From an optimization exercise on the open Yosys and OpenROAD flow, aimed at a short achievable clock period and few clock cycles; shortcuts taken in it are not production practice.
At most, simulation tests tie the RTL to the original design; equivalence was not proved.
Not every run is shown, and edits may drop behaviour that the tests do not exercise.
No functional check of the RTL was part of run 4.
Power figures rest on the tool's default switching activity, not on a simulated workload.

--- design/flow/run.sh ---
#!/bin/bash
# synth_recipe.tcl (not shown) runs the flow's synth.tcl, then flattens the netlist and writes it again
# the make line also repeats each setting of config.mk as NAME=value (left out here)
make -C /OpenROAD-flow-scripts/flow DESIGN_CONFIG=/design/flow/config.mk WORK_HOME=/design/flow/orfs CLKGATE_MAP_FILE= SYNTH_SCRIPT=/design/flow/synth_recipe.tcl finish
--- design/flow/config.mk ---
export PLATFORM = sky130hd
export DESIGN_NAME = cpu
export DESIGN_NICKNAME = cpu
export VERILOG_FILES = /design/flow/design.v
export SDC_FILE = /design/flow/constraint.sdc
export NUM_CORES = 4
export LEC_CHECK = 0
export ABC_CLOCK_PERIOD_IN_PS = 7000
export CAP_MARGIN = 20
export CORE_MARGIN = 2
export CORE_UTILIZATION = 35
export PLACE_DENSITY = 0.55
export SETUP_SLACK_MARGIN = 0.5
export SLEW_MARGIN = 20
--- design/flow/constraint.sdc ---
create_clock -name core_clock -period 13.0 [get_ports {clk}]
set_input_delay 2.6000 -clock core_clock [delete_from_list [all_inputs] [get_ports {clk}]]
set_output_delay 2.6000 -clock core_clock [all_outputs]
set_load 0.01 [all_outputs]
--- design/flow/design.v ---
`timescale 1ns / 1ps
module alu(a,b,alucontrol,zeroflag,aluresult);
input [31:0] a,b;
input [3:0] alucontrol;
output zeroflag;
output reg [31:0] aluresult;
localparam [3:0] 
          AND = 4'b0000,
          OR  = 4'b0001,
          ADD = 4'b0010,
          SUB = 4'b0110;
always @(*)
begin
    case(alucontrol)
        AND: aluresult = a & b;
        OR : aluresult = a | b;
        ADD: aluresult = a + b;
        SUB: aluresult = a - b;
        default : aluresult = 32'bx;
     endcase
end
assign zeroflag = (aluresult == 32'b0)? 1'b1 : 1'b0;
endmodule
`timescale 1ns / 1ps
module alucontrol(aluop,funct3,funct7_5,alu_control);
input [1:0] aluop;
input [2:0] funct3;
input funct7_5;
output reg [3:0] alu_control;
wire [3:0] funct;
assign funct = {funct7_5,funct3};
localparam [1:0]
            lw_sw_operation = 2'b00,
            beq_operation = 2'b01,
            R_operation = 2'b10;
localparam [3:0] 
            add = 4'b0000,
            sub = 4'b1000,
            AND = 4'b0111,
            OR = 4'b0110;
always @(*)
    case(aluop)
        lw_sw_operation : 
            alu_control = 4'b0010;
         beq_operation :
            alu_control = 4'b0110;
          R_operation :
            begin
                case(funct)
                    add:
                        alu_control = 4'b0010;
                    sub: 
                        alu_control = 4'b0110;
                    AND:
                        alu_control = 4'b0000;
                    OR:
                        alu_control = 4'b0001;
                     default:
                        alu_control = 4'b0010;
                endcase
            end  
          default :
            alu_control = 4'b0010;
     endcase
endmodule
`timescale 1ns / 1ps
module control_unit(opcode,immsel,aluop,regwrite_en,alusrc,MemtoReg,MemRead,MemWrite,Branch);
input [6:0] opcode;
output reg [1:0] immsel,aluop;
output reg regwrite_en,alusrc,MemtoReg,MemRead,MemWrite,Branch;
localparam [6:0]
            R_operation = 7'b0110011,
            lw_operation = 7'b0000011,
            sw_operation = 7'b0100011,
            beq_operation = 7'b1100011;
always @(*)
begin
    case(opcode)
        R_operation :
            begin
            immsel = 2'bxx;
            aluop =  2'b10;
            alusrc = 1'b0;
            MemtoReg = 1'b0;
            regwrite_en = 1'b1;
            MemRead = 1'b0;
            MemWrite = 1'b0;
            Branch = 1'b0;
            end
       lw_operation :
            begin
            immsel = 2'b00;
            aluop =  2'b00;
            alusrc = 1'b1;
            MemtoReg = 1'b1;
            regwrite_en = 1'b1;
            MemRead = 1'b1;
            MemWrite = 1'b0;
            Branch = 1'b0;
            end
       sw_operation:
            begin
            immsel = 2'b01;
            aluop =  2'b00;
            alusrc = 1'b1;
            MemtoReg = 1'bx;
            regwrite_en = 1'b0;
            MemRead = 1'b0;
            MemWrite = 1'b1;
            Branch = 1'b0;
            end
       beq_operation:
            begin
            immsel = 2'b10;
            aluop =  2'b01;
            alusrc = 1'b0;
            MemtoReg = 1'bx;
            regwrite_en = 1'b0;
            MemRead = 1'b0;
            MemWrite = 1'b0;
            Branch = 1'b1;
            end
        default:
            begin
            immsel = 2'bxx;
            aluop =  2'b10;
            alusrc = 1'b0;
            MemtoReg = 1'b0;
            regwrite_en = 1'b1;
            MemRead = 1'b0;
            MemWrite = 1'b0;
            Branch = 1'b0;
            end
    endcase
end
endmodule
`timescale 1ns / 1ps
module imm_gen(instr,imm_sel,imm);
input [31:0] instr;
input [1:0] imm_sel;
output [31:0] imm;
reg [11:0] immediate;
wire [31:0] sign_extended_imm;
 assign  sign_extended_imm = $signed(immediate);
localparam [1:0]
            lw_operation = 2'b00,
            sw_operation = 2'b01,
            beq_operation = 2'b10;
always @(*)
    case (imm_sel)
        lw_operation : 
            immediate <= instr[31:20];
        sw_operation :
            immediate <= {instr[31:25],instr[11:7]};
        beq_operation :
            immediate <= {instr[31],instr[7],instr[30:25],instr[11:8]};
         default:
            immediate <= 12'bx;
    endcase
 assign  imm  = sign_extended_imm;
endmodule
`timescale 1ns / 1ps
module program_counter(clk,reset,pc_in,pc_out);
input [31:0] pc_in;
input clk,reset;
output reg [31:0] pc_out;
always @ (posedge clk, posedge reset)
    if(reset)
    begin
        pc_out = 32'b0;
    end
    else
        begin
            pc_out = pc_in;
        end
endmodule
`timescale 1ns / 1ps
    module register_file(clk,reset,read_address_port_a,read_address_port_b,write_address,write_data,write_enable,read_data_port_a,read_data_port_b,r1,r2,r3,r4,r5,r10);
    input clk,reset;
    output wire [31:0] r1,r2,r3,r4,r5,r10;
    input [4:0] read_address_port_a;
    output [31:0] read_data_port_a;
    input [4:0] read_address_port_b;
    output  [31:0] read_data_port_b;
    input [31:0] write_data;
    input [4:0] write_address;
    input write_enable;
    reg [31:0] reg_file [31:0];
    integer i;
    always @(posedge clk, posedge reset)
    begin
        if(reset)
            begin
            for(i =0; i<32; i=i+1)
                reg_file[i] = {27'b0,i}; 
            end
        else
            begin
            if(write_enable)
                begin
                    reg_file[write_address] = write_data;
                end
            end
    end
    assign r1 = reg_file[1];
    assign r2 = reg_file[2];
    assign r3 = reg_file[3];
    assign r4 = reg_file[4];
    assign r5 = reg_file[5];
    assign r10 = reg_file[10];
    assign read_data_port_a = (read_address_port_a==5'b0)? 32'b0 : reg_file[read_address_port_a];
    assign read_data_port_b = (read_address_port_b==5'b0)? 32'b0 : reg_file[read_address_port_b];
    endmodule
`timescale 1ns / 1ps
module cpu(clk,reset,imem_addr,imem_rdata,dmem_addr,dmem_wdata,dmem_we,dmem_rdata,r1,r2,r3,r4,r5,r10);
input clk,reset;
output [31:0] imem_addr;
input  [31:0] imem_rdata;
output [31:0] dmem_addr,dmem_wdata;
output dmem_we;
input  [31:0] dmem_rdata;
output [31:0] r1,r2,r3,r4,r5,r10;
wire [31:0] pc_in,pc_out,imm,data_memory_read,instruction,final_result,data_a,data_b,b,aluresult;
wire pc_src,zeroflag;
wire [3:0] alucontrol;
wire branch,MemtoReg,MemRead,MemWrite,Regwrite,alusrc;
wire [1:0] aluop,immsel;
wire [4:0] rs1,rs2,rdd;
wire [31:0] shifted_imm;
assign shifted_imm = imm << 1;
assign pc_in = (pc_src)  ? (pc_out + shifted_imm ) : (pc_out + 4);
program_counter pc(.clk(clk),
                   .reset(reset),
                   .pc_in(pc_in),
                   .pc_out(pc_out));
assign imem_addr = pc_out;
assign instruction = imem_rdata;
register_file registers(.clk(clk),
                        .reset(reset),
                        .read_address_port_a(instruction[19:15]),
                        .read_address_port_b(instruction[24:20]),
                        .write_address(instruction[11:7]),
                        .write_data(final_result),
                        .write_enable(Regwrite),
                        .read_data_port_a(data_a),
                        .read_data_port_b(data_b),
                        .r1(r1),
                        .r2(r2),
                        .r3(r3),
                        .r4(r4),
                        .r5(r5),
                        .r10(r10));
assign rs1 = instruction[19:15];
assign rs2 = instruction[24:20];
assign rdd = instruction[11:7];
control_unit  main_control_unit(.opcode(instruction[6:0]),
                               .immsel(immsel),
                               .aluop(aluop),
                               .regwrite_en(Regwrite),
                               .alusrc(alusrc),
                               .MemtoReg(MemtoReg),
                               .MemRead(MemRead),
                               .MemWrite(MemWrite),
                               .Branch(branch));
imm_gen IMM_GEN(.instr(instruction),
                .imm_sel(immsel),
                .imm(imm));
alucontrol ALU_CONTROL_UNIT(.aluop(aluop),
                            .funct3(instruction[14:12]),
                            .funct7_5(instruction[30]),
                            .alu_control(alucontrol));
assign b = (alusrc)? imm : data_b;
alu ALU(.a(data_a),
        .b(b),
        .alucontrol(alucontrol),
        .zeroflag(zeroflag),
        .aluresult(aluresult));
assign pc_src = branch & zeroflag;
assign dmem_addr = aluresult;
assign dmem_wdata = data_b;
assign dmem_we = MemWrite;
assign data_memory_read = dmem_rdata;
assign final_result = (MemtoReg) ? data_memory_read : aluresult;
endmodule
### Register map, names as in the netlist, run 1

The bar under the picture is 100 um long. Other cells in gray.
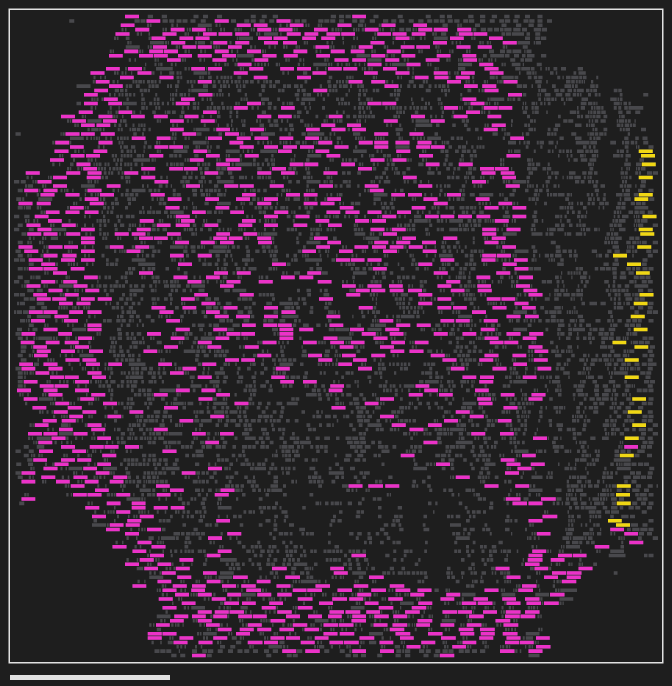
| color | signal | sequential cells |
|---|---|---|
| magenta | `registers.reg_file` | 992 |
| yellow | `pc.pc_out` | 31 |

### Final layout, run 1

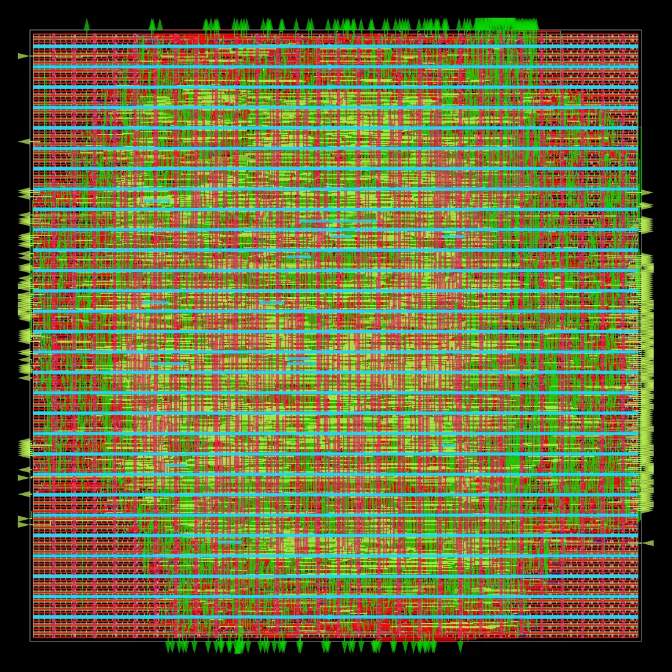
design area: 68700 um^2
WL final: 362000 um

### Clock wires, drivers and flops, run 1

The bar under the picture is 100 um long.
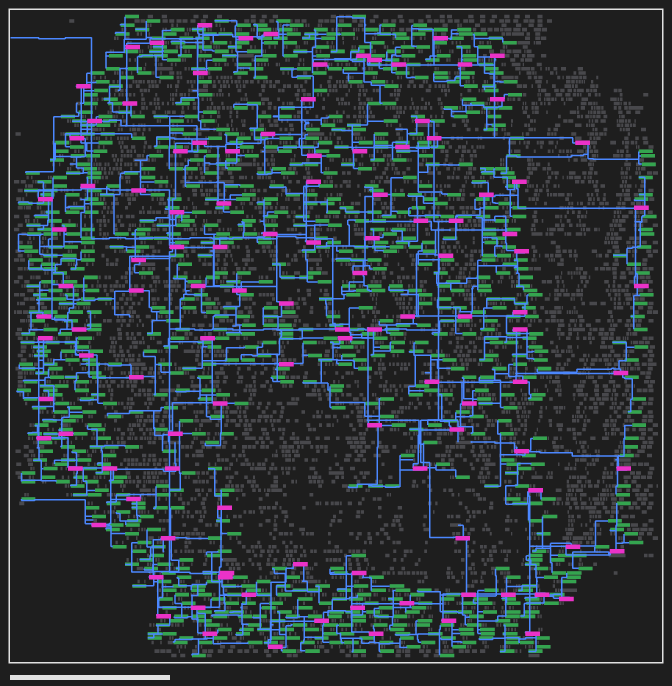
[magenta] clock drivers | count: 117
[blue] clock wires | length: 15300 um
[green] flip-flops | count: 1023
flops lie: all over the die
routed clock nets: 118

### Routing congestion, run 1

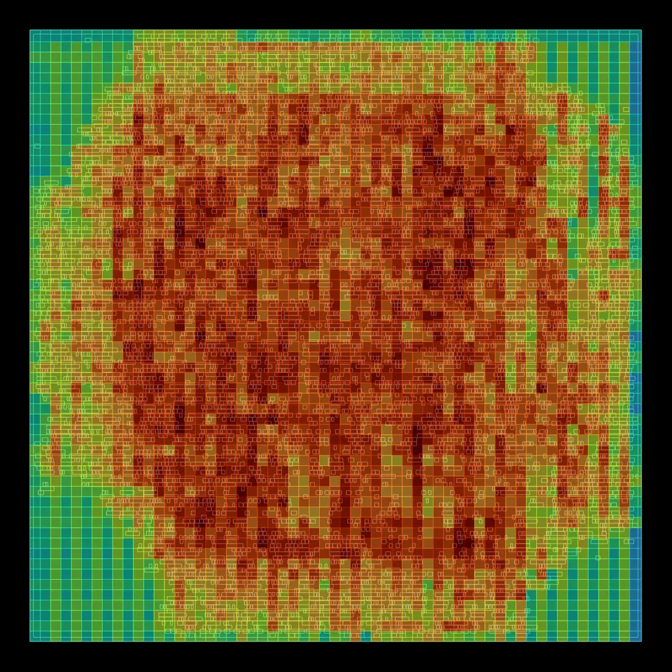
Finished Core Util: 0.423
Tot GR Track Use: 0.422

==> impl_metrics.ini, run 1 <==
[yosys]
synthTopCellsByArea = dfrtp_1 41%, o21ai_0 9.1%, nand2_1 7.8%, a22oi_1 5.2%, and3_1 4.3%
synth.area.mux_share = 0.0192
yosys.area_share.adder = 0.0165
syn_inst = 6616
synthArstFlopShare = 1.00
synth_edf_count = 0
synth_flop_cell = dfrtp_1
synth_top_family_by_area = compound AO/OA/AOI/OAI gates
netlist_area_um2 = 57100
syn_nets = 6752
yosys-top-cells-count = 1190 x nand2_1, 1037 x o21ai_0, 943 x dfrtp_1
synth_cell_types = 108
ys_seq_area_frac = 0.450
yosys.area.top_type_share = 0.413
synth_compound_area_frac = 0.231
yosysMostFrequentCell = nand2_1

[critical_path]
r2r-start = registers.reg_file[16][3]
worstSetupEndpoint = dmem_addr[30]
r2r_end = pc.pc_out[27]
reg2reg_depth = 27
critical_path_class = in2out
path_common_cell = buf_4
crit_buf_inv = 7
cp.required_ps = 10400
start_kind = input port
path_depth = 30
slowest_delay_ps = 560
cp_slowest_cell = clkdlybuf4s50_1
cp_max_fo = 18

[timing]
skew_ps = 63.5
clock.fmax_mhz = 81.7
layout_min_cycle_time_ps = 12250
slew_headroom = 0.0736
setup_viol = 0
slew_viol_final = 0
tightest_slew_ps = 1380
fin_crit_sh = 0.942
rsz0062_at_grt = no

[cts]
clk-insertion-delay-late_ps = 810
cts_resized = 3
cts_tree = built
clockRootBuffer = clkbuf_16
clock_path_buffers = 3
htreeDepth = 3
ctsHoldBuffers = 0
clock-sinks = 1023
clk_transition_reported_paths_ps = 60

[route]
met1Wirelength_um = 140000
met2WireLength_um = 144000
top_layer = met5
initialDrtViolationCount = 10422
vias = 61235
vias_per_cell = 6.70
drtPass1Iterations = 7
wl_per_cell_um = 39.6
wl_met3_um = 51300

[cells_and_area]
largest_class = multi-input combinational cells
multi_input_area_share = 0.428
final-nonclk-buf-share = 0.0932
final.fill_count = 16191
nMultiInputCombCells = 4931
clk_share = 0.0610
instances_no_fill = 9143
regArea_um2 = 25700
area_growth_pct = 20.2
seq-cell-share = 0.374
n_all_buffers = 712
drive_gt1_frac = 0.132
seq_cell_count = 1023

[floorplan]
initial_core_util = 0.352
tap_cells = 2175
die_area_um2 = 167000
die_w_um = 408
pin_count = 355
rows = 148

[grt]
overflow = 0
met2_usage = 0.584
met3_usage = 0.174
antenna_found_initial = 34

[placed_design]
place_area_um2 = 64200
placedCellCount = 8894
port-buffer-count = 353
place.gp.congestion = 1.05

[pwr]
pwr-share-clk = 0.213
cell_internal_pwr_mw = 9.11
powerSeq_mw = 6.65
top_power_group = combinational logic
switching_share = 0.470
seqPwrFrac = 0.387
powerDensity_nw_per_um2 = 250
combPwrFrac = 0.400
power.leakage_nw = 30.4

[worst_hold_path]
min_path_type = reg2reg
min_from = registers.reg_file[26][1]

[run]
drv_cap = 0

[run_status]
status = timing/DRC/antenna clean
Testbench counts for the RTL of run 1, summed over its fixed seeds: cycles 12,961.
-- run 1: state kept, by name, indices dropped and copies added (netlist names) --
name	count
pc.pc_out	31
registers.reg_file	992
-- run 1: per-stage QoR --
| stage | setup WS [ps] | TNS (ps) | util | hold slack (ps) | power (mW) |
|---|---|---|---|---|---|
| after floorplan | -3630 | -3427450 | - | 455 | 8.92 |
| after global placement | -10.8 | -10.8 | 0.396 | 478 | 13.1 |
| after detailed placement | 106 | 0 | 0.396 | 484 | 13.1 |
| after CTS | 510 | 0 | 0.421 | 499 | 16.8 |
| after global routing | 535 | 0 | 0.423 | 515 | 17.7 |
| final | 754 | 0 | 0.423 | 501 | 17.2 |
-- run 1: layout by cell type (no fill, tap or decap), drive strengths merged, types with 159 or more instances in the layout --
| cell | Yosys | layout |
|---|---|---|
| buf | 136 | 365 |
| and3 | 396 | 396 |
| o21ai | 1038 | 1038 |
| clkdlybuf4s50 | 0 | 343 |
| nand4 | 161 | 161 |
| nand3 | 335 | 335 |
| dfrtp | 943 | 943 |
| nor2 | 178 | 178 |
| nand2 | 1192 | 1192 |
| clkbuf | 466 | 159 |
| a22oi | 396 | 396 |
| a21oi | 166 | 166 |
### I/O nets highlighted, run 1

The bar under the picture is 100 um long.
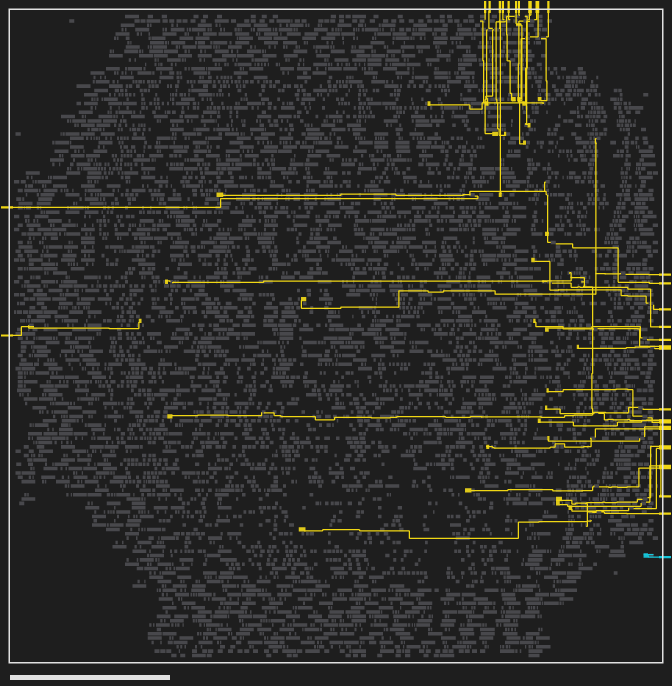

==> run 2: a larger rewrite; changed files in full <==
removed: design/flow/run.sh
==> design/flow/design.v <==
`timescale 1ns / 1ps
module cpu(clk,reset,imem_addr,imem_rdata,dmem_addr,dmem_wdata,dmem_we,dmem_rdata,r1,r2,r3,r4,r5,r10);
input clk,reset;
output [31:0] imem_addr;
input  [31:0] imem_rdata;
output [31:0] dmem_addr,dmem_wdata;
output dmem_we;
input  [31:0] dmem_rdata;
output [31:0] r1,r2,r3,r4,r5,r10;
function automatic sum_eq;
    input [31:0] x, y, v;
    input cin;
    reg [31:0] c;
    begin
        c = {((x[30:0] & y[30:0]) | ((x[30:0] ^ y[30:0]) & ~v[30:0])), cin};
        sum_eq = ((x ^ y ^ v) == c[31:0]);
    end
endfunction
reg  [31:1] pc_f;                
reg  [31:0] ir_d;                
reg  [31:1] pc_d;
reg         v_d;
reg  [31:0] opa_e, opb_e, sd_e;  
reg         fwa_e, fwb_e, fws_e; 
reg  [1:0]  op_e;                
reg  [4:0]  rd_e;
reg         wr_e, ld_e, st_e;
reg  [31:0] res_m, sd_m;
reg  [4:0]  rd_m;
reg         wr_m, ld_m, st_m;
reg  [31:0] rf [1:31];
reg         bv   [0:7];
reg  [6:0]  btag [0:7];
reg  [31:1] btgt [0:7];
assign imem_addr  = {pc_f, 1'b0};
assign dmem_addr  = res_m;
assign dmem_wdata = sd_m;
assign dmem_we    = st_m;
assign r1 = rf[1];
assign r2 = rf[2];
assign r3 = rf[3];
assign r4 = rf[4];
assign r5 = rf[5];
assign r10 = rf[10];
wire [31:0] wb_data = ld_m ? dmem_rdata : res_m;
integer i;
always @(posedge clk or posedge reset)
    if (reset) begin
        for (i = 1; i < 32; i = i + 1) rf[i] <= i;
    end else if (wr_m) begin
        rf[rd_m] <= wb_data;
    end
wire [31:0] a_e = fwa_e ? res_m : opa_e;
wire [31:0] b_e = fwb_e ? res_m : opb_e;
wire [31:0] s_e = fws_e ? res_m : sd_e;
reg  [31:0] alu_e;
always @(*)
    case (op_e)
        2'd0: alu_e = a_e + b_e;
        2'd1: alu_e = a_e - b_e;
        2'd2: alu_e = a_e & b_e;
        default: alu_e = a_e | b_e;
    endcase
function automatic ex_eq;
    input [31:0] v;
    begin
        case (op_e)
            2'd0: ex_eq = sum_eq(a_e, b_e, v, 1'b0);
            2'd1: ex_eq = sum_eq(a_e, ~b_e, v, 1'b1);
            2'd2: ex_eq = ((a_e & b_e) == v);
            default: ex_eq = ((a_e | b_e) == v);
        endcase
    end
endfunction
always @(posedge clk or posedge reset)
    if (reset) begin
        wr_m <= 1'b0;
        ld_m <= 1'b0;
        st_m <= 1'b0;
    end else begin
        wr_m <= wr_e;
        ld_m <= ld_e;
        st_m <= st_e;
    end
always @(posedge clk) begin
    res_m <= alu_e;
    sd_m  <= s_e;
    rd_m  <= rd_e;
end
wire [6:0] opc = ir_d[6:0];
wire is_lw  = (opc == 7'b0000011);
wire is_sw  = (opc == 7'b0100011);
wire is_beq = (opc == 7'b1100011);
wire is_alu = ~(is_lw | is_sw | is_beq);
wire [4:0] rs1 = ir_d[19:15];
wire [4:0] rs2 = ir_d[24:20];
wire [4:0] rd  = ir_d[11:7];
wire [3:0] funct = {ir_d[30], ir_d[14:12]};
wire [1:0] aluop = ~is_alu ? 2'd0 :
                   (funct == 4'b1000) ? 2'd1 :
                   (funct == 4'b0111) ? 2'd2 :
                   (funct == 4'b0110) ? 2'd3 : 2'd0;
wire [31:0] imm_i = {{20{ir_d[31]}}, ir_d[31:20]};
wire [31:0] imm_s = {{20{ir_d[31]}}, ir_d[31:25], ir_d[11:7]};
wire [31:1] off_b = {{19{ir_d[31]}}, ir_d[31], ir_d[7], ir_d[30:25], ir_d[11:8]};
wire [31:0] rf1 = (rs1 == 5'd0) ? 32'd0 : rf[rs1];
wire [31:0] rf2 = (rs2 == 5'd0) ? 32'd0 : rf[rs2];
wire e1 = wr_e && (rd_e == rs1);
wire e2 = wr_e && (rd_e == rs2);
wire m1 = wr_m && (rd_m == rs1);
wire m2 = wr_m && (rd_m == rs2);
wire use2 = ~is_lw;
wire same = (rs1 == rs2);
wire stall_ld  = ld_e && (e1 || (use2 && e2));
wire stall_beq = is_beq && !same && ((m1 && !e1 && ld_m) || (m2 && !e2 && ld_m));
wire stall = v_d && (stall_ld || stall_beq);
wire [31:0] va = m1 ? wb_data : rf1;
wire [31:0] vb = m2 ? wb_data : rf2;
wire [31:0] ca = m1 ? res_m : rf1;
wire [31:0] cb = m2 ? res_m : rf2;
wire beq_eq = same ? 1'b1 :
              e1   ? ex_eq(cb) :
              e2   ? ex_eq(ca) :
              (ca == cb);
wire taken = is_beq && beq_eq;
wire [31:1] tgt_d = pc_d + off_b;
wire [31:1] seq_d = pc_d + 31'd2;
wire [31:1] npc_d = taken ? tgt_d : seq_d;
wire ok_t = sum_eq({pc_d, 1'b0}, {off_b, 1'b0}, {pc_f, 1'b0}, 1'b0);
wire ok_n = sum_eq({pc_d, 1'b0}, 32'd4, {pc_f, 1'b0}, 1'b0);
wire go  = v_d && !stall;
wire mis = go && (taken ? !ok_t : !ok_n);
wire [2:0] fidx = pc_f[4:2];
wire [6:0] ftag = {pc_f[1], pc_f[10:5]};
wire bhit = bv[fidx] && (btag[fidx] == ftag);
wire [31:1] pred_f = bhit ? btgt[fidx] : pc_f + 31'd2;
always @(posedge clk or posedge reset)
    if (reset) begin
        pc_f <= 31'd0;
        v_d  <= 1'b0;
    end else if (mis) begin
        pc_f <= npc_d;
        v_d  <= 1'b0;
    end else if (!stall) begin
        pc_f <= pred_f;
        v_d  <= 1'b1;
    end
always @(posedge clk)
    if (!stall && !mis) begin
        ir_d <= imem_rdata;
        pc_d <= pc_f;
    end
wire [2:0] didx = pc_d[4:2];
wire [6:0] dtag = {pc_d[1], pc_d[10:5]};
always @(posedge clk or posedge reset)
    if (reset) begin
        for (i = 0; i < 8; i = i + 1) bv[i] <= 1'b0;
    end else if (go && is_beq) begin
        if (taken) bv[didx] <= 1'b1;
        else if (btag[didx] == dtag) bv[didx] <= 1'b0;
    end
always @(posedge clk)
    if (go && is_beq && taken) begin
        btag[didx] <= dtag;
        btgt[didx] <= tgt_d;
    end
always @(posedge clk or posedge reset)
    if (reset) begin
        wr_e <= 1'b0;
        ld_e <= 1'b0;
        st_e <= 1'b0;
    end else begin
        wr_e <= go && (is_alu || is_lw) && (rd != 5'd0);
        ld_e <= go && is_lw;
        st_e <= go && is_sw;
    end
always @(posedge clk) begin
    opa_e <= va;
    opb_e <= is_lw ? imm_i : is_sw ? imm_s : vb;
    sd_e  <= vb;
    fwa_e <= e1;
    fwb_e <= e2 && !is_lw && !is_sw;
    fws_e <= e2;
    op_e  <= aluop;
    rd_e  <= rd;
end
endmodule
==> design/flow/flow/run.sh <==
#!/bin/bash
set -euo pipefail
MARGIN=${MARGIN:-8.7}
bash standard.sh SETUP_SLACK_MARGIN=$MARGIN finish > flow_make.log 2>&1
==> design/flow/standard.sh <==
#!/bin/bash
# synth_recipe.tcl (not shown) runs the flow's synth.tcl, then flattens the netlist and writes it again
# the make line also repeats each setting of config.mk as NAME=value (left out here)
make -C /OpenROAD-flow-scripts/flow DESIGN_CONFIG=/design/flow/config.mk WORK_HOME=/design/flow/orfs CLKGATE_MAP_FILE= SYNTH_SCRIPT=/design/flow/synth_recipe.tcl "${@:-finish}"
==> design/flow/config.mk <==
export PLATFORM = sky130hd
export DESIGN_NAME = cpu
export DESIGN_NICKNAME = cpu
export VERILOG_FILES = /design/flow/design.v
export SDC_FILE = /design/flow/constraint.sdc
export NUM_CORES = 4
export LEC_CHECK = 0
export ABC_CLOCK_PERIOD_IN_PS = 3000
export CAP_MARGIN = 20
export CORE_MARGIN = 2
export CORE_UTILIZATION = 35
export PLACE_DENSITY = 0.55
export SETUP_SLACK_MARGIN = 5
export SLEW_MARGIN = 20
export TNS_END_PERCENT = 100
### I/O nets highlighted, run 2

The bar under the picture is 200 um long.
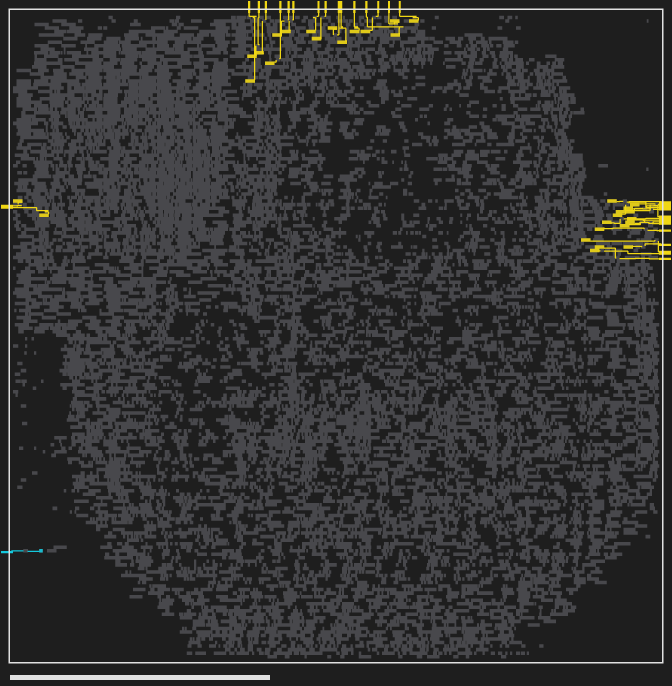
| color | port | bits | direction | edge | end cells | wire |
|---|---|---|---|---|---|---|
| cyan | `reset` | 1 | input | left | 1 | 19.9 um |
| yellow | `dmem_wdata` | 32 | output | 15 top, 15 right, 2 left | 32 | 982 um |

### The metal 3 layer, run 2

The bar under the picture is 200 um long.
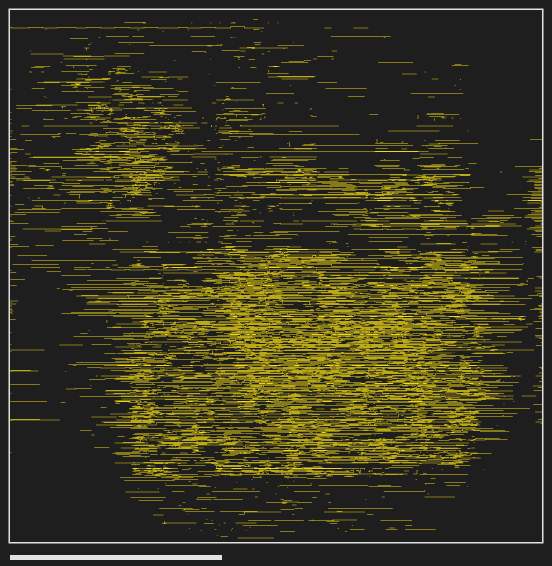
wire length on this layer: 73.4 mm
nets with wire on the layer: 1983
share of all routed wire: 14%
longest straight run: 214 um

==> impl_metrics.ini, run 2 <==
[timing]
skew_ps = 100
tightest_slew_ps = 1310
fin_crit_sh = 0.533
layout_min_cycle_time_ps = 6930
slew_viol_final = 0
fin_setup_tns_ps = 0
setup_viol = 0
slew_headroom = 0.117
hold_ws_ps = 356
clock.fmax_mhz = 144
rsz0062_at_grt = yes
setup_ws_ps = 6070

[floorplan]
die_area_um2 = 252000
pin_count = 355
initial_core_util = 0.352
rows = 182

[cells_and_area]
largest_reg_flops = 992
drive_gt1_frac = 0.258
area_growth_pct = 32.8
final.fill_count = 22928
final_cell_mix = 864 x nand3_1, 832 x nor2_1, 761 x a21oi_1
fin_area_um2 = 115000
final_common_cell = nand3_1
instances_no_fill = 13512

[yosys]
synth_edf_count = 367
ys_seq_area_frac = 0.468
syn_inst = 9073
synth_compound_area_frac = 0.154
synth_cell_types = 98
netlist_area_um2 = 86800
yosys.area_share.adder = 0.0602
synth_top_family_by_area = simple AND/OR/NAND/NOR gates
yosys.area.top_type_share = 0.276
synth_flop_cell = dfrtp_1
syn_nets = 9463
yosysMostFrequentCell = dfrtp_1
synthArstFlopShare = 0.656
synth.area.mux_share = 0.0471

[grt]
met2_usage = 0.563
overflow = 0
met3_usage = 0.172
grt_use_total = 0.408
antenna_found_initial = 59

[route]
initialDrtViolationCount = 17076
met1Wirelength_um = 198000
top_layer = met5
wl_met3_um = 73400
met2WireLength_um = 212000
drtPass1Iterations = 15
vias_per_cell = 6.61
wl_um = 534000
vias = 89342

[pwr]
power.leakage_nw = 45.9
design_power_total_mw = 39.3

[run_status]
status = timing/DRC/antenna clean

[placed_design]
place_area_um2 = 95100
pre_cts_ws_ps = 2860
port-buffer-count = 353

[cts]
clockRootBuffer = clkbuf_16
clock-sinks = 1583
cts_resized = 1914
ctsHoldBuffers = 0
clk_transition_reported_paths_ps = 70
clock_path_buffers = 3
htreeDepth = 4

[critical_path]
start_kind = flip-flop
cp_slowest_cell = a2111oi_0
crit_buf_inv = 7
cp_max_fo = 36
path_common_cell = buf_6
cp.required_ps = 13800
slowest_delay_ps = 920

[run]
drv_cap = 0

[worst_hold_path]
min_path_type = reg2reg
Testbench counts for the RTL of run 2, summed over its fixed seeds: cycles 13,963.
### Register map, names as in the netlist, run 2

The bar under the picture is 200 um long. Other sequential cells in the stronger gray, the rest of the logic in the fainter gray.
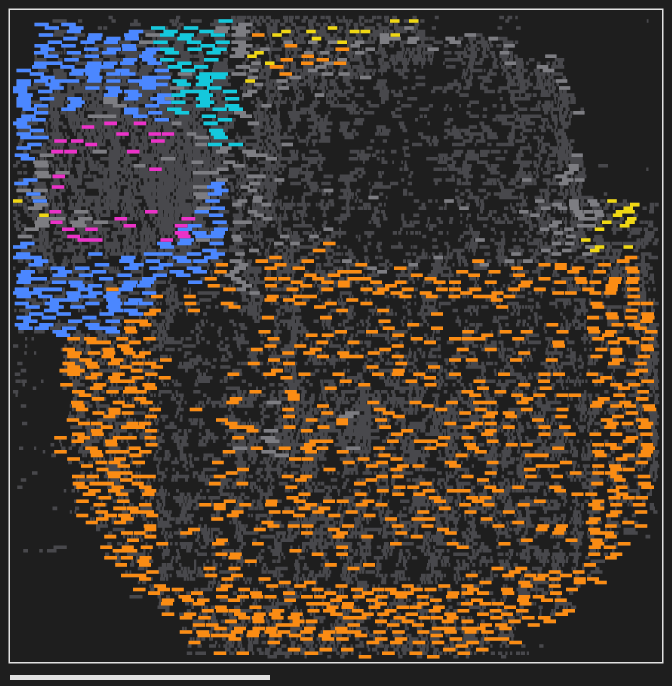
| color | signal | sequential cells |
|---|---|---|
| blue | `btgt` | 248 |
| orange | `rf` | 992 |
| yellow | `sd_m` | 32 |
| magenta | `pc_f` | 31 |
| cyan | `btag` | 56 |
not colored: 224
sequential cell area: 41100 um^2
Finished Core Util: 0.468
seq pwr: 10.3 mW
sequential share of cell area: 0.356

### Clock wires, drivers and flops, run 2

The bar under the picture is 200 um long.
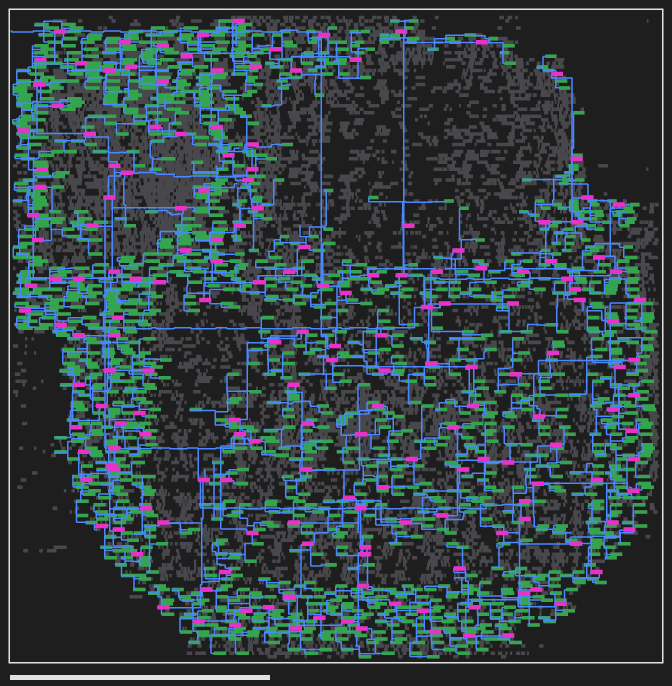
[green] flip-flops | count: 1583
[magenta] clock drivers | count: 181
[blue] clock wires | length: 22.6 mm
routed clock nets: 182
flops lie: all over the die
clk latency of the worst-skew pair: 940 ps
clock network fraction of total power: 0.141

[run 2: final cells by class]
cell class                      count  area [um^2]  share of cell area
Timing Repair Buffer             1490        16500               0.143
Multi-Input combinational cell   6556        46400               0.402
Timing Repair inverter              1         16.3            0.000141
Clock buffer                      235         4980              0.0432
Clock inverter                     99         1390              0.0120
Sequential cell                  1583        41100               0.356
Antenna cell                       62          155             0.00135
Inverter                          174          694             0.00602
Tap cell                         3312         4140              0.0359
[run 2: final timing paths]
kind / start / cells after the start / slack (ps) / endpoint
min in group asynchronous: reset / 3 / 2360 / rf[13][30]
min: st_e / 0 / 360 / st_m
max: ir_d[18] / 23 / 6070 / flip-flop
max in group asynchronous: reset / 5 / 8920 / rf[5][14]
max reg2reg: ir_d[18] / 23 / 6070 / flip-flop
min reg2reg: st_e / 0 / 360 / st_m
[run 2: cell families after synthesis]
family	count (synthesis)
AND/OR/NAND/NOR	3345
AO/OA/AOI/OAI	2172
flip-flops	1583
buffers and inverters	952
XOR/XNOR	405
adder cells (fa/ha/maj)	324
multiplexers	291
other	1
[run 2: power breakdown]
group	switching (mW)	internal, mW
sequential	2.70	7.61
combinational	14.5	8.92
clock	2.39	3.15
total	19.6	19.7
### Routing congestion, run 2

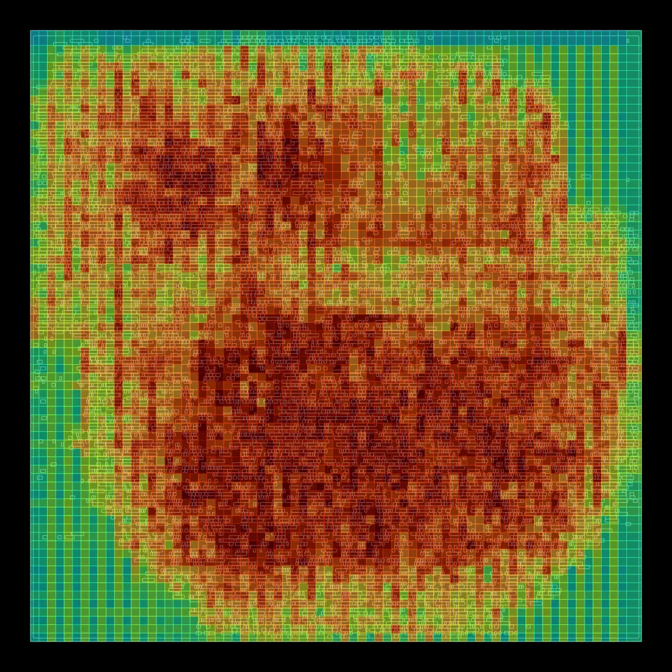

==> inputs of run 3 (changes only) <==
==> design/flow/run.sh (new file) <==
#!/bin/bash
# synth_recipe.tcl (not shown) runs the flow's synth.tcl, then flattens the netlist and writes it again
# the make line also repeats each setting of config.mk as NAME=value (left out here)
make -C /OpenROAD-flow-scripts/flow DESIGN_CONFIG=/design/flow/config.mk WORK_HOME=/design/flow/orfs CLKGATE_MAP_FILE= SYNTH_SCRIPT=/design/flow/synth_recipe.tcl finish
--- a/design/flow/config.mk
+++ b/design/flow/config.mk
@@ -13,3 +13,2 @@
 export SETUP_SLACK_MARGIN = 5
 export SLEW_MARGIN = 20
-export TNS_END_PERCENT = 100
removed: design/flow/flow/run.sh
removed: design/flow/standard.sh
### Routing congestion, run 3

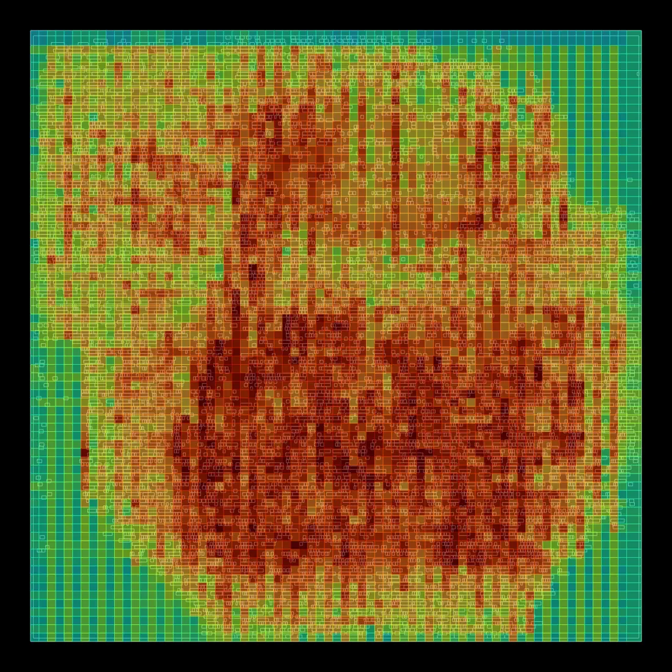
Tot GR Track Use: 0.373
average routed wire per standard cell: 37.9 um

### I/O nets highlighted, run 3

The bar under the picture is 200 um long.
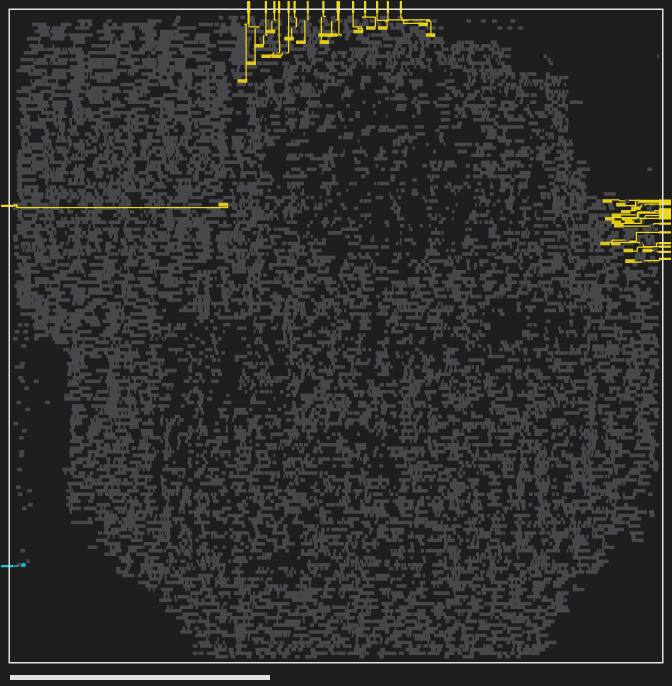
| color | port | bits | direction | edge | end cells | wire |
|---|---|---|---|---|---|---|
| cyan | `reset` | 1 | input | left | 1 | 6.60 um |
| yellow | `dmem_wdata` | 32 | output | 16 top, 15 right, 1 left | 32 | 1110 um |
Port Buffers: 353
io pins: 355

### Final layout, run 3

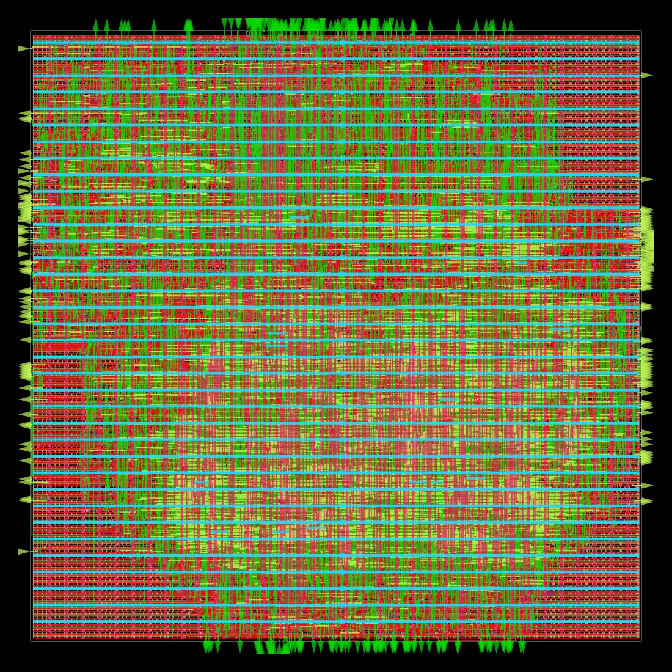
Finished Core Util: 0.417
Cell Rows: 182
die area: 252000 um^2

### Register map, names as in the netlist, run 3

The bar under the picture is 200 um long. Other sequential cells in the stronger gray, the rest of the logic in the fainter gray.
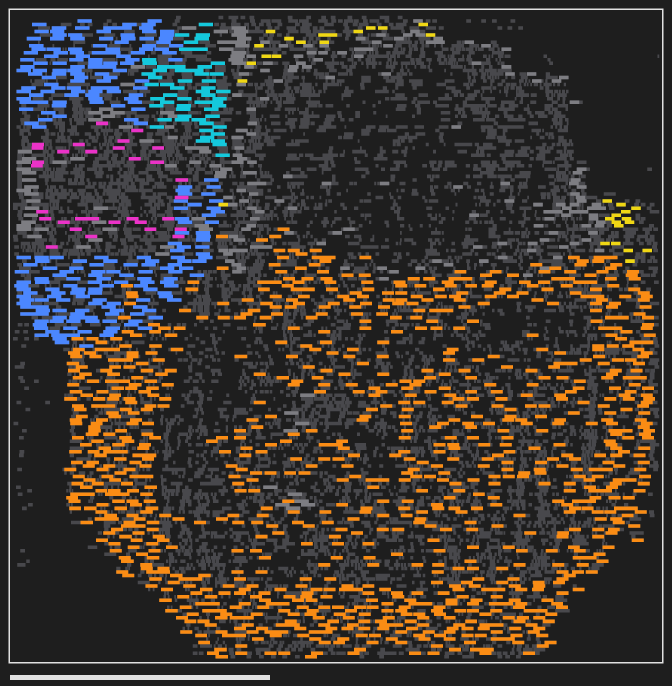
| color | signal | sequential cells |
|---|---|---|
| yellow | `sd_m` | 32 |
| cyan | `btag` | 56 |
| blue | `btgt` | 248 |
| magenta | `pc_f` | 31 |
| orange | `rf` | 992 |

==> impl_metrics.ini, run 3 <==
[run_status]
status = timing/DRC/antenna clean

[placed_design]
placedCellCount = 12301
dp_hpwl_um = 326000
pre_cts_ws_ps = 3350
place_area_um2 = 95000
place.gp.congestion = 1.04

[yosys]
ys_seq_area_frac = 0.468
netlist_area_um2 = 86800
synth_xor_area_frac = 0.0408
synth_edf_count = 367
ys_ff_latch = 1583
synth_flop_cell = dfrtp_1
synth_cell_types = 98
synthArstFlopShare = 0.656
syn_nets = 9463
yosys.area.top_type_share = 0.276
synth_top_family_by_area = simple AND/OR/NAND/NOR gates
yosys.area_share.adder = 0.0602
synthTopCellsByArea = dfrtp_1 28%, edfxtp_1 13%, nand3_1 5.0%, a21oi_1 4.6%, dfxtp_1 4.1%
synth_compound_area_frac = 0.154
synth_area_leader_cell = dfrtp_1
syn_inst = 9073
syn_area_per_cell_um2 = 9.57
yosys-top-cells-count = 958 x dfrtp_1, 874 x nand3_1, 869 x nor2_1
yosysWarnings = 3
synth-simple-area-share = 0.186
yosysMostFrequentCell = dfrtp_1
synth.area.mux_share = 0.0471

[critical_path]
critical_path_class = reg2reg
cp_max_fo = 43
worstPathCellList = buf_6 -> nor3b_4 -> buf_4 -> and2_1 -> buf_4 -> a22oi_1 -> nand3_1 -> or4_1 -> a32o_1 -> xor2_1 -> nand4_1 -> a2111oi_1 -> nand4_1 -> and3_1 -> o21ba_2 -> nor3_4 -> nor2_4 -> buf_12 -> nand2_8 -> clkinv_8 -> buf_16
arrival_ps = 8690
crit_buf_inv = 6
critPathTopFamily = simple AND/OR/NAND/NOR gates
cp_slowest_cell = a2111oi_1
slowest_delay_ps = 790
cp.required_ps = 13570
crit_path_end_kind = flip-flop
start_kind = flip-flop

[timing]
layout_min_cycle_time_ps = 8120
skew_ps = 97.7
clock.fmax_mhz = 123
slew_viol_final = 0
fin_setup_tns_ps = 0
hold_ws_ps = 360
setup_ws_ps = 4880
hold_viol = 0
rsz0062_at_grt = no
setup_viol = 0
slew_headroom = 0.151
fin_crit_sh = 0.624
tightest_slew_ps = 1270

[cells_and_area]
instances_no_fill = 12727
drive_gt1_frac = 0.124
area_growth_pct = 18.3
final_common_cell = dfrtp_1
largest_reg_flops = 992
nNetsFinal = 9623
final_cell_mix = 954 x dfrtp_1, 871 x nand3_1, 845 x nor2_1
fin_area_um2 = 103000

[cts]
htreeDepth = 4
clock_path_buffers = 3
cts_tree = built
clk-insertion-delay-late_ps = 890
clockRootBuffer = clkbuf_16
numCtsBuffers = 180
ctsHoldBuffers = 0
clock-sinks = 1583
clk_transition_reported_paths_ps = 60

[pwr]
ir_worst_vdd_uv = 206
cell_internal_pwr_mw = 17.2
design_power_total_mw = 35.0
comb-power_mw = 18.7
p_switching_mw = 17.8
powerSeq_mw = 10.7
pwr-share-clk = 0.159
power.leakage_nw = 40.0
seqPwrFrac = 0.306
switching_share = 0.507
powerDensity_nw_per_um2 = 341
pg_clk_mw = 5.56
top_power_group = combinational logic
combPwrFrac = 0.535

[route]
vias = 82825
drc = 0
vias_per_cell = 6.51
initialDrtViolationCount = 14436
drtPass1Iterations = 10
wl_um = 482000
drtAntennaViolNets = 0

[run]
drv_cap = 0

[grt]
grt_pass1_wl_um = 655000
grt_max_degree = 160
overflow = 0
grt_pass1_vias = 77531
antenna_found_initial = 40

[floorplan]
fp.coreArea_um2 = 246000
initial_core_util = 0.352
fp.dieH_um = 502
die_w_um = 502

[worst_hold_path]
min_path_type = reg2reg
run 3: path summary, 6_finish.rpt:
kind	slack [ps]	depth (start not counted)	from	to
setup reg to reg	4880	21	ir_d[23]	ir_d[27]
setup / recovery	4880	21	ir_d[23]	ir_d[27]
hold / removal	360	0	st_e	st_m
max in group asynchronous	8400	5	reset	rf[7][3]
min in group asynchronous	2250	3	reset	rf[15][30]
hold reg to reg	360	0	st_e	st_m
run 3: timing repair:
item / in CTS / in global routing
resized for setup: 85 / 53
setup buffers: 19 / 26
setup endpoints to repair: 408 / 359
cloned: 8 / 4
pin swaps: 8 / 10
run 3: metal layers:
layer / vias to the layer above / share of wire / GRT usage
met4: 26 / 0.078 / 0.231
li1: 33266 / - / -
met1: 41296 / 0.39 / 0.491
met3: 1713 / 0.12 / 0.118
met2: 6524 / 0.41 / 0.529
met5: - / 0.00032 / 0
run 3: cell type report:
| cell class | instances | area (um^2) |
|---|---|---|
| flip-flops and latches | 1583 | 40700 |
| fillers | 24048 | 144000 |
| well taps | 3312 | 4140 |
| inverters | 174 | 669 |
| clock buffers | 237 | 4930 |
| multi-input cells | 6548 | 43900 |
| repair buffers | 746 | 6860 |
| diodes | 28 | 70.1 |
| clock inverters | 99 | 1470 |
### Clock wires, drivers and flops, run 3

The bar under the picture is 200 um long.
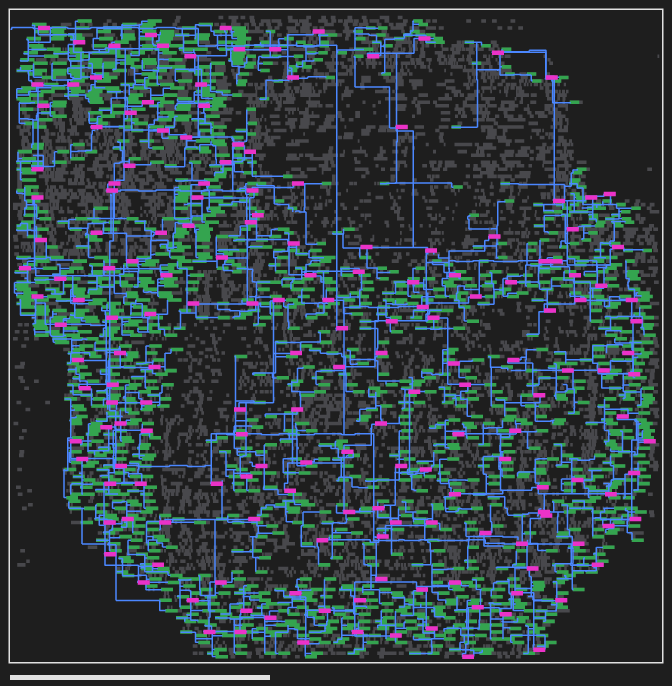

## Run 4: files that changed since run 3, shown whole
removed: design/flow/run.sh
==> design/flow/design.v <==
`timescale 1ns / 1ps
module cpu(clk,reset,imem_addr,imem_rdata,dmem_addr,dmem_wdata,dmem_we,dmem_rdata,r1,r2,r3,r4,r5,r10);
input clk,reset;
output [31:0] imem_addr;
input  [31:0] imem_rdata;
output [31:0] dmem_addr,dmem_wdata;
output dmem_we;
input  [31:0] dmem_rdata;
output [31:0] r1,r2,r3,r4,r5,r10;
reg  [31:1] pc_f;                
reg  [31:0] ir_d;                
reg  [31:1] pc_d;
reg         pt_d;                
reg  [31:1] sa_d, sb_d;          
reg         v_d;
reg  [31:0] opa_e, opb_e, sd_e;  
reg         fam_e, fbm_e;        
reg         fsl_e, fsm_e;        
reg  [1:0]  op_e;                
reg  [4:0]  rd_e;
reg         wr_e, ld_e, st_e;
reg         br_e, pt_e;          
reg  [31:1] alt_e;               
reg  [31:0] res_m, sd_m;
reg  [4:0]  rd_m;
reg         wr_m, ld_m, st_m;
reg  [31:0] rf [1:31];
assign imem_addr  = {pc_f, 1'b0};
assign dmem_addr  = res_m;
assign dmem_wdata = sd_m;
assign dmem_we    = st_m;
assign r1 = rf[1];
assign r2 = rf[2];
assign r3 = rf[3];
assign r4 = rf[4];
assign r5 = rf[5];
assign r10 = rf[10];
wire [31:0] wb_data = ld_m ? dmem_rdata : res_m;
integer i;
always @(posedge clk or posedge reset)
    if (reset) begin
        for (i = 1; i < 32; i = i + 1) rf[i] <= i;
    end else if (wr_m) begin
        rf[rd_m] <= wb_data;
    end
wire [31:0] a_e = fam_e ? res_m : opa_e;
wire [31:0] b_e = fbm_e ? res_m : opb_e;
wire [31:0] s_e = fsl_e ? dmem_rdata : fsm_e ? res_m : sd_e;
reg  [31:0] alu_e;
always @(*)
    case (op_e)
        2'd0: alu_e = a_e + b_e;
        2'd1: alu_e = a_e - b_e;
        2'd2: alu_e = a_e & b_e;
        default: alu_e = a_e | b_e;
    endcase
wire eq_e  = (a_e == b_e);
wire mis_e = br_e && (eq_e != pt_e);
always @(posedge clk or posedge reset)
    if (reset) begin
        wr_m <= 1'b0;
        ld_m <= 1'b0;
        st_m <= 1'b0;
    end else begin
        wr_m <= wr_e;
        ld_m <= ld_e;
        st_m <= st_e;
    end
always @(posedge clk) begin
    res_m <= alu_e;
    sd_m  <= s_e;
    rd_m  <= rd_e;
end
wire [6:0] opc = ir_d[6:0];
wire is_lw  = (opc == 7'b0000011);
wire is_sw  = (opc == 7'b0100011);
wire is_beq = (opc == 7'b1100011);
wire is_alu = ~(is_lw | is_sw | is_beq);
wire [4:0] rs1 = ir_d[19:15];
wire [4:0] rs2 = ir_d[24:20];
wire [4:0] rd  = ir_d[11:7];
wire [3:0] funct = {ir_d[30], ir_d[14:12]};
wire [1:0] aluop = ~is_alu ? 2'd0 :
                   (funct == 4'b1000) ? 2'd1 :
                   (funct == 4'b0111) ? 2'd2 :
                   (funct == 4'b0110) ? 2'd3 : 2'd0;
wire [31:0] imm_i = {{20{ir_d[31]}}, ir_d[31:20]};
wire [31:0] imm_s = {{20{ir_d[31]}}, ir_d[31:25], ir_d[11:7]};
wire [31:1] off_d = {{19{ir_d[31]}}, ir_d[31], ir_d[7], ir_d[30:25], ir_d[11:8]};
reg  [31:0] rf1, rf2;
always @(*) begin
    rf1 = 32'd0;
    rf2 = 32'd0;
    for (i = 1; i < 32; i = i + 1) begin
        rf1 = rf1 | ({32{sa_d[i]}} & rf[i]);
        rf2 = rf2 | ({32{sb_d[i]}} & rf[i]);
    end
end
wire e1 = wr_e && (rd_e == rs1);
wire e2 = wr_e && (rd_e == rs2);
wire m1 = wr_m && (rd_m == rs1);
wire m2 = wr_m && (rd_m == rs2);
wire imm_b = is_lw || is_sw;
wire [31:0] va = m1 ? wb_data : rf1;
wire [31:0] vb = m2 ? wb_data : rf2;
wire stall = v_d && ld_e && (e1 || (e2 && !imm_b));
wire go = v_d && !mis_e && !stall;
wire [31:1] tgt_d = pc_d + off_d;
wire [31:1] seq_d = pc_d + 31'd2;
always @(posedge clk or posedge reset)
    if (reset) begin
        wr_e <= 1'b0;
        ld_e <= 1'b0;
        st_e <= 1'b0;
        br_e <= 1'b0;
    end else begin
        wr_e <= go && !is_sw && !is_beq && (rd != 5'd0);
        ld_e <= go && is_lw;
        st_e <= go && is_sw;
        br_e <= go && is_beq;
    end
always @(posedge clk) begin
    opa_e <= va;
    opb_e <= is_lw ? imm_i : is_sw ? imm_s : vb;
    sd_e  <= vb;
    fam_e <= e1;
    fbm_e <= e2 && !imm_b;
    fsl_e <= e2 && ld_e;
    fsm_e <= e2 && !ld_e;
    op_e  <= aluop;
    rd_e  <= rd;
    pt_e  <= pt_d;
    alt_e <= pt_d ? seq_d : tgt_d;
end
wire [31:0] fi = imem_rdata;
wire        f_beq = (fi[6:0] == 7'b1100011);
wire        f_pt  = f_beq && ((fi[19:15] == fi[24:20]) || fi[31]);
wire [11:0] f_off = {fi[31], fi[7], fi[30:25], fi[11:8]};
wire [12:0] f_lo;
wire [31:13] f_hip, f_him;
add12  u_add12 (.a(pc_f[12:1]), .b(f_off), .s(f_lo));
incdec u_incdec(.x(pc_f[31:13]), .xp(f_hip), .xm(f_him));
wire [31:13] f_th  = (f_lo[12] == f_off[11]) ? pc_f[31:13] : f_lo[12] ? f_hip : f_him;
wire [31:1]  f_tgt = {f_th, f_lo[11:0]};
wire [31:1]  f_seq = pc_f + 31'd2;
always @(posedge clk or posedge reset)
    if (reset) begin
        pc_f <= 31'd0;
        v_d  <= 1'b0;
    end else if (mis_e) begin
        pc_f <= alt_e;
        v_d  <= 1'b0;
    end else if (!stall) begin
        pc_f <= f_pt ? f_tgt : f_seq;
        v_d  <= 1'b1;
    end
integer j;
always @(posedge clk)
    if (!stall) begin
        ir_d <= imem_rdata;
        pc_d <= pc_f;
        pt_d <= f_pt;
        for (j = 1; j < 32; j = j + 1) begin
            sa_d[j] <= (fi[19:15] == j);
            sb_d[j] <= (fi[24:20] == j);
        end
    end
endmodule
module add12(a, b, s);
input  [11:0] a, b;
output [12:0] s;
assign s = {1'b0, a} + {1'b0, b};
endmodule
module incdec(x, xp, xm);
input  [18:0] x;
output [18:0] xp, xm;
assign xp = x + 19'd1;
assign xm = x - 19'd1;
endmodule
==> design/flow/flow/run.sh <==
#!/bin/bash
set -euo pipefail
MARGIN=${MARGIN:-8.9}
bash standard.sh SETUP_SLACK_MARGIN=$MARGIN finish > flow_make.log 2>&1
==> design/flow/standard.sh <==
#!/bin/bash
# synth_recipe.tcl (not shown) runs the flow's synth.tcl, then flattens the netlist and writes it again
# the make line also repeats each setting of config.mk as NAME=value (left out here)
make -C /OpenROAD-flow-scripts/flow DESIGN_CONFIG=/design/flow/config.mk WORK_HOME=/design/flow/orfs CLKGATE_MAP_FILE= SYNTH_SCRIPT=/design/flow/synth_recipe.tcl "${@:-finish}"
==> design/flow/config.mk <==
export PLATFORM = sky130hd
export DESIGN_NAME = cpu
export DESIGN_NICKNAME = cpu
export VERILOG_FILES = /design/flow/design.v
export SDC_FILE = /design/flow/constraint.sdc
export NUM_CORES = 4
export LEC_CHECK = 0
export ABC_CLOCK_PERIOD_IN_PS = 2000
export CAP_MARGIN = 20
export CORE_MARGIN = 2
export CORE_UTILIZATION = 40
export PLACE_DENSITY = 0.6
export SETUP_SLACK_MARGIN = 5
export SLEW_MARGIN = 20
export SYNTH_HIERARCHICAL = 1
export TNS_END_PERCENT = 100
### Clock wires, drivers and flops, run 4

The bar under the picture is 100 um long.
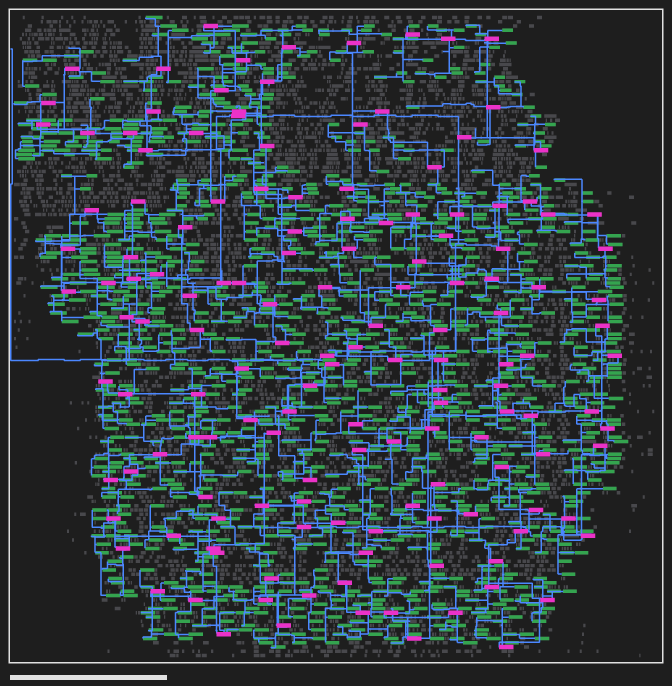
[magenta] clock drivers | count: 148
[green] flip-flops | count: 1365
[blue] clock wires | length: 18300 um
routed clock nets: 149
flops lie: all over the die
clk pwr: 4.56 mW
clock skew: 53.1 ps

### The metal 3 layer, run 4

The bar under the picture is 100 um long.
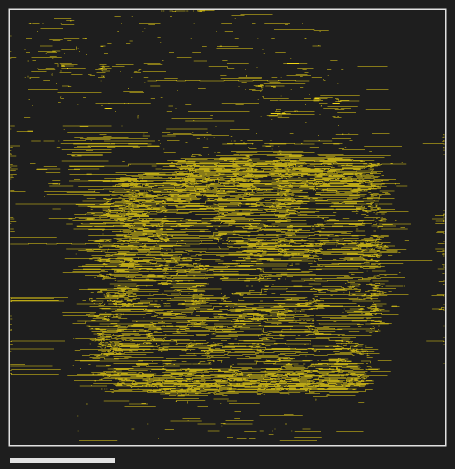
nets with wire on the layer: 1069
longest straight run: 160 um
vias: 66016
WL final: 335000 um
GRT met3 Usage: 0.156

### I/O nets highlighted, run 4

The bar under the picture is 100 um long.
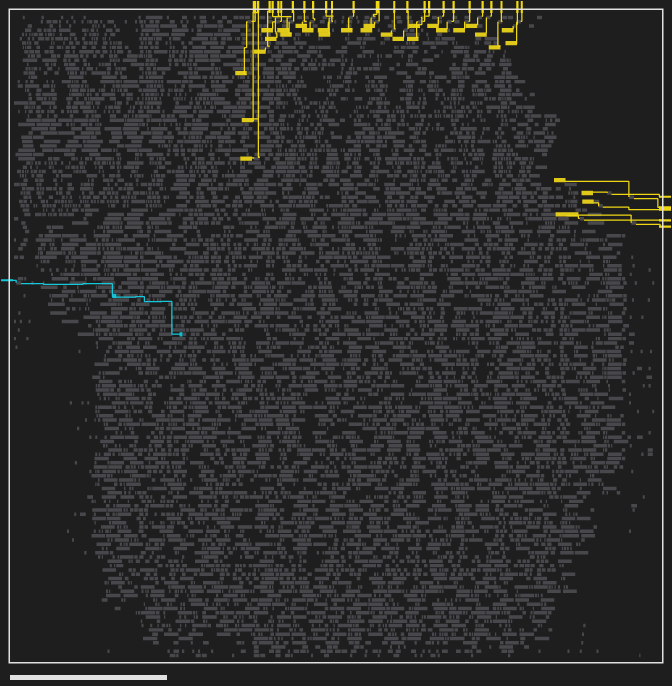
| color | port | bits | direction | edge | end cells | wire |
|---|---|---|---|---|---|---|
| yellow | `dmem_wdata` | 32 | output | 27 top, 5 right | 32 | 866 um |
| cyan | `reset` | 1 | input | left | 2 | 139 um |

### Routing congestion, run 4

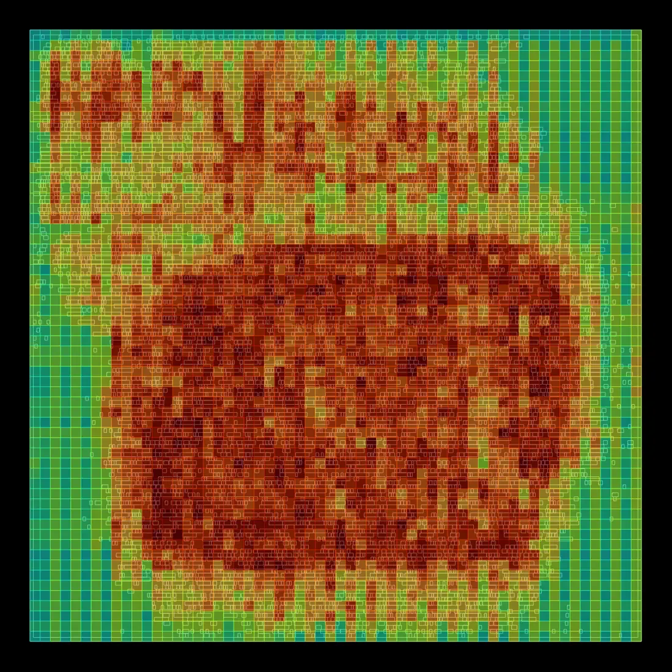
M1 GR Usage: 0.443
average routed wire per standard cell: 34.1 um
M2 GR Usage: 0.534

==> impl_metrics.ini, run 4 <==
[critical_path]
path_depth = 14
critical_path_class = in2reg
start_kind = input port
r2r_slack_ps = 9060
r2r-start = fbm_e

[yosys]
synth_cell_types = 94
syn_area_per_cell_um2 = 9.45
yosysMostFrequentCell = dfrtp_1
synth_compound_area_frac = 0.245
syn_inst = 7114
yosys-top-cells-count = 951 x dfrtp_1, 809 x nor2_1, 751 x a21oi_1
synth.area.mux_share = 0.0353
synth_xor_area_frac = 0.0177
yosys.area.top_type_share = 0.354
syn_nets = 7325

[grt]
busiest_layer = met2
antenna_found_initial = 23
grt_pass1_wl_um = 467000
grt_pass1_vias = 62811

[cts]
ctsHoldBuffers = 0
numCtsBuffers = 148
cts_tree = built
clk-insertion-delay-late_ps = 840

[pwr]
pwr-share-clk = 0.256
powerSeq_mw = 7.38
p_switching_mw = 6.95
top_power_group = registers
ir_worst_vdd_uv = 158
seqPwrFrac = 0.414

[worst_hold_path]
min_path_type = reg2reg
min_from = st_e

[cells_and_area]
final.fill_count = 15630
fin_area_um2 = 81100
multi_input_area_um2 = 31800
final_common_cell = nor2_1
nNetsFinal = 7674

[floorplan]
fp.coreArea_um2 = 167000

[route]
met1Wirelength_um = 116000
drtAntennaViolNets = 0
drc = 0

[placed_design]
placedCellCount = 9264

[timing]
slew_viol_final = 0
clock.fmax_mhz = 228
setup_viol = 0
slew_headroom = 0.0788
hold_ws_ps = 348
fin_crit_sh = 0.337

[run_status]
status = timing/DRC/antenna clean
run 4: cell count changes after synthesis, sizes merged, moves of 91 or more:
cell,before,now
and3,198,22
nand3,875,127
buf,235,82
nand4,297,141
edfxtp,367,126
xor2,156,65
a221oi,18,267
a22o,44,260
xnor2,249,71
fa,156,4
run 4: what timing repair did:
item,4_1_cts,5_1_grt
gates resized for setup,1253,57
endpoints found under the setup margin,655,148
setup buffers,225,12
pin swaps,36,29
gates cloned,6,2
run 4: metrics by stage:
stage	setup TNS (ps)	setup slack (ps)
after CTS	0	8640
final	0	8620
after global routing	0	8580
after detailed placement	0	6780
after floorplan	-3562950	-3750
after global placement	0	6820
run 4: area by class of cell:
cell class,instances,share of cell area
Timing Repair inverter,1,0.0000617
Antenna cell,20,0.000617
Clock buffer,214,0.0539
Tap cell,2204,0.0340
Timing Repair Buffer,802,0.0818
Multi-Input combinational cell,5022,0.392
Inverter,123,0.00583
Sequential cell,1365,0.421
Clock inverter,63,0.0105
run 4: per-module statistics from Yosys (local to each module, per instance):
module  flops+latches  area [um^2]  copies in the design  cells inside
add12               0          628                     1            82
cpu              1365        65900                     1          6924
incdec              0          722                     1           108
### Register map, names as in the netlist, run 4

The bar under the picture is 100 um long. Other sequential cells in the stronger gray, the rest of the logic in the fainter gray.
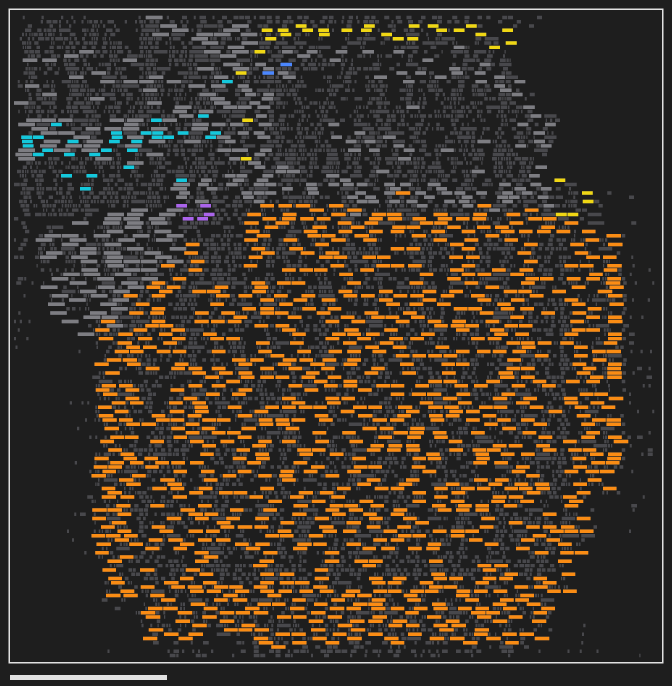

## Run 5: files that changed since run 4, shown whole
==> design/flow/design.v <==
`timescale 1ns / 1ps
module cpu(clk,reset,imem_addr,imem_rdata,dmem_addr,dmem_wdata,dmem_we,dmem_rdata,r1,r2,r3,r4,r5,r10);
input clk,reset;
output [31:0] imem_addr;
input  [31:0] imem_rdata;
output [31:0] dmem_addr,dmem_wdata;
output dmem_we;
input  [31:0] dmem_rdata;
output [31:0] r1,r2,r3,r4,r5,r10;
reg  [31:1] pc_f;                
reg  [31:0] ir_d;                
reg  [31:1] pc_d;
reg         pt_d;                
reg         v_d;
reg  [31:0] opa_e, opb_e, sd_e;  
reg         fal_e, fam_e;        
reg         fbl_e, fbm_e;        
reg         fsl_e, fsm_e;        
reg  [1:0]  op_e;                
reg  [4:0]  rd_e;
reg         wr_e, ld_e, st_e;
reg         br_e, pt_e;          
reg  [31:1] alt_e;               
reg  [31:0] res_m, sd_m;
reg  [4:0]  rd_m;
reg         wr_m, ld_m, st_m;
reg  [31:0] rf [1:31];
assign imem_addr  = {pc_f, 1'b0};
assign dmem_addr  = res_m;
assign dmem_wdata = sd_m;
assign dmem_we    = st_m;
assign r1 = rf[1];
assign r2 = rf[2];
assign r3 = rf[3];
assign r4 = rf[4];
assign r5 = rf[5];
assign r10 = rf[10];
wire [31:0] wb_data = ld_m ? dmem_rdata : res_m;
integer i;
always @(posedge clk or posedge reset)
    if (reset) begin
        for (i = 1; i < 32; i = i + 1) rf[i] <= i;
    end else if (wr_m) begin
        rf[rd_m] <= wb_data;
    end
wire [31:0] a_e = fal_e ? dmem_rdata : fam_e ? res_m : opa_e;
wire [31:0] b_e = fbl_e ? dmem_rdata : fbm_e ? res_m : opb_e;
wire [31:0] s_e = fsl_e ? dmem_rdata : fsm_e ? res_m : sd_e;
reg  [31:0] alu_e;
always @(*)
    case (op_e)
        2'd0: alu_e = a_e + b_e;
        2'd1: alu_e = a_e - b_e;
        2'd2: alu_e = a_e & b_e;
        default: alu_e = a_e | b_e;
    endcase
wire eq_e  = (a_e == b_e);
wire mis_e = br_e && (eq_e != pt_e);
always @(posedge clk or posedge reset)
    if (reset) begin
        wr_m <= 1'b0;
        ld_m <= 1'b0;
        st_m <= 1'b0;
    end else begin
        wr_m <= wr_e;
        ld_m <= ld_e;
        st_m <= st_e;
    end
always @(posedge clk) begin
    res_m <= alu_e;
    sd_m  <= s_e;
    rd_m  <= rd_e;
end
wire [6:0] opc = ir_d[6:0];
wire is_lw  = (opc == 7'b0000011);
wire is_sw  = (opc == 7'b0100011);
wire is_beq = (opc == 7'b1100011);
wire is_alu = ~(is_lw | is_sw | is_beq);
wire [4:0] rs1 = ir_d[19:15];
wire [4:0] rs2 = ir_d[24:20];
wire [4:0] rd  = ir_d[11:7];
wire [3:0] funct = {ir_d[30], ir_d[14:12]};
wire [1:0] aluop = ~is_alu ? 2'd0 :
                   (funct == 4'b1000) ? 2'd1 :
                   (funct == 4'b0111) ? 2'd2 :
                   (funct == 4'b0110) ? 2'd3 : 2'd0;
wire [31:0] imm_i = {{20{ir_d[31]}}, ir_d[31:20]};
wire [31:0] imm_s = {{20{ir_d[31]}}, ir_d[31:25], ir_d[11:7]};
wire [31:1] off_d = {{19{ir_d[31]}}, ir_d[31], ir_d[7], ir_d[30:25], ir_d[11:8]};
wire [31:0] rf1 = (rs1 == 5'd0) ? 32'd0 : rf[rs1];
wire [31:0] rf2 = (rs2 == 5'd0) ? 32'd0 : rf[rs2];
wire e1 = wr_e && (rd_e == rs1);
wire e2 = wr_e && (rd_e == rs2);
wire m1 = wr_m && (rd_m == rs1);
wire m2 = wr_m && (rd_m == rs2);
wire imm_b = is_lw || is_sw;
wire [31:0] va = m1 ? wb_data : rf1;
wire [31:0] vb = m2 ? wb_data : rf2;
wire go = v_d && !mis_e;
wire [31:1] tgt_d = pc_d + off_d;
wire [31:1] seq_d = pc_d + 31'd2;
always @(posedge clk or posedge reset)
    if (reset) begin
        wr_e <= 1'b0;
        ld_e <= 1'b0;
        st_e <= 1'b0;
        br_e <= 1'b0;
    end else begin
        wr_e <= go && !is_sw && !is_beq && (rd != 5'd0);
        ld_e <= go && is_lw;
        st_e <= go && is_sw;
        br_e <= go && is_beq;
    end
always @(posedge clk) begin
    opa_e <= va;
    opb_e <= is_lw ? imm_i : is_sw ? imm_s : vb;
    sd_e  <= vb;
    fal_e <= e1 && ld_e;
    fam_e <= e1 && !ld_e;
    fbl_e <= e2 && ld_e && !imm_b;
    fbm_e <= e2 && !ld_e && !imm_b;
    fsl_e <= e2 && ld_e;
    fsm_e <= e2 && !ld_e;
    op_e  <= aluop;
    rd_e  <= rd;
    pt_e  <= pt_d;
    alt_e <= pt_d ? seq_d : tgt_d;
end
wire [31:0] fi = imem_rdata;
wire        f_beq = (fi[6:0] == 7'b1100011);
wire        f_pt  = f_beq && ((fi[19:15] == fi[24:20]) || fi[31]);
wire [11:0] f_off = {fi[31], fi[7], fi[30:25], fi[11:8]};
wire [12:0] f_lo  = {1'b0, pc_f[12:1]} + {1'b0, f_off};
wire [31:13] f_hi  = pc_f[31:13];
wire [31:13] f_hip = pc_f[31:13] + 19'd1;
wire [31:13] f_him = pc_f[31:13] - 19'd1;
wire [31:13] f_th  = (f_lo[12] == f_off[11]) ? f_hi : f_lo[12] ? f_hip : f_him;
wire [31:1]  f_tgt = {f_th, f_lo[11:0]};
wire [31:1]  f_seq = pc_f + 31'd2;
always @(posedge clk or posedge reset)
    if (reset) begin
        pc_f <= 31'd0;
        v_d  <= 1'b0;
    end else begin
        pc_f <= mis_e ? alt_e : f_pt ? f_tgt : f_seq;
        v_d  <= !mis_e;
    end
always @(posedge clk) begin
    ir_d <= imem_rdata;
    pc_d <= pc_f;
    pt_d <= f_pt;
end
endmodule
==> design/flow/flow/run.sh <==
#!/bin/bash
set -euo pipefail
MARGIN=${MARGIN:-8.8}
bash standard.sh SETUP_SLACK_MARGIN=$MARGIN finish > flow_make.log 2>&1
==> design/flow/config.mk <==
export PLATFORM = sky130hd
export DESIGN_NAME = cpu
export DESIGN_NICKNAME = cpu
export VERILOG_FILES = /design/flow/design.v
export SDC_FILE = /design/flow/constraint.sdc
export NUM_CORES = 4
export LEC_CHECK = 0
export ABC_CLOCK_PERIOD_IN_PS = 3000
export CAP_MARGIN = 20
export CORE_MARGIN = 2
export CORE_UTILIZATION = 40
export PLACE_DENSITY = 0.6
export SETUP_SLACK_MARGIN = 5
export SLEW_MARGIN = 20
export TNS_END_PERCENT = 10
### Register map, names as in the netlist, run 5

The bar under the picture is 100 um long. Other sequential cells in the stronger gray, the rest of the logic in the fainter gray.
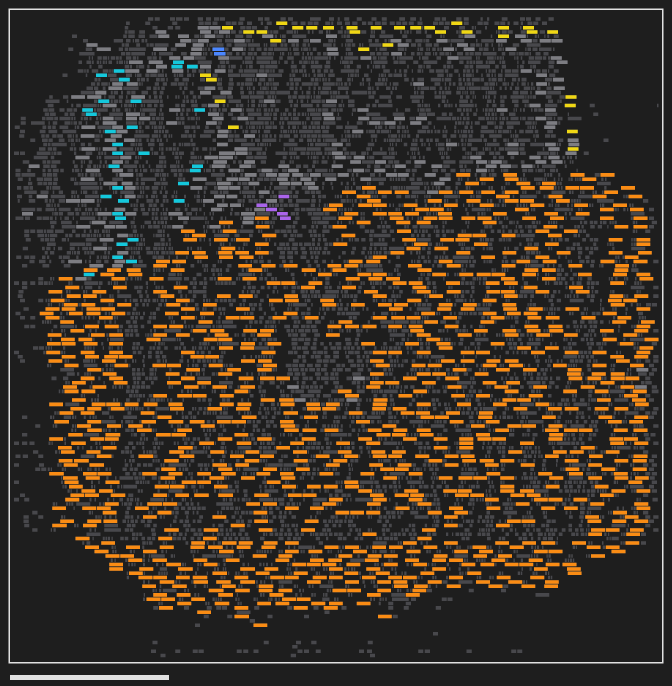
| color | signal | sequential cells |
|---|---|---|
| orange | `rf` | 992 |
| cyan | `alt_e` | 31 |
| yellow | `sd_m` | 32 |
| blue | `op_e` | 2 |
| purple | `rd_m` | 5 |
seq pwr: 7.43 mW
sequential cell area: 31400 um^2
sequential share of cell area: 0.390
Finished Core Util: 0.493

### The metal 3 layer, run 5

The bar under the picture is 100 um long.
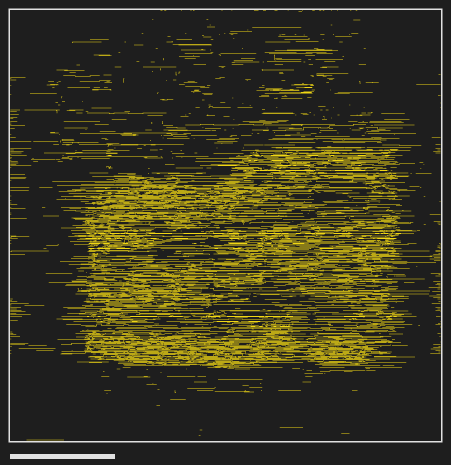
nets with wire on the layer: 1200
longest straight run: 184 um
share of all routed wire: 15%
wire length on this layer: 50.5 mm

### Final layout, run 5

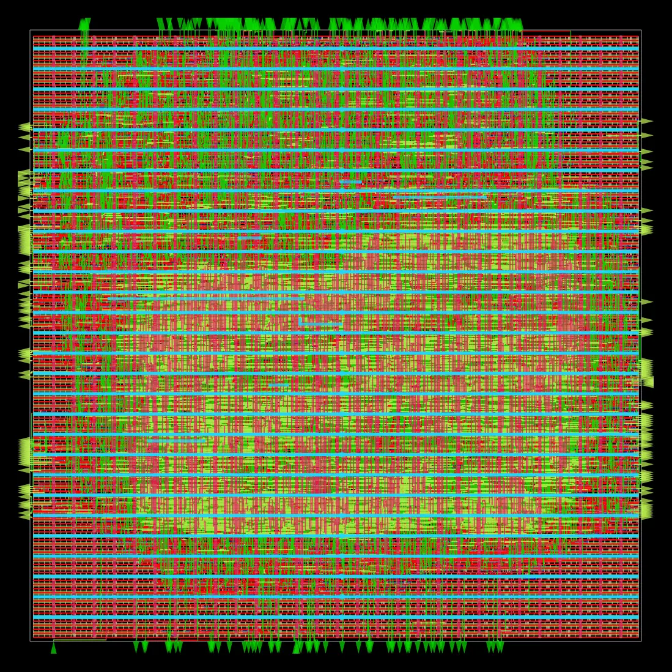
design area: 80500 um^2
Cell Count, Final, Fillers Out: 9943
Die Wd: 410 um
WL final: 337000 um
chip height: 410 um

### Clock wires, drivers and flops, run 5

The bar under the picture is 100 um long.
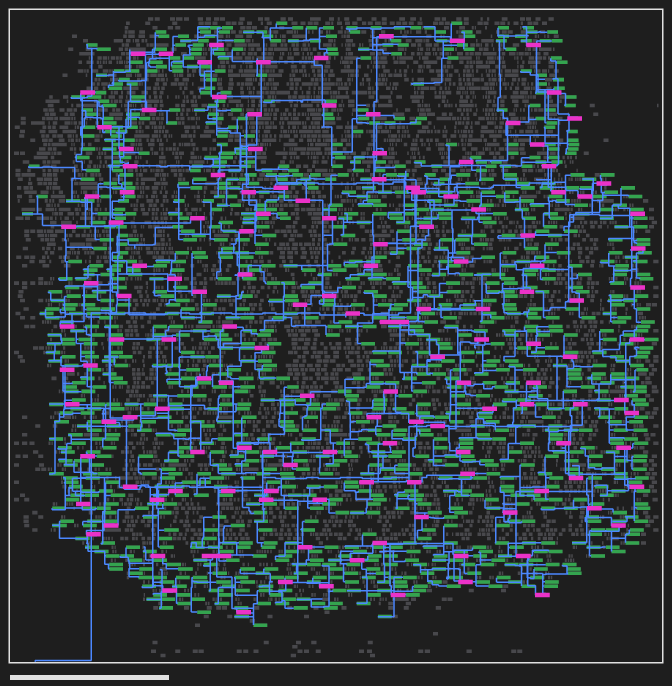
[blue] clock wires | length: 17700 um
[magenta] clock drivers | count: 145
[green] flip-flops | count: 1305
flops lie: all over the die
routed clock nets: 146
clock skew: 64.1 ps
clk pwr: 4.45 mW
clk latency of the worst-skew pair: 830 ps
clock network fraction of total power: 0.241

==> impl_metrics.ini, run 5 <==
[run_status]
status = timing/DRC/antenna clean

[placed_design]
port-buffer-count = 353
placedCellCount = 9502
place_area_um2 = 72100

[yosys]
synth_flop_cell = dfrtp_1
yosys-top-cells-count = 951 x dfrtp_1, 910 x a21oi_1, 869 x nor2_1
synth_area_leader_cell = dfrtp_1
synth_edf_count = 0
synth_xor_area_frac = 0.0205
synthArstFlopShare = 0.790
synth_compound_area_frac = 0.257
synthTopCellsByArea = dfrtp_1 36%, dfxtp_1 8.3%, a22oi_1 7.4%, a21oi_1 6.9%, nor2_1 5.0%
netlist_area_um2 = 65800
syn_inst = 7429
yosys.area.top_type_share = 0.362
syn_area_per_cell_um2 = 8.86
synth_top_family_by_area = compound AO/OA/AOI/OAI gates
synth.area.mux_share = 0.0271
yosys.area_share.adder = 0.0312
synth-simple-area-share = 0.143

[grt]
grt_use_total = 0.389
grt_pass1_wl_um = 471000
grt_max_degree = 153
antenna_found_initial = 21

[cells_and_area]
diodes = 19
n_all_inverters = 121
final_cell_mix = 950 x dfrtp_1, 880 x a21oi_1, 787 x nor2_1
drive_gt1_frac = 0.138
nMultiInputCombCells = 5376
largest_class = multi-input combinational cells
final_common_cell = dfrtp_1
nNetsFinal = 7856
multi_input_area_share = 0.423
nClkBuffers = 210

[route]
vias = 67079
initialDrtViolationCount = 13032
wl_per_cell_um = 33.9
vias_per_cell = 6.75
top_layer = met5
met1Wirelength_um = 122000
drtPass1Iterations = 12

[critical_path]
critPathTopFamily = compound AO/OA/AOI/OAI gates
r2r_end = opa_e[0]
path_depth = 20
slowest_delay_ps = 340
crit_start = imem_rdata[8]
r2r_slack_ps = 8180
crit_path_end_kind = flip-flop
r2r-start = ir_d[15]
worstPathCellList = buf_8 -> ha_4 -> fa_2 -> a21o_1 -> a21o_1 -> a21o_1 -> a22o_4 -> o41ai_4 -> buf_6 -> buf_6 -> ha_4 -> a21oi_4 -> nand4b_1 -> a21boi_2 -> a221o_1 -> a32oi_2 -> nor2b_4 -> xnor2_2 -> a211oi_2 -> o31ai_1
cp_max_fo = 5
cp.required_ps = 13720

[floorplan]
pin_count = 355
initial_core_util = 0.403
rows = 148

[timing]
slew_viol_final = 0
tightest_slew_ps = 1320
setup_viol = 0
rsz0062_at_grt = yes
layout_min_cycle_time_ps = 5730
hold_viol = 0

[cts]
clk_transition_reported_paths_ps = 60
clock_path_buffers = 3
clockRootBuffer = clkbuf_16
htreeDepth = 4

[run]
drv_cap = 0

[pwr]
powerDensity_nw_per_um2 = 230
power.leakage_nw = 31.7
ir_worst_vdd_uv = 124

[worst_hold_path]
min_path_type = reg2reg
Testbench counts for the RTL of run 5, summed over its fixed seeds: cycles 13,523.
-- run 5: cell types whose count changed after synthesis, moves of 40 or more --
cell      delta
dfxtp_1     +66
a22o_1     -165
nor2_1      +60
a21oi_1    +159
a22oi_1    +263
a221oi_1   -166
mux2i_1     -87
nand2_1    +166
o21ai_0     +91
edfxtp_1   -126
o21a_1      +60
nor3_1      -40
-- run 5: per-layer routing --
layer  GRT usage  vias to the layer above
li1            -                    27341
met1       0.484                    32023
met2       0.537                     5822
met3       0.168                     1879
met4       0.274                       14
met5      0.0152                        -
-- run 5: timing repair --
action / in CTS / in global routing
cloned: 9 / 0
endpoints found under the hold margin: 0 / 0
setup buffers: 107 / 32
setup endpoints to repair: 738 / 777
resized for setup: 481 / 55
pin swaps: 149 / 52
-- run 5: power by group --
group          internal, mW  switching, mW
Clock                  2.64           1.81
Combinational          2.86           3.74
Sequential             5.62           1.82
Total                  11.1           7.36
-- run 5: metrics by stage --
step	power [mW]	TNS [ps]	worst slack (ps)	hold WS, ps
after floorplan	10.2	-3562950	-3750	329
after global placement	12.8	0	5410	336
after detailed placement	12.9	0	5410	342
after CTS	18.1	0	7130	355
after global routing	19.3	0	7070	357
final	18.5	0	7270	355
### I/O nets highlighted, run 5

The bar under the picture is 100 um long.
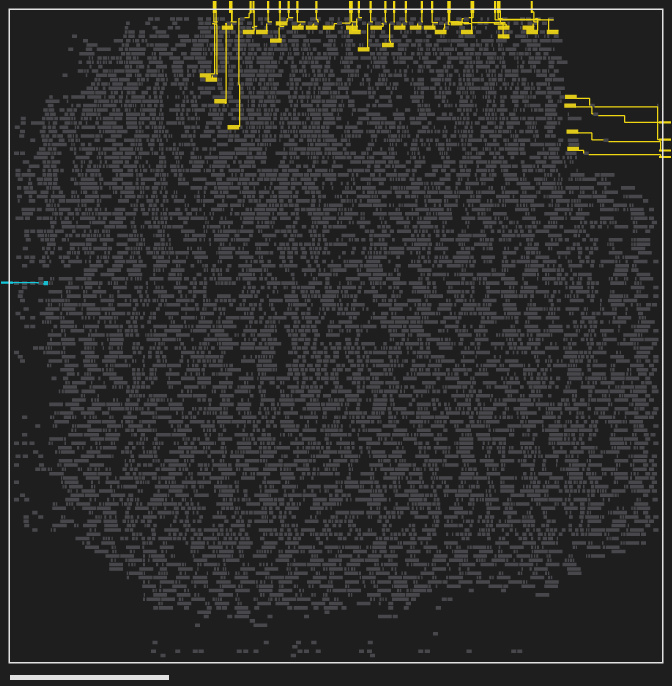

--- run 6 (changed files replaced; the others as in run 5) ---
==> design/flow/design.v <==
`timescale 1ns / 1ps
module cpu(clk,reset,imem_addr,imem_rdata,dmem_addr,dmem_wdata,dmem_we,dmem_rdata,r1,r2,r3,r4,r5,r10);
input clk,reset;
output [31:0] imem_addr;
input  [31:0] imem_rdata;
output [31:0] dmem_addr,dmem_wdata;
output dmem_we;
input  [31:0] dmem_rdata;
output [31:0] r1,r2,r3,r4,r5,r10;
reg  [31:1] pc_f;                
reg  [31:0] ir_d;                
reg  [31:1] pc_d;
reg         pt_d;                
reg  [31:1] sa_d, sb_d;          
reg         v_d;
reg  [31:0] opa_e, opb_e, sd_e;  
reg         fam_e, fbm_e;        
reg         fal_e, fbl_e;        
reg         fsl_e, fsm_e;        
reg  [1:0]  op_e;                
reg  [4:0]  rd_e;
reg         wr_e, ld_e, st_e;
reg         br_e, pt_e;          
reg  [31:1] alt_e;               
reg         mis_q;               
reg  [31:1] alt_q;
reg  [31:0] res_m, sd_m;
reg  [4:0]  rd_m;
reg         wr_m, ld_m, st_m;
reg  [31:0] rf [1:31];
assign imem_addr  = {pc_f, 1'b0};
assign dmem_addr  = res_m;
assign dmem_wdata = sd_m;
assign dmem_we    = st_m;
assign r1 = rf[1];
assign r2 = rf[2];
assign r3 = rf[3];
assign r4 = rf[4];
assign r5 = rf[5];
assign r10 = rf[10];
wire [31:0] wb_data = ld_m ? dmem_rdata : res_m;
integer i;
always @(posedge clk or posedge reset)
    if (reset) begin
        for (i = 1; i < 32; i = i + 1) rf[i] <= i;
    end else if (wr_m) begin
        rf[rd_m] <= wb_data;
    end
wire [31:0] a_e = fam_e ? res_m : opa_e;
wire [31:0] b_e = fbm_e ? res_m : opb_e;
wire [31:0] s_e = fsl_e ? dmem_rdata : fsm_e ? res_m : sd_e;
wire [31:0] la_e = fal_e ? dmem_rdata : a_e;
wire [31:0] lb_e = fbl_e ? dmem_rdata : b_e;
wire eq_e  = (la_e == lb_e);
wire        sub_e = (op_e == 2'd1);
wire [31:0] sum_e;
add32 u_add32(.a(a_e), .b(b_e ^ {32{sub_e}}), .cin(sub_e), .s(sum_e));
wire [31:0] logic_e = op_e[0] ? (la_e | lb_e) : (la_e & lb_e);
wire [31:0] alu_e = op_e[1] ? logic_e : sum_e;
wire mis_e = br_e && !mis_q && (eq_e != pt_e);
reg ex_zero;
always @(*)
    case (op_e)
        2'd0: ex_zero = ((opa_e ^ opb_e) == {(opa_e[30:0] | opb_e[30:0]), 1'b0});
        2'd1: ex_zero = (opa_e == opb_e);
        2'd2: ex_zero = ((opa_e & opb_e) == 32'd0);
        default: ex_zero = ((opa_e | opb_e) == 32'd0);
    endcase
always @(posedge clk or posedge reset)
    if (reset) begin
        wr_m <= 1'b0;
        ld_m <= 1'b0;
        st_m <= 1'b0;
    end else begin
        wr_m <= wr_e && !mis_q;
        ld_m <= ld_e && !mis_q;
        st_m <= st_e && !mis_q;
    end
always @(posedge clk or posedge reset)
    if (reset) mis_q <= 1'b0;
    else       mis_q <= mis_e && !mis_q;
always @(posedge clk) begin
    res_m <= alu_e;
    sd_m  <= s_e;
    rd_m  <= rd_e;
    alt_q <= alt_e;
end
wire [6:0] opc = ir_d[6:0];
wire is_lw  = (opc == 7'b0000011);
wire is_sw  = (opc == 7'b0100011);
wire is_beq = (opc == 7'b1100011);
wire is_alu = ~(is_lw | is_sw | is_beq);
wire [4:0] rs1 = ir_d[19:15];
wire [4:0] rs2 = ir_d[24:20];
wire [4:0] rd  = ir_d[11:7];
wire [3:0] funct = {ir_d[30], ir_d[14:12]};
wire [1:0] aluop = ~is_alu ? 2'd0 :
                   (funct == 4'b1000) ? 2'd1 :
                   (funct == 4'b0111) ? 2'd2 :
                   (funct == 4'b0110) ? 2'd3 : 2'd0;
wire [31:0] imm_i = {{20{ir_d[31]}}, ir_d[31:20]};
wire [31:0] imm_s = {{20{ir_d[31]}}, ir_d[31:25], ir_d[11:7]};
wire [31:1] off_d = {{19{ir_d[31]}}, ir_d[31], ir_d[7], ir_d[30:25], ir_d[11:8]};
reg  [31:0] rf1, rf2;
always @(*) begin
    rf1 = 32'd0;
    rf2 = 32'd0;
    for (i = 1; i < 32; i = i + 1) begin
        rf1 = rf1 | ({32{sa_d[i]}} & rf[i]);
        rf2 = rf2 | ({32{sb_d[i]}} & rf[i]);
    end
end
wire e1 = wr_e && (rd_e == rs1);
wire e2 = wr_e && (rd_e == rs2);
wire m1 = wr_m && (rd_m == rs1);
wire m2 = wr_m && (rd_m == rs2);
wire imm_b = is_lw || is_sw;
wire [31:0] va = m1 ? wb_data : rf1;
wire [31:0] vb = m2 ? wb_data : rf2;
wire logic_op = is_alu && aluop[1];
wire stall = v_d && ld_e && ((e1 && !is_beq && !logic_op) || (e2 && is_alu && !logic_op));
wire go = v_d && !mis_q && !stall;
wire [31:1] tgt_d = pc_d + off_d;
wire [31:1] seq_d = pc_d + 31'd2;
wire [31:1] alt_d = pt_d ? seq_d : tgt_d;
wire same  = (rs1 == rs2);
wire ml1 = m1 && ld_m;
wire ml2 = m2 && ld_m;
wire [31:0] ca = m1 ? res_m : rf1;
wire [31:0] cb = m2 ? res_m : rf2;
wire z1 = (rs1 == 5'd0);
wire z2 = (rs2 == 5'd0);
wire exok  = !ld_e && !fal_e && !fbl_e && !fam_e && !fbm_e;    
wire res_d = same || (exok && ((e1 && z2) || (e2 && z1))) || (!e1 && !e2 && ((z2 && !ml1) || (z1 && !ml2)));
wire eq_d  = same ? 1'b1 : (e1 || e2) ? ex_zero : ((z2 && ca == 32'd0) || (z1 && cb == 32'd0));
wire mis_d = go && is_beq && res_d && (eq_d != pt_d);
always @(posedge clk or posedge reset)
    if (reset) begin
        wr_e <= 1'b0;
        ld_e <= 1'b0;
        st_e <= 1'b0;
        br_e <= 1'b0;
    end else begin
        wr_e <= go && !is_sw && !is_beq && (rd != 5'd0);
        ld_e <= go && is_lw;
        st_e <= go && is_sw;
        br_e <= go && is_beq && !res_d;
    end
always @(posedge clk) begin
    opa_e <= va;
    opb_e <= is_lw ? imm_i : is_sw ? imm_s : vb;
    sd_e  <= vb;
    fam_e <= e1 && !ld_e;
    fbm_e <= e2 && !ld_e && !imm_b;
    fal_e <= e1 && ld_e;
    fbl_e <= e2 && ld_e && !imm_b;
    fsl_e <= e2 && ld_e;
    fsm_e <= e2 && !ld_e;
    op_e  <= aluop;
    rd_e  <= rd;
    pt_e  <= pt_d;
    alt_e <= alt_d;
end
wire [31:0] fi = imem_rdata;
wire        f_beq = (fi[6:0] == 7'b1100011);
wire        f_pt  = f_beq && ((fi[19:15] == fi[24:20]) || fi[31]);
wire [11:0] f_off = {fi[31], fi[7], fi[30:25], fi[11:8]};
wire [12:0] f_lo;
wire [31:13] f_hip, f_him;
add12  u_add12 (.a(pc_f[12:1]), .b(f_off), .s(f_lo));
incdec u_incdec(.x(pc_f[31:13]), .xp(f_hip), .xm(f_him));
wire [31:1]  f_seq = pc_f + 31'd2;
wire        redir = mis_q | mis_d;
wire [31:1] rpc   = mis_q ? alt_q : alt_d;
wire        take  = f_pt && !stall;
wire [31:13] keep_hi = stall ? pc_f[31:13] : f_seq[31:13];
wire [31:13] t1 = f_off[11] ? pc_f[31:13] : f_hip;    
wire [31:13] t0 = f_off[11] ? f_him : pc_f[31:13];    
wire [12:1]  keep_lo = stall ? pc_f[12:1] : f_seq[12:1];
wire [31:1]  pc_next;
pc_mux u_pc_mux(.c(f_lo[12]), .sum(f_lo[11:0]), .take(take), .keep_lo(keep_lo),
                .keep_hi(keep_hi), .t1(t1), .t0(t0), .redir(redir), .rpc(rpc), .npc(pc_next));
always @(posedge clk or posedge reset)
    if (reset) begin
        pc_f <= 31'd0;
        v_d  <= 1'b0;
    end else begin
        pc_f <= pc_next;
        if (redir)
            v_d <= 1'b0;
        else if (!stall)
            v_d <= 1'b1;
    end
integer j;
always @(posedge clk)
    if (!stall) begin
        ir_d <= imem_rdata;
        pc_d <= pc_f;
        pt_d <= f_pt;
        for (j = 1; j < 32; j = j + 1) begin
            sa_d[j] <= (fi[19:15] == j);
            sb_d[j] <= (fi[24:20] == j);
        end
    end
endmodule
module add32(a, b, cin, s);
input  [31:0] a, b;
input         cin;
output [31:0] s;
wire [31:0] g0 = (a & b) | ({31'd0, cin} & (a | b));
wire [31:0] p0 = a | b;
wire [31:0] g1 = g0 | (p0 & {g0[30:0], 1'b0});
wire [31:0] p1 = p0 & {p0[30:0], 1'b0};
wire [31:0] g2 = g1 | (p1 & {g1[29:0], 2'b0});
wire [31:0] p2 = p1 & {p1[29:0], 2'b0};
wire [31:0] g3 = g2 | (p2 & {g2[27:0], 4'b0});
wire [31:0] p3 = p2 & {p2[27:0], 4'b0};
wire [31:0] g4 = g3 | (p3 & {g3[23:0], 8'b0});
wire [31:0] p4 = p3 & {p3[23:0], 8'b0};
wire [31:0] g5 = g4 | (p4 & {g4[15:0], 16'b0});
wire [31:0] c  = {g5[30:0], cin};
assign s = a ^ b ^ c;
endmodule
module add12(a, b, s);
input  [11:0] a, b;
output [12:0] s;
wire [11:0] g0 = a & b, p0 = a | b;
wire [11:0] g1 = g0 | (p0 & {g0[10:0], 1'b0});
wire [11:0] p1 = p0 & {p0[10:0], 1'b0};
wire [11:0] g2 = g1 | (p1 & {g1[9:0], 2'b0});
wire [11:0] p2 = p1 & {p1[9:0], 2'b0};
wire [11:0] g3 = g2 | (p2 & {g2[7:0], 4'b0});
wire [11:0] p3 = p2 & {p2[7:0], 4'b0};
wire [11:0] g4 = g3 | (p3 & {g3[3:0], 8'b0});
wire [12:0] c  = {g4, 1'b0};
assign s = {c[12], (a ^ b ^ c[11:0])};
endmodule
module pc_mux(c, sum, take, keep_lo, keep_hi, t1, t0, redir, rpc, npc);
input         c, take, redir;
input  [11:0] sum, keep_lo;
input  [18:0] keep_hi, t1, t0;
input  [30:0] rpc;
output [30:0] npc;
assign npc = redir ? rpc : take ? {(c ? t1 : t0), sum} : {keep_hi, keep_lo};
endmodule
module incdec(x, xp, xm);
input  [18:0] x;
output [18:0] xp, xm;
assign xp = x + 19'd1;
assign xm = x - 19'd1;
endmodule
==> design/flow/flow/run.sh <==
#!/bin/bash
set -euo pipefail
MARGIN=${MARGIN:-9.0}
bash standard.sh SETUP_SLACK_MARGIN=$MARGIN "BUFFER_PORTS_ARGS=-buffer_cell sky130_fd_sc_hd__buf_6" finish > flow_make.log 2>&1
==> design/flow/config.mk <==
export PLATFORM = sky130hd
export DESIGN_NAME = cpu
export DESIGN_NICKNAME = cpu
export VERILOG_FILES = /design/flow/design.v
export SDC_FILE = /design/flow/constraint.sdc
export NUM_CORES = 4
export LEC_CHECK = 0
export CAP_MARGIN = 40
export CORE_MARGIN = 2
export CORE_UTILIZATION = 40
export CTS_CLUSTER_DIAMETER = 80
export CTS_CLUSTER_SIZE = 20
export PLACE_DENSITY = 0.6
export SETUP_SLACK_MARGIN = 5
export SLEW_MARGIN = 60
export SYNTH_HIERARCHICAL = 1
export TNS_END_PERCENT = 100
### I/O nets highlighted, run 6

The bar under the picture is 100 um long.
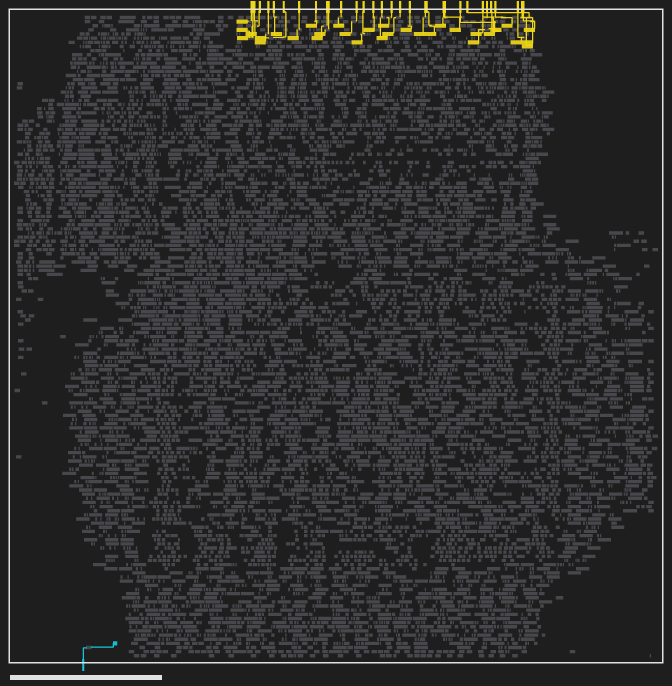
| color | port | bits | direction | edge | end cells | wire |
|---|---|---|---|---|---|---|
| yellow | `dmem_wdata` | 32 | output | top | 32 | 676 um |
| cyan | `reset` | 1 | input | bottom | 1 | 28.8 um |

### Final layout, run 6

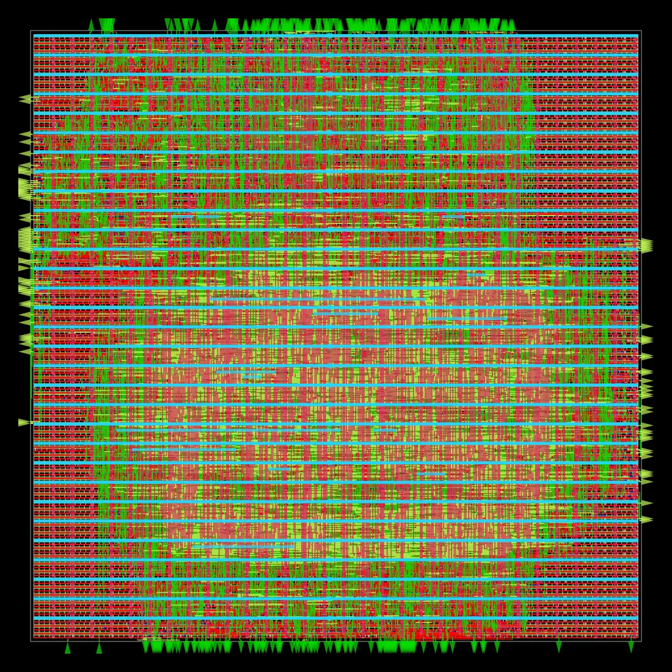
Cell Rows: 155
WL final: 372000 um

### The metal 3 layer, run 6

The bar under the picture is 100 um long.
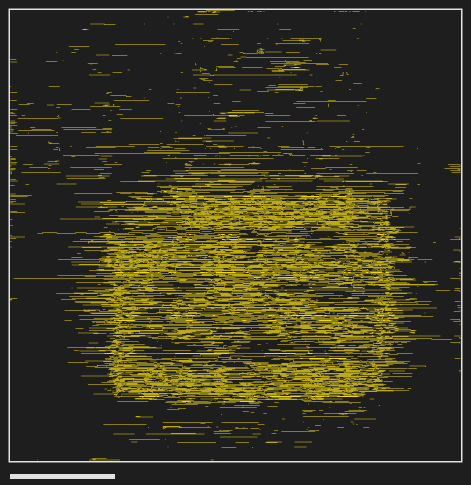
share of all routed wire: 14%
longest straight run: 173 um
vias: 71317
GRT met3 Usage: 0.175

### Clock wires, drivers and flops, run 6

The bar under the picture is 100 um long.
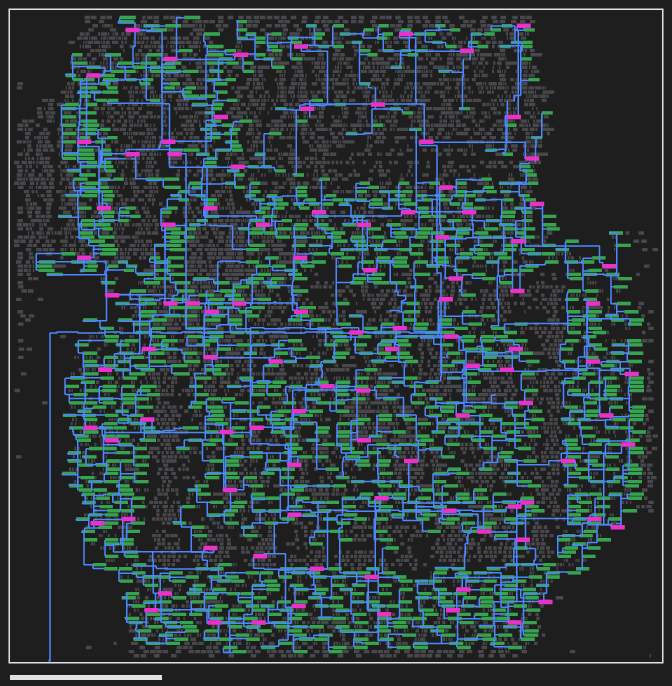
[green] flip-flops | count: 1399
[blue] clock wires | length: 17800 um
[magenta] clock drivers | count: 100
flops lie: all over the die
routed clock nets: 101

==> impl_metrics.ini, run 6 <==
[critical_path]
r2r-start = sa_d[20]
crit_buf_inv = 5
worstPathCellList = buf_12 -> buf_16 -> a22o_1 -> a221oi_2 -> nand3_1 -> or4_4 -> nor4_4 -> nand4_1 -> nor3_4 -> or4_4 -> o2111ai_4 -> buf_12 -> buf_16 -> buf_8 -> nand2_1 -> o221ai_2
start_kind = flip-flop
critical_path_class = reg2reg

[worst_hold_path]
hold_depth = 0
min_path_type = reg2reg
min_from = alt_e[27]

[floorplan]
pin_count = 355
fp.dieH_um = 428
fp.coreArea_um2 = 178000

[cells_and_area]
largest_reg_flops = 992
multi_input_area_share = 0.398
largest_class = multi-input combinational cells
final-nonclk-buf-share = 0.126
drive_gt1_frac = 0.222
nClkBuffers = 135
regArea_um2 = 34900
n_all_buffers = 956
nNetsFinal = 8468
multi_input_area_um2 = 35300
seq-cell-share = 0.393
final.fill_count = 16353

[pwr]
combPwrFrac = 0.375
top_power_group = registers
pg_clk_mw = 3.39
pwr-share-clk = 0.190
powerSeq_mw = 7.78
powerDensity_nw_per_um2 = 201
p_switching_mw = 7.47
cell_internal_pwr_mw = 10.4

[timing]
hold_ws_ps = 330
slew_viol_final = 0
setup_viol = 0
layout_min_cycle_time_ps = 4470
clock.fmax_mhz = 224
setup_ws_ps = 8530

[yosys]
synth_edf_count = 126
synth_flop_cell = dfrtp_1
yosysWarnings = 8
synthArstFlopShare = 0.738
synth_xor_area_frac = 0.0303
yosys-top-cells-count = 952 x dfrtp_1, 856 x nor2_1, 760 x a21oi_1
synthTopCellsByArea = dfrtp_1 33%, dfxtp_1 6.7%, a22oi_1 6.5%, a21oi_1 5.3%, edfxtp_1 5.3%
syn_inst = 7699
synth_area_leader_cell = dfrtp_1

[run_status]
status = timing/DRC/antenna clean

[cts]
numCtsBuffers = 100

[grt]
grt_pass1_wl_um = 513000

[route]
drc = 0
top_layer = met5
drtAntennaViolNets = 0

[run]
drv_cap = 0
Testbench counts for the RTL of run 6, summed over its fixed seeds: cycles 13,414.
==> run 6: worst reg2reg max path, stage by stage, from the launching register on <==
cell and delay (ps):
edfxtp_1 440, buf_12 180, buf_16 190, a22o_1 230, a221oi_2 240, nand3_1 120, or4_4 600, nor4_4 530
nand4_1 430, nor3_4 320, or4_4 200, o2111ai_4 190, buf_12 220, buf_16 130, buf_8 140, nand2_1 100
o221ai_2 90
==> run 6: per-stage QoR <==
stage	cell area [um^2]	setup TNS (ps)	util
2_1_floorplan	72000	-3580010	-
4_1_cts	87600	0	0.491
5_1_grt	88800	0	0.498
3_5_place_dp	80000	0	0.448
3_3_place_gp	78500	0	0.440
6_report	88800	0	0.498
==> run 6: modules after synthesis (local to each module, per instance) <==
module,flip-flops and latches,cells inside
cpu,1399,7014
add32,0,337
pc_mux,0,127
add12,0,117
incdec,0,104
==> run 6: timing repair <==
item,4_1_cts,5_1_grt
resized for setup,523,76
setup endpoints to repair,288,139
cloned,24,7
hold buffers,0,0
buffers inserted,272,54
pin swaps,43,31
==> run 6: metal layers <==
layer,vias up,track usage
li1,28737,-
met1,34076,0.473
met2,6194,0.549
met3,2279,0.175
met4,31,0.282
met5,-,0.0206
### Routing congestion, run 6

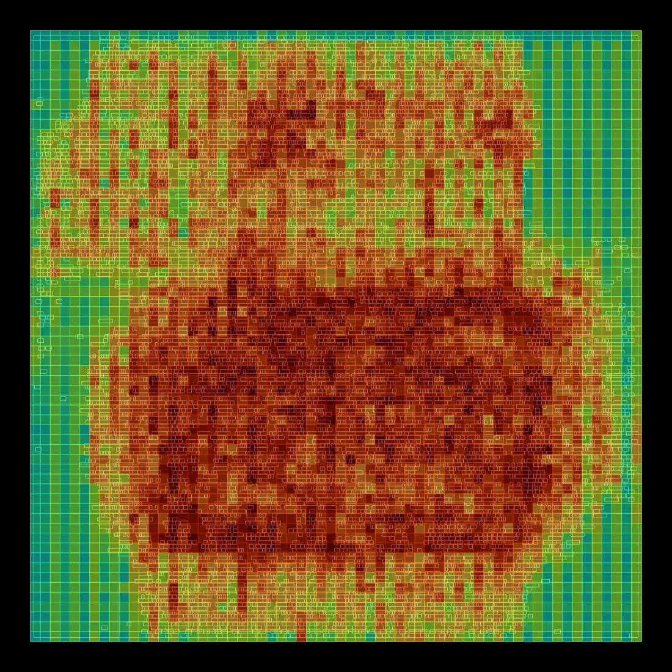

==> inputs of run 7 (changes only) <==
--- a/design/flow/config.mk
+++ b/design/flow/config.mk
@@ -9,6 +9,4 @@
 export CORE_MARGIN = 2
 export CORE_UTILIZATION = 40
-export CTS_CLUSTER_DIAMETER = 80
-export CTS_CLUSTER_SIZE = 20
 export PLACE_DENSITY = 0.6
 export SETUP_SLACK_MARGIN = 5
### Routing congestion, run 7

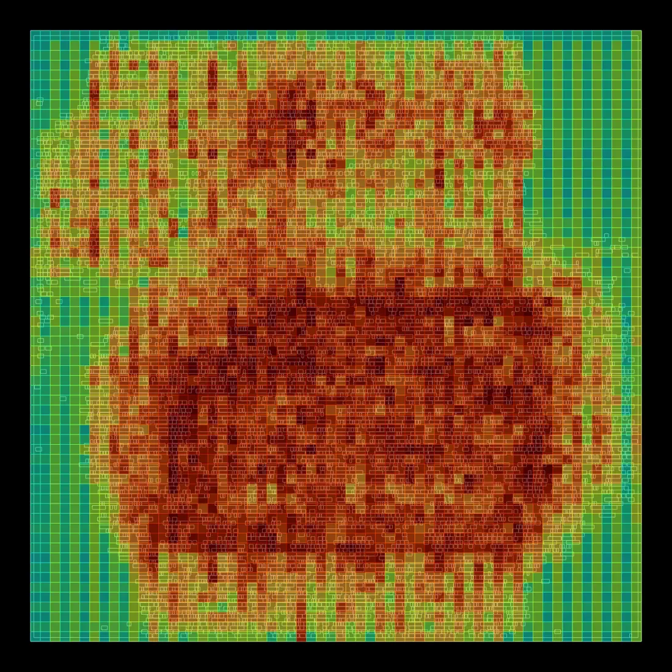
Finished Core Util: 0.509
average routed wire per standard cell: 34.5 um
Tot GR Track Use: 0.391

### Register map, names as in the netlist, run 7

The bar under the picture is 100 um long. Other sequential cells in the stronger gray, the rest of the logic in the fainter gray.
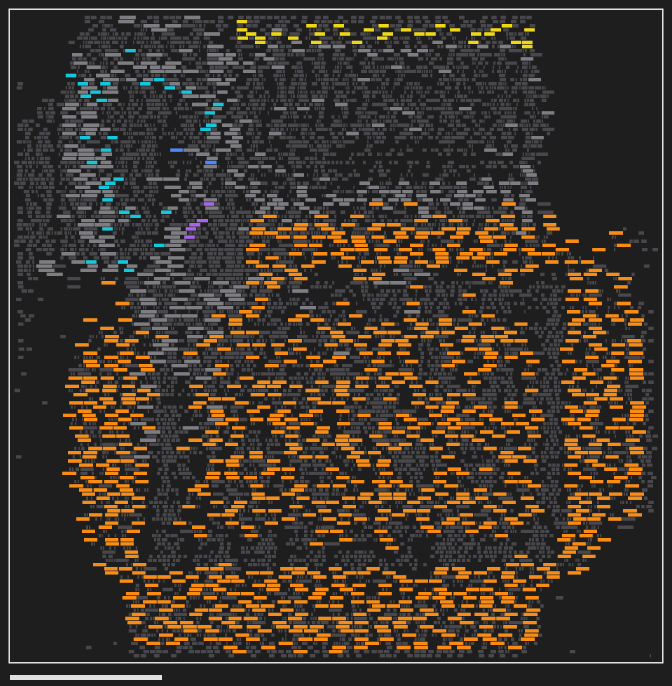
| color | signal | sequential cells |
|---|---|---|
| orange | `rf` | 992 |
| yellow | `sd_m` | 32 |
| purple | `rd_m` | 5 |
| cyan | `alt_e` | 31 |
| blue | `op_e` | 2 |
not colored: 337

### Clock wires, drivers and flops, run 7

The bar under the picture is 100 um long.
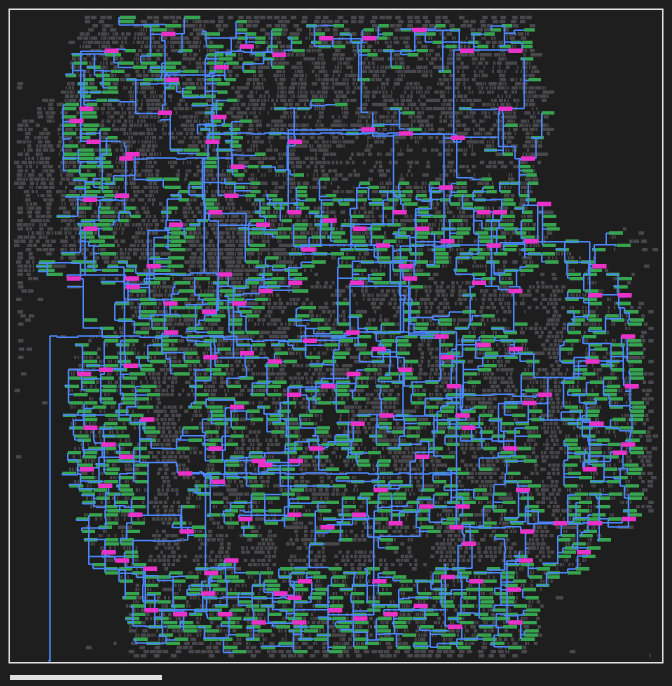
[magenta] clock drivers | count: 156
[green] flip-flops | count: 1399
[blue] clock wires | length: 19000 um
routed clock nets: 157
clock network fraction of total power: 0.247
clk pwr: 4.77 mW
clk latency of the worst-skew pair: 870 ps
clock skew: 59.2 ps

### I/O nets highlighted, run 7

The bar under the picture is 100 um long.
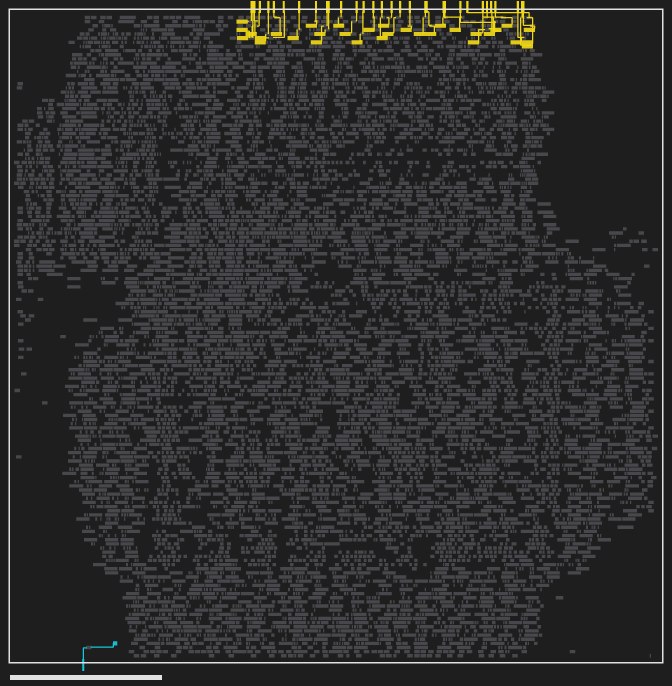
| color | port | bits | direction | edge | end cells | wire |
|---|---|---|---|---|---|---|
| yellow | `dmem_wdata` | 32 | output | top | 32 | 675 um |
| cyan | `reset` | 1 | input | bottom | 1 | 28.8 um |

==> impl_metrics.ini, run 7 <==
[yosys]
synth_top_family_by_area = compound AO/OA/AOI/OAI gates
yosys-top-cells-count = 952 x dfrtp_1, 856 x nor2_1, 760 x a21oi_1
synth.area.mux_share = 0.0407
yosysWarnings = 8
synthArstFlopShare = 0.738
synthTopCellsByArea = dfrtp_1 33%, dfxtp_1 6.7%, a22oi_1 6.5%, a21oi_1 5.3%, edfxtp_1 5.3%
yosysMostFrequentCell = dfrtp_1
ys_ff_latch = 1399
ys_seq_area_frac = 0.481
syn_nets = 8014
yosys.area_share.adder = 0.0438
netlist_area_um2 = 71900
yosys.area.top_type_share = 0.332
syn_inst = 7699

[cts]
numCtsBuffers = 156
clockRootBuffer = clkbuf_16
clk_transition_reported_paths_ps = 60
htreeDepth = 4
cts_tree = built

[timing]
hold_viol = 0
hold_ws_ps = 315
fin_crit_sh = 0.358
tightest_slew_ps = 712
layout_min_cycle_time_ps = 4650
setup_ws_ps = 8350
setup_viol = 0

[critical_path]
r2r-start = sa_d[20]
r2r_end = pc_f[31]
crit_start = sa_d[20]
r2r_slack_ps = 8350
critPathTopFamily = simple AND/OR/NAND/NOR gates
reg2reg_depth = 17
cp_slowest_cell = or4_4
worstPathCellList = buf_12 -> buf_16 -> a22o_1 -> a221oi_2 -> nand3_1 -> or4_4 -> nor4_4 -> nand4_1 -> nor3_4 -> buf_4 -> nor2_2 -> o2111ai_4 -> buf_6 -> buf_12 -> buf_16 -> nand2_1 -> o221ai_2
cp_max_fo = 12
cp.required_ps = 13720
worstSetupEndpoint = pc_f[31]
crit_buf_inv = 6
critical_path_class = reg2reg

[route]
vias_per_cell = 6.69
drtPass1Iterations = 17
met1Wirelength_um = 130000
initialDrtViolationCount = 14658
wl_um = 370000
drc = 0
vias = 71672

[pwr]
ir_worst_vdd_uv = 133
combPwrFrac = 0.354
top_power_group = registers
comb-power_mw = 6.84
cell_internal_pwr_mw = 11.7
p_switching_mw = 7.66
powerDensity_nw_per_um2 = 213
power.leakage_nw = 37.6

[grt]
grt_use_met1 = 0.468
grt_max_degree = 73
antenna_found_initial = 24
grt_pass1_vias = 67581
busiest_layer = met2

[placed_design]
place.gp.congestion = 1.01
port-buffer-count = 353
dp_hpwl_um = 225000

[cells_and_area]
final.fill_count = 16175
largest_reg_flops = 992
drive_gt1_frac = 0.231

[worst_hold_path]
holdPathEnd = alt_q[13]
min_from = alt_e[13]
hold_depth = 0

[floorplan]
die_area_um2 = 183000
initial_core_util = 0.403
fp.coreArea_um2 = 178000
pin_count = 355

[run_status]
status = timing/DRC/antenna clean
==> run 7: cell count changes in the layout (fill, tap and decap cells not counted), sizes merged <==
cell,change
buf,-6
bufbuf,-3
bufinv,+16
clkbuf,+87
clkinv,+15
clkinvlp,+1
diode,+7
inv,-7
==> run 7: timing repair <==
| action | 4_1_cts | 5_1_grt |
|---|---|---|
| buffers inserted | 311 | 15 |
| pin swaps | 38 | 17 |
| hold buffers | 0 | 0 |
| resized for setup | 541 | 51 |
| cloned | 20 | 6 |
| setup endpoints to repair | 298 | 159 |
==> run 7: layout make-up <==
type	instances	area, um^2	share of cell area
timing repair buffer	951	11000	0.121
sequential	1399	34900	0.385
clock inverter	72	936	0.0103
tap	2355	2950	0.0325
antenna	26	65.1	0.000717
clock buffer	218	4510	0.0497
inverter	295	1120	0.0123
multi-input combinational	5401	35300	0.389
==> run 7: through the flow <==
stage / TNS (ps) / total power, mW / area (um^2) / std cells
after global placement: 0 / 13.4 / 78500 / 9979
after floorplan: -3580010 / 10.4 / 72000 / 7699
after global routing: 0 / 20.0 / 90700 / 10693
after CTS: 0 / 19.0 / 89900 / 10662
final: 0 / 19.3 / 90800 / 10717
after detailed placement: 0 / 13.6 / 80000 / 10041
### Final layout, run 7

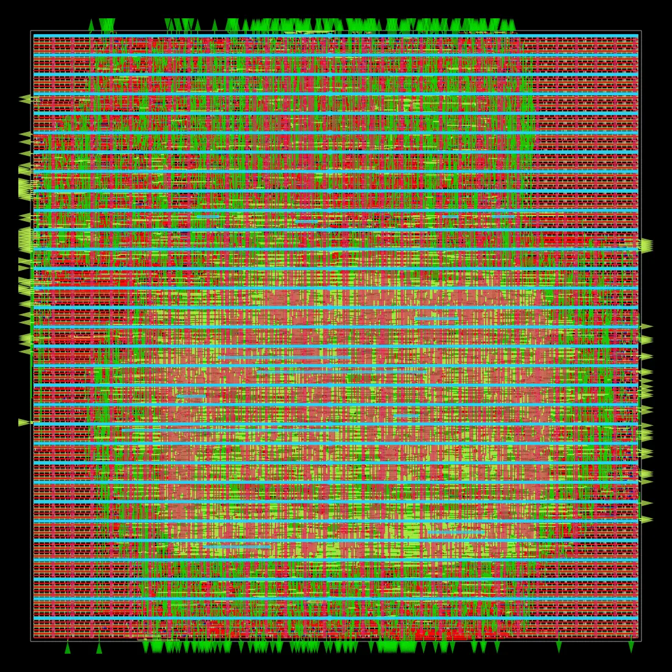

==> inputs of run 8 (changes only) <==
--- a/design/flow/design.v
+++ b/design/flow/design.v
@@ -125,13 +125,9 @@
 wire [31:1] alt_d = pt_d ? seq_d : tgt_d;
 wire same  = (rs1 == rs2);
-wire ml1 = m1 && ld_m;
-wire ml2 = m2 && ld_m;
-wire [31:0] ca = m1 ? res_m : rf1;
-wire [31:0] cb = m2 ? res_m : rf2;
 wire z1 = (rs1 == 5'd0);
 wire z2 = (rs2 == 5'd0);
 wire exok  = !ld_e && !fal_e && !fbl_e && !fam_e && !fbm_e;    
-wire res_d = same || (exok && ((e1 && z2) || (e2 && z1))) || (!e1 && !e2 && ((z2 && !ml1) || (z1 && !ml2)));
-wire eq_d  = same ? 1'b1 : (e1 || e2) ? ex_zero : ((z2 && ca == 32'd0) || (z1 && cb == 32'd0));
+wire res_d = same || (exok && ((e1 && z2) || (e2 && z1)));
+wire eq_d  = same || ex_zero;
 wire mis_d = go && is_beq && res_d && (eq_d != pt_d);
 always @(posedge clk or posedge reset)
--- a/design/flow/config.mk
+++ b/design/flow/config.mk
@@ -9,4 +9,6 @@
 export CORE_MARGIN = 2
 export CORE_UTILIZATION = 40
+export CTS_CLUSTER_DIAMETER = 80
+export CTS_CLUSTER_SIZE = 20
 export PLACE_DENSITY = 0.6
 export SETUP_SLACK_MARGIN = 5
### Final layout, run 8

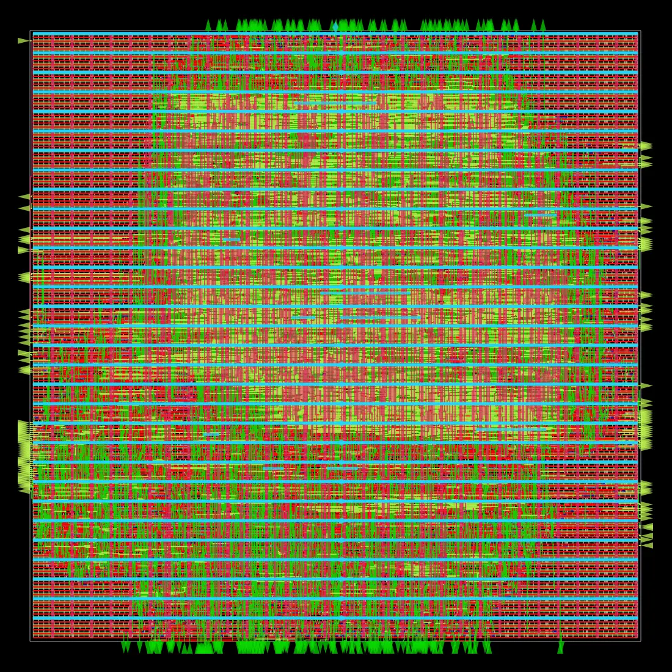
Die Wd: 426 um
Cell Count, Final, Fillers Out: 10352
die area: 182000 um^2

### Clock wires, drivers and flops, run 8

The bar under the picture is 100 um long.
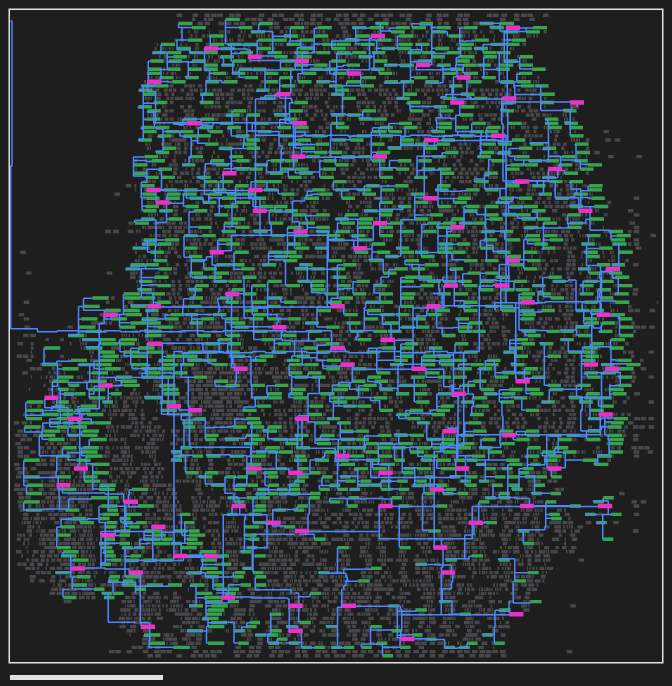
[magenta] clock drivers | count: 96
[blue] clock wires | length: 18000 um
[green] flip-flops | count: 1399
routed clock nets: 97
clk latency of the worst-skew pair: 810 ps
clock skew: 48.8 ps
clk pwr: 3.29 mW

### I/O nets highlighted, run 8

The bar under the picture is 100 um long.
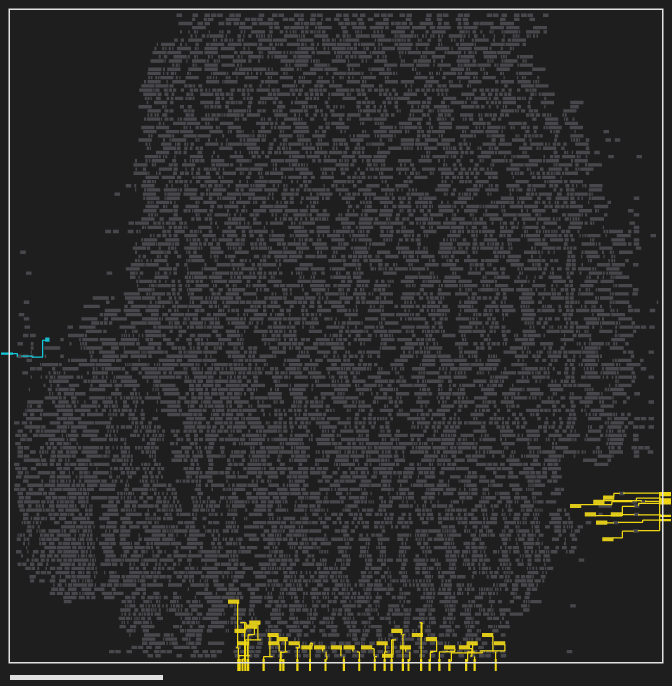
| color | port | bits | direction | edge | end cells | wire |
|---|---|---|---|---|---|---|
| yellow | `dmem_wdata` | 32 | output | 25 bottom, 7 right | 32 | 817 um |
| cyan | `reset` | 1 | input | left | 1 | 33.4 um |

### Routing congestion, run 8

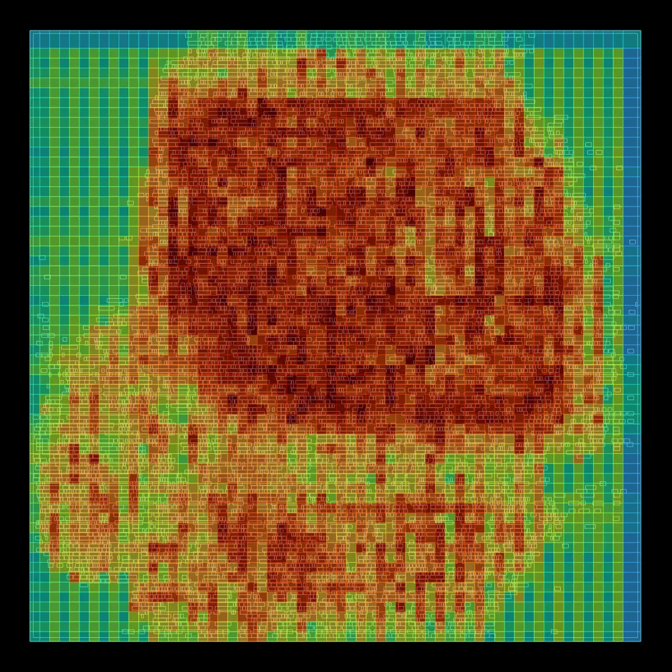
average routed wire per standard cell: 33.6 um
GRT met3 Usage: 0.151
M1 GR Usage: 0.457
M2 GR Usage: 0.519

==> impl_metrics.ini, run 8 <==
[cts]
clock_path_buffers = 3
ctsHoldBuffers = 0
htreeDepth = 3
clockRootBuffer = clkbuf_16
post_cts_buffers = 158
clock-sinks = 1399
cts_resized = 232
cts_tree = built
clk_transition_reported_paths_ps = 90

[yosys]
synth.area.mux_share = 0.0484
syn_area_per_cell_um2 = 9.46
ys_ff_latch = 1399
yosys-top-cells-count = 952 x dfrtp_1, 789 x nor2_1, 714 x a21oi_1
synth_edf_count = 126
netlist_area_um2 = 71400
synthTopCellsByArea = dfrtp_1 33%, dfxtp_1 6.8%, edfxtp_1 5.3%, a21oi_1 5.0%, ha_1 4.3%
syn_inst = 7543
ys_seq_area_frac = 0.484
synth-simple-area-share = 0.126
syn_nets = 7858
synth_top_family_by_area = compound AO/OA/AOI/OAI gates
yosys.area.top_type_share = 0.334
synth_compound_area_frac = 0.218
synth_cell_types = 97

[cells_and_area]
final_core_util = 0.482
largest_reg_flops = 992
final_cell_mix = 776 x nor2_1, 754 x dfrtp_1, 713 x a21oi_1
largest_class = flip-flops and latches
final-nonclk-buf-share = 0.108
n_all_buffers = 884
regArea_um2 = 34900
nClkBuffers = 124

[route]
met2WireLength_um = 139000
vias_per_cell = 6.62
met1Wirelength_um = 124000
drtPass1Iterations = 12
vias = 68528

[grt]
antenna_found_initial = 19
grt_pass1_vias = 64530

[critical_path]
critical_path_class = reg2out
slowest_delay_ps = 660
reg2reg_depth = 14
r2r-start = ir_d[8]
arrival_ps = 1610
path_depth = 1
critPathTopFamily = flip-flops
crit_buf_inv = 1
r2r_slack_ps = 9150
r2r_end = pc_f[31]
crit_start = rf[2][1]
start_kind = flip-flop
worstSetupEndpoint = r2[1]

[placed_design]
dp_hpwl_um = 216000
place_area_um2 = 80000

[worst_hold_path]
min_path_type = reg2reg

[run_status]
status = timing/DRC/antenna clean

[timing]
hold_viol = 0
fin_setup_tns_ps = 0
slew_viol_final = 0
tightest_slew_ps = 713
hold_ws_ps = 327
layout_min_cycle_time_ps = 4210
clock.fmax_mhz = 238

[floorplan]
fp.coreArea_um2 = 178000
initial_core_util = 0.401

[pwr]
ir_worst_vdd_uv = 115
powerDensity_nw_per_um2 = 202

[run]
drv_cap = 0
Testbench counts for the RTL of run 8, summed over its fixed seeds: cycles 13,436.
[run 8: changes by cell type after synthesis, sizes merged, moves of 49 or more]
cell,change
nor2,-68
a22oi,-240
or4,-49
a221oi,+119
a22o,+120
nand3,-90
mux2i,+53
[run 8: how the worst min path moves through the flow]
stage,startpoint,endpoint,slack [ps],cells after the start
2_1_floorplan,alt_e[10],alt_q[10],310,0
3_3_place_gp,alt_e[30],alt_q[30],310,0
3_5_place_dp,alt_e[19],alt_q[19],310,0
4_1_cts,alt_e[10],alt_q[10],330,0
5_1_grt,alt_e[10],alt_q[10],330,0
6_report,alt_e[27],alt_q[27],330,0
[run 8: worst reg2reg max path: stages, from the launching register on]
cell and delay (ps):
edfxtp_1 510, ha_1 280, inv_1 80, fa_1 400
nand2b_1 200, a21oi_1 250, o211a_1 280, a221oi_4 120
or3_1 410, a31oi_1 320, xnor2_1 140, o221a_2 290
a221oi_1 320, nand2_1 120, o221ai_1 90
[run 8: where the power goes]
part | leakage, nW | switching [mW] | internal, mW
sequential | 14.7 | 1.57 | 6.03
clock | 1.48 | 1.78 | 1.51
combinational | 19.6 | 3.65 | 2.76
total | 35.8 | 7.00 | 10.3

==> afterwards: timing with drivers on the ports <==
Ports are ideal in the flow. The routed layouts listed here were re-timed in OpenROAD. Step 1: set_driving_cell puts a clkbuf_16 on clk and a buf_2 on each other input, an assumption about the parent block. Step 2, shift: input delay + t, output delay - t, t = (earliest + latest rising clock arrival at the registers) / 2. This alone moves slack from input paths to output paths. a / b / c = ideal / step 1 / step 2; a / b = the first two.
run | shift t [ns] | slack for setup (ns) | hold WS [ns] | worst slew at a driven data input, ns
run 1 | 0.869 | 0.754 / 0.629 / 0.629 | 0.501 / 0.501 / 0.501 | 0.12
run 2 | 0.989 | 6.071 / 6.071 / 6.071 | 0.356 / 0.356 / 0.356 | 0.06
run 3 | 0.952 | 4.885 / 4.885 / 4.885 | 0.360 / 0.360 / 0.360 | 0.08
run 4 | 0.897 | 8.622 / 8.663 / 7.766 | 0.348 / 0.348 / 0.348 | 0.06
run 5 | 0.893 | 7.266 / 7.327 / 6.433 | 0.355 / 0.355 / 0.355 | 0.13
run 6 | 0.881 | 8.534 / 8.534 / 8.176 | 0.330 / 0.330 / 0.330 | 0.08
run 7 | 0.923 | 8.346 / 8.346 / 7.943 | 0.315 / 0.315 / 0.315 | 0.08
run 8 | 0.872 | 8.790 / 8.703 / 8.093 | 0.327 / 0.327 / 0.327 | 0.08
After both steps every run listed still meets setup and hold. For run 4, which loses most, drivers alone change the setup slack by +0.041 ns; drivers and shift together by -0.856 ns.
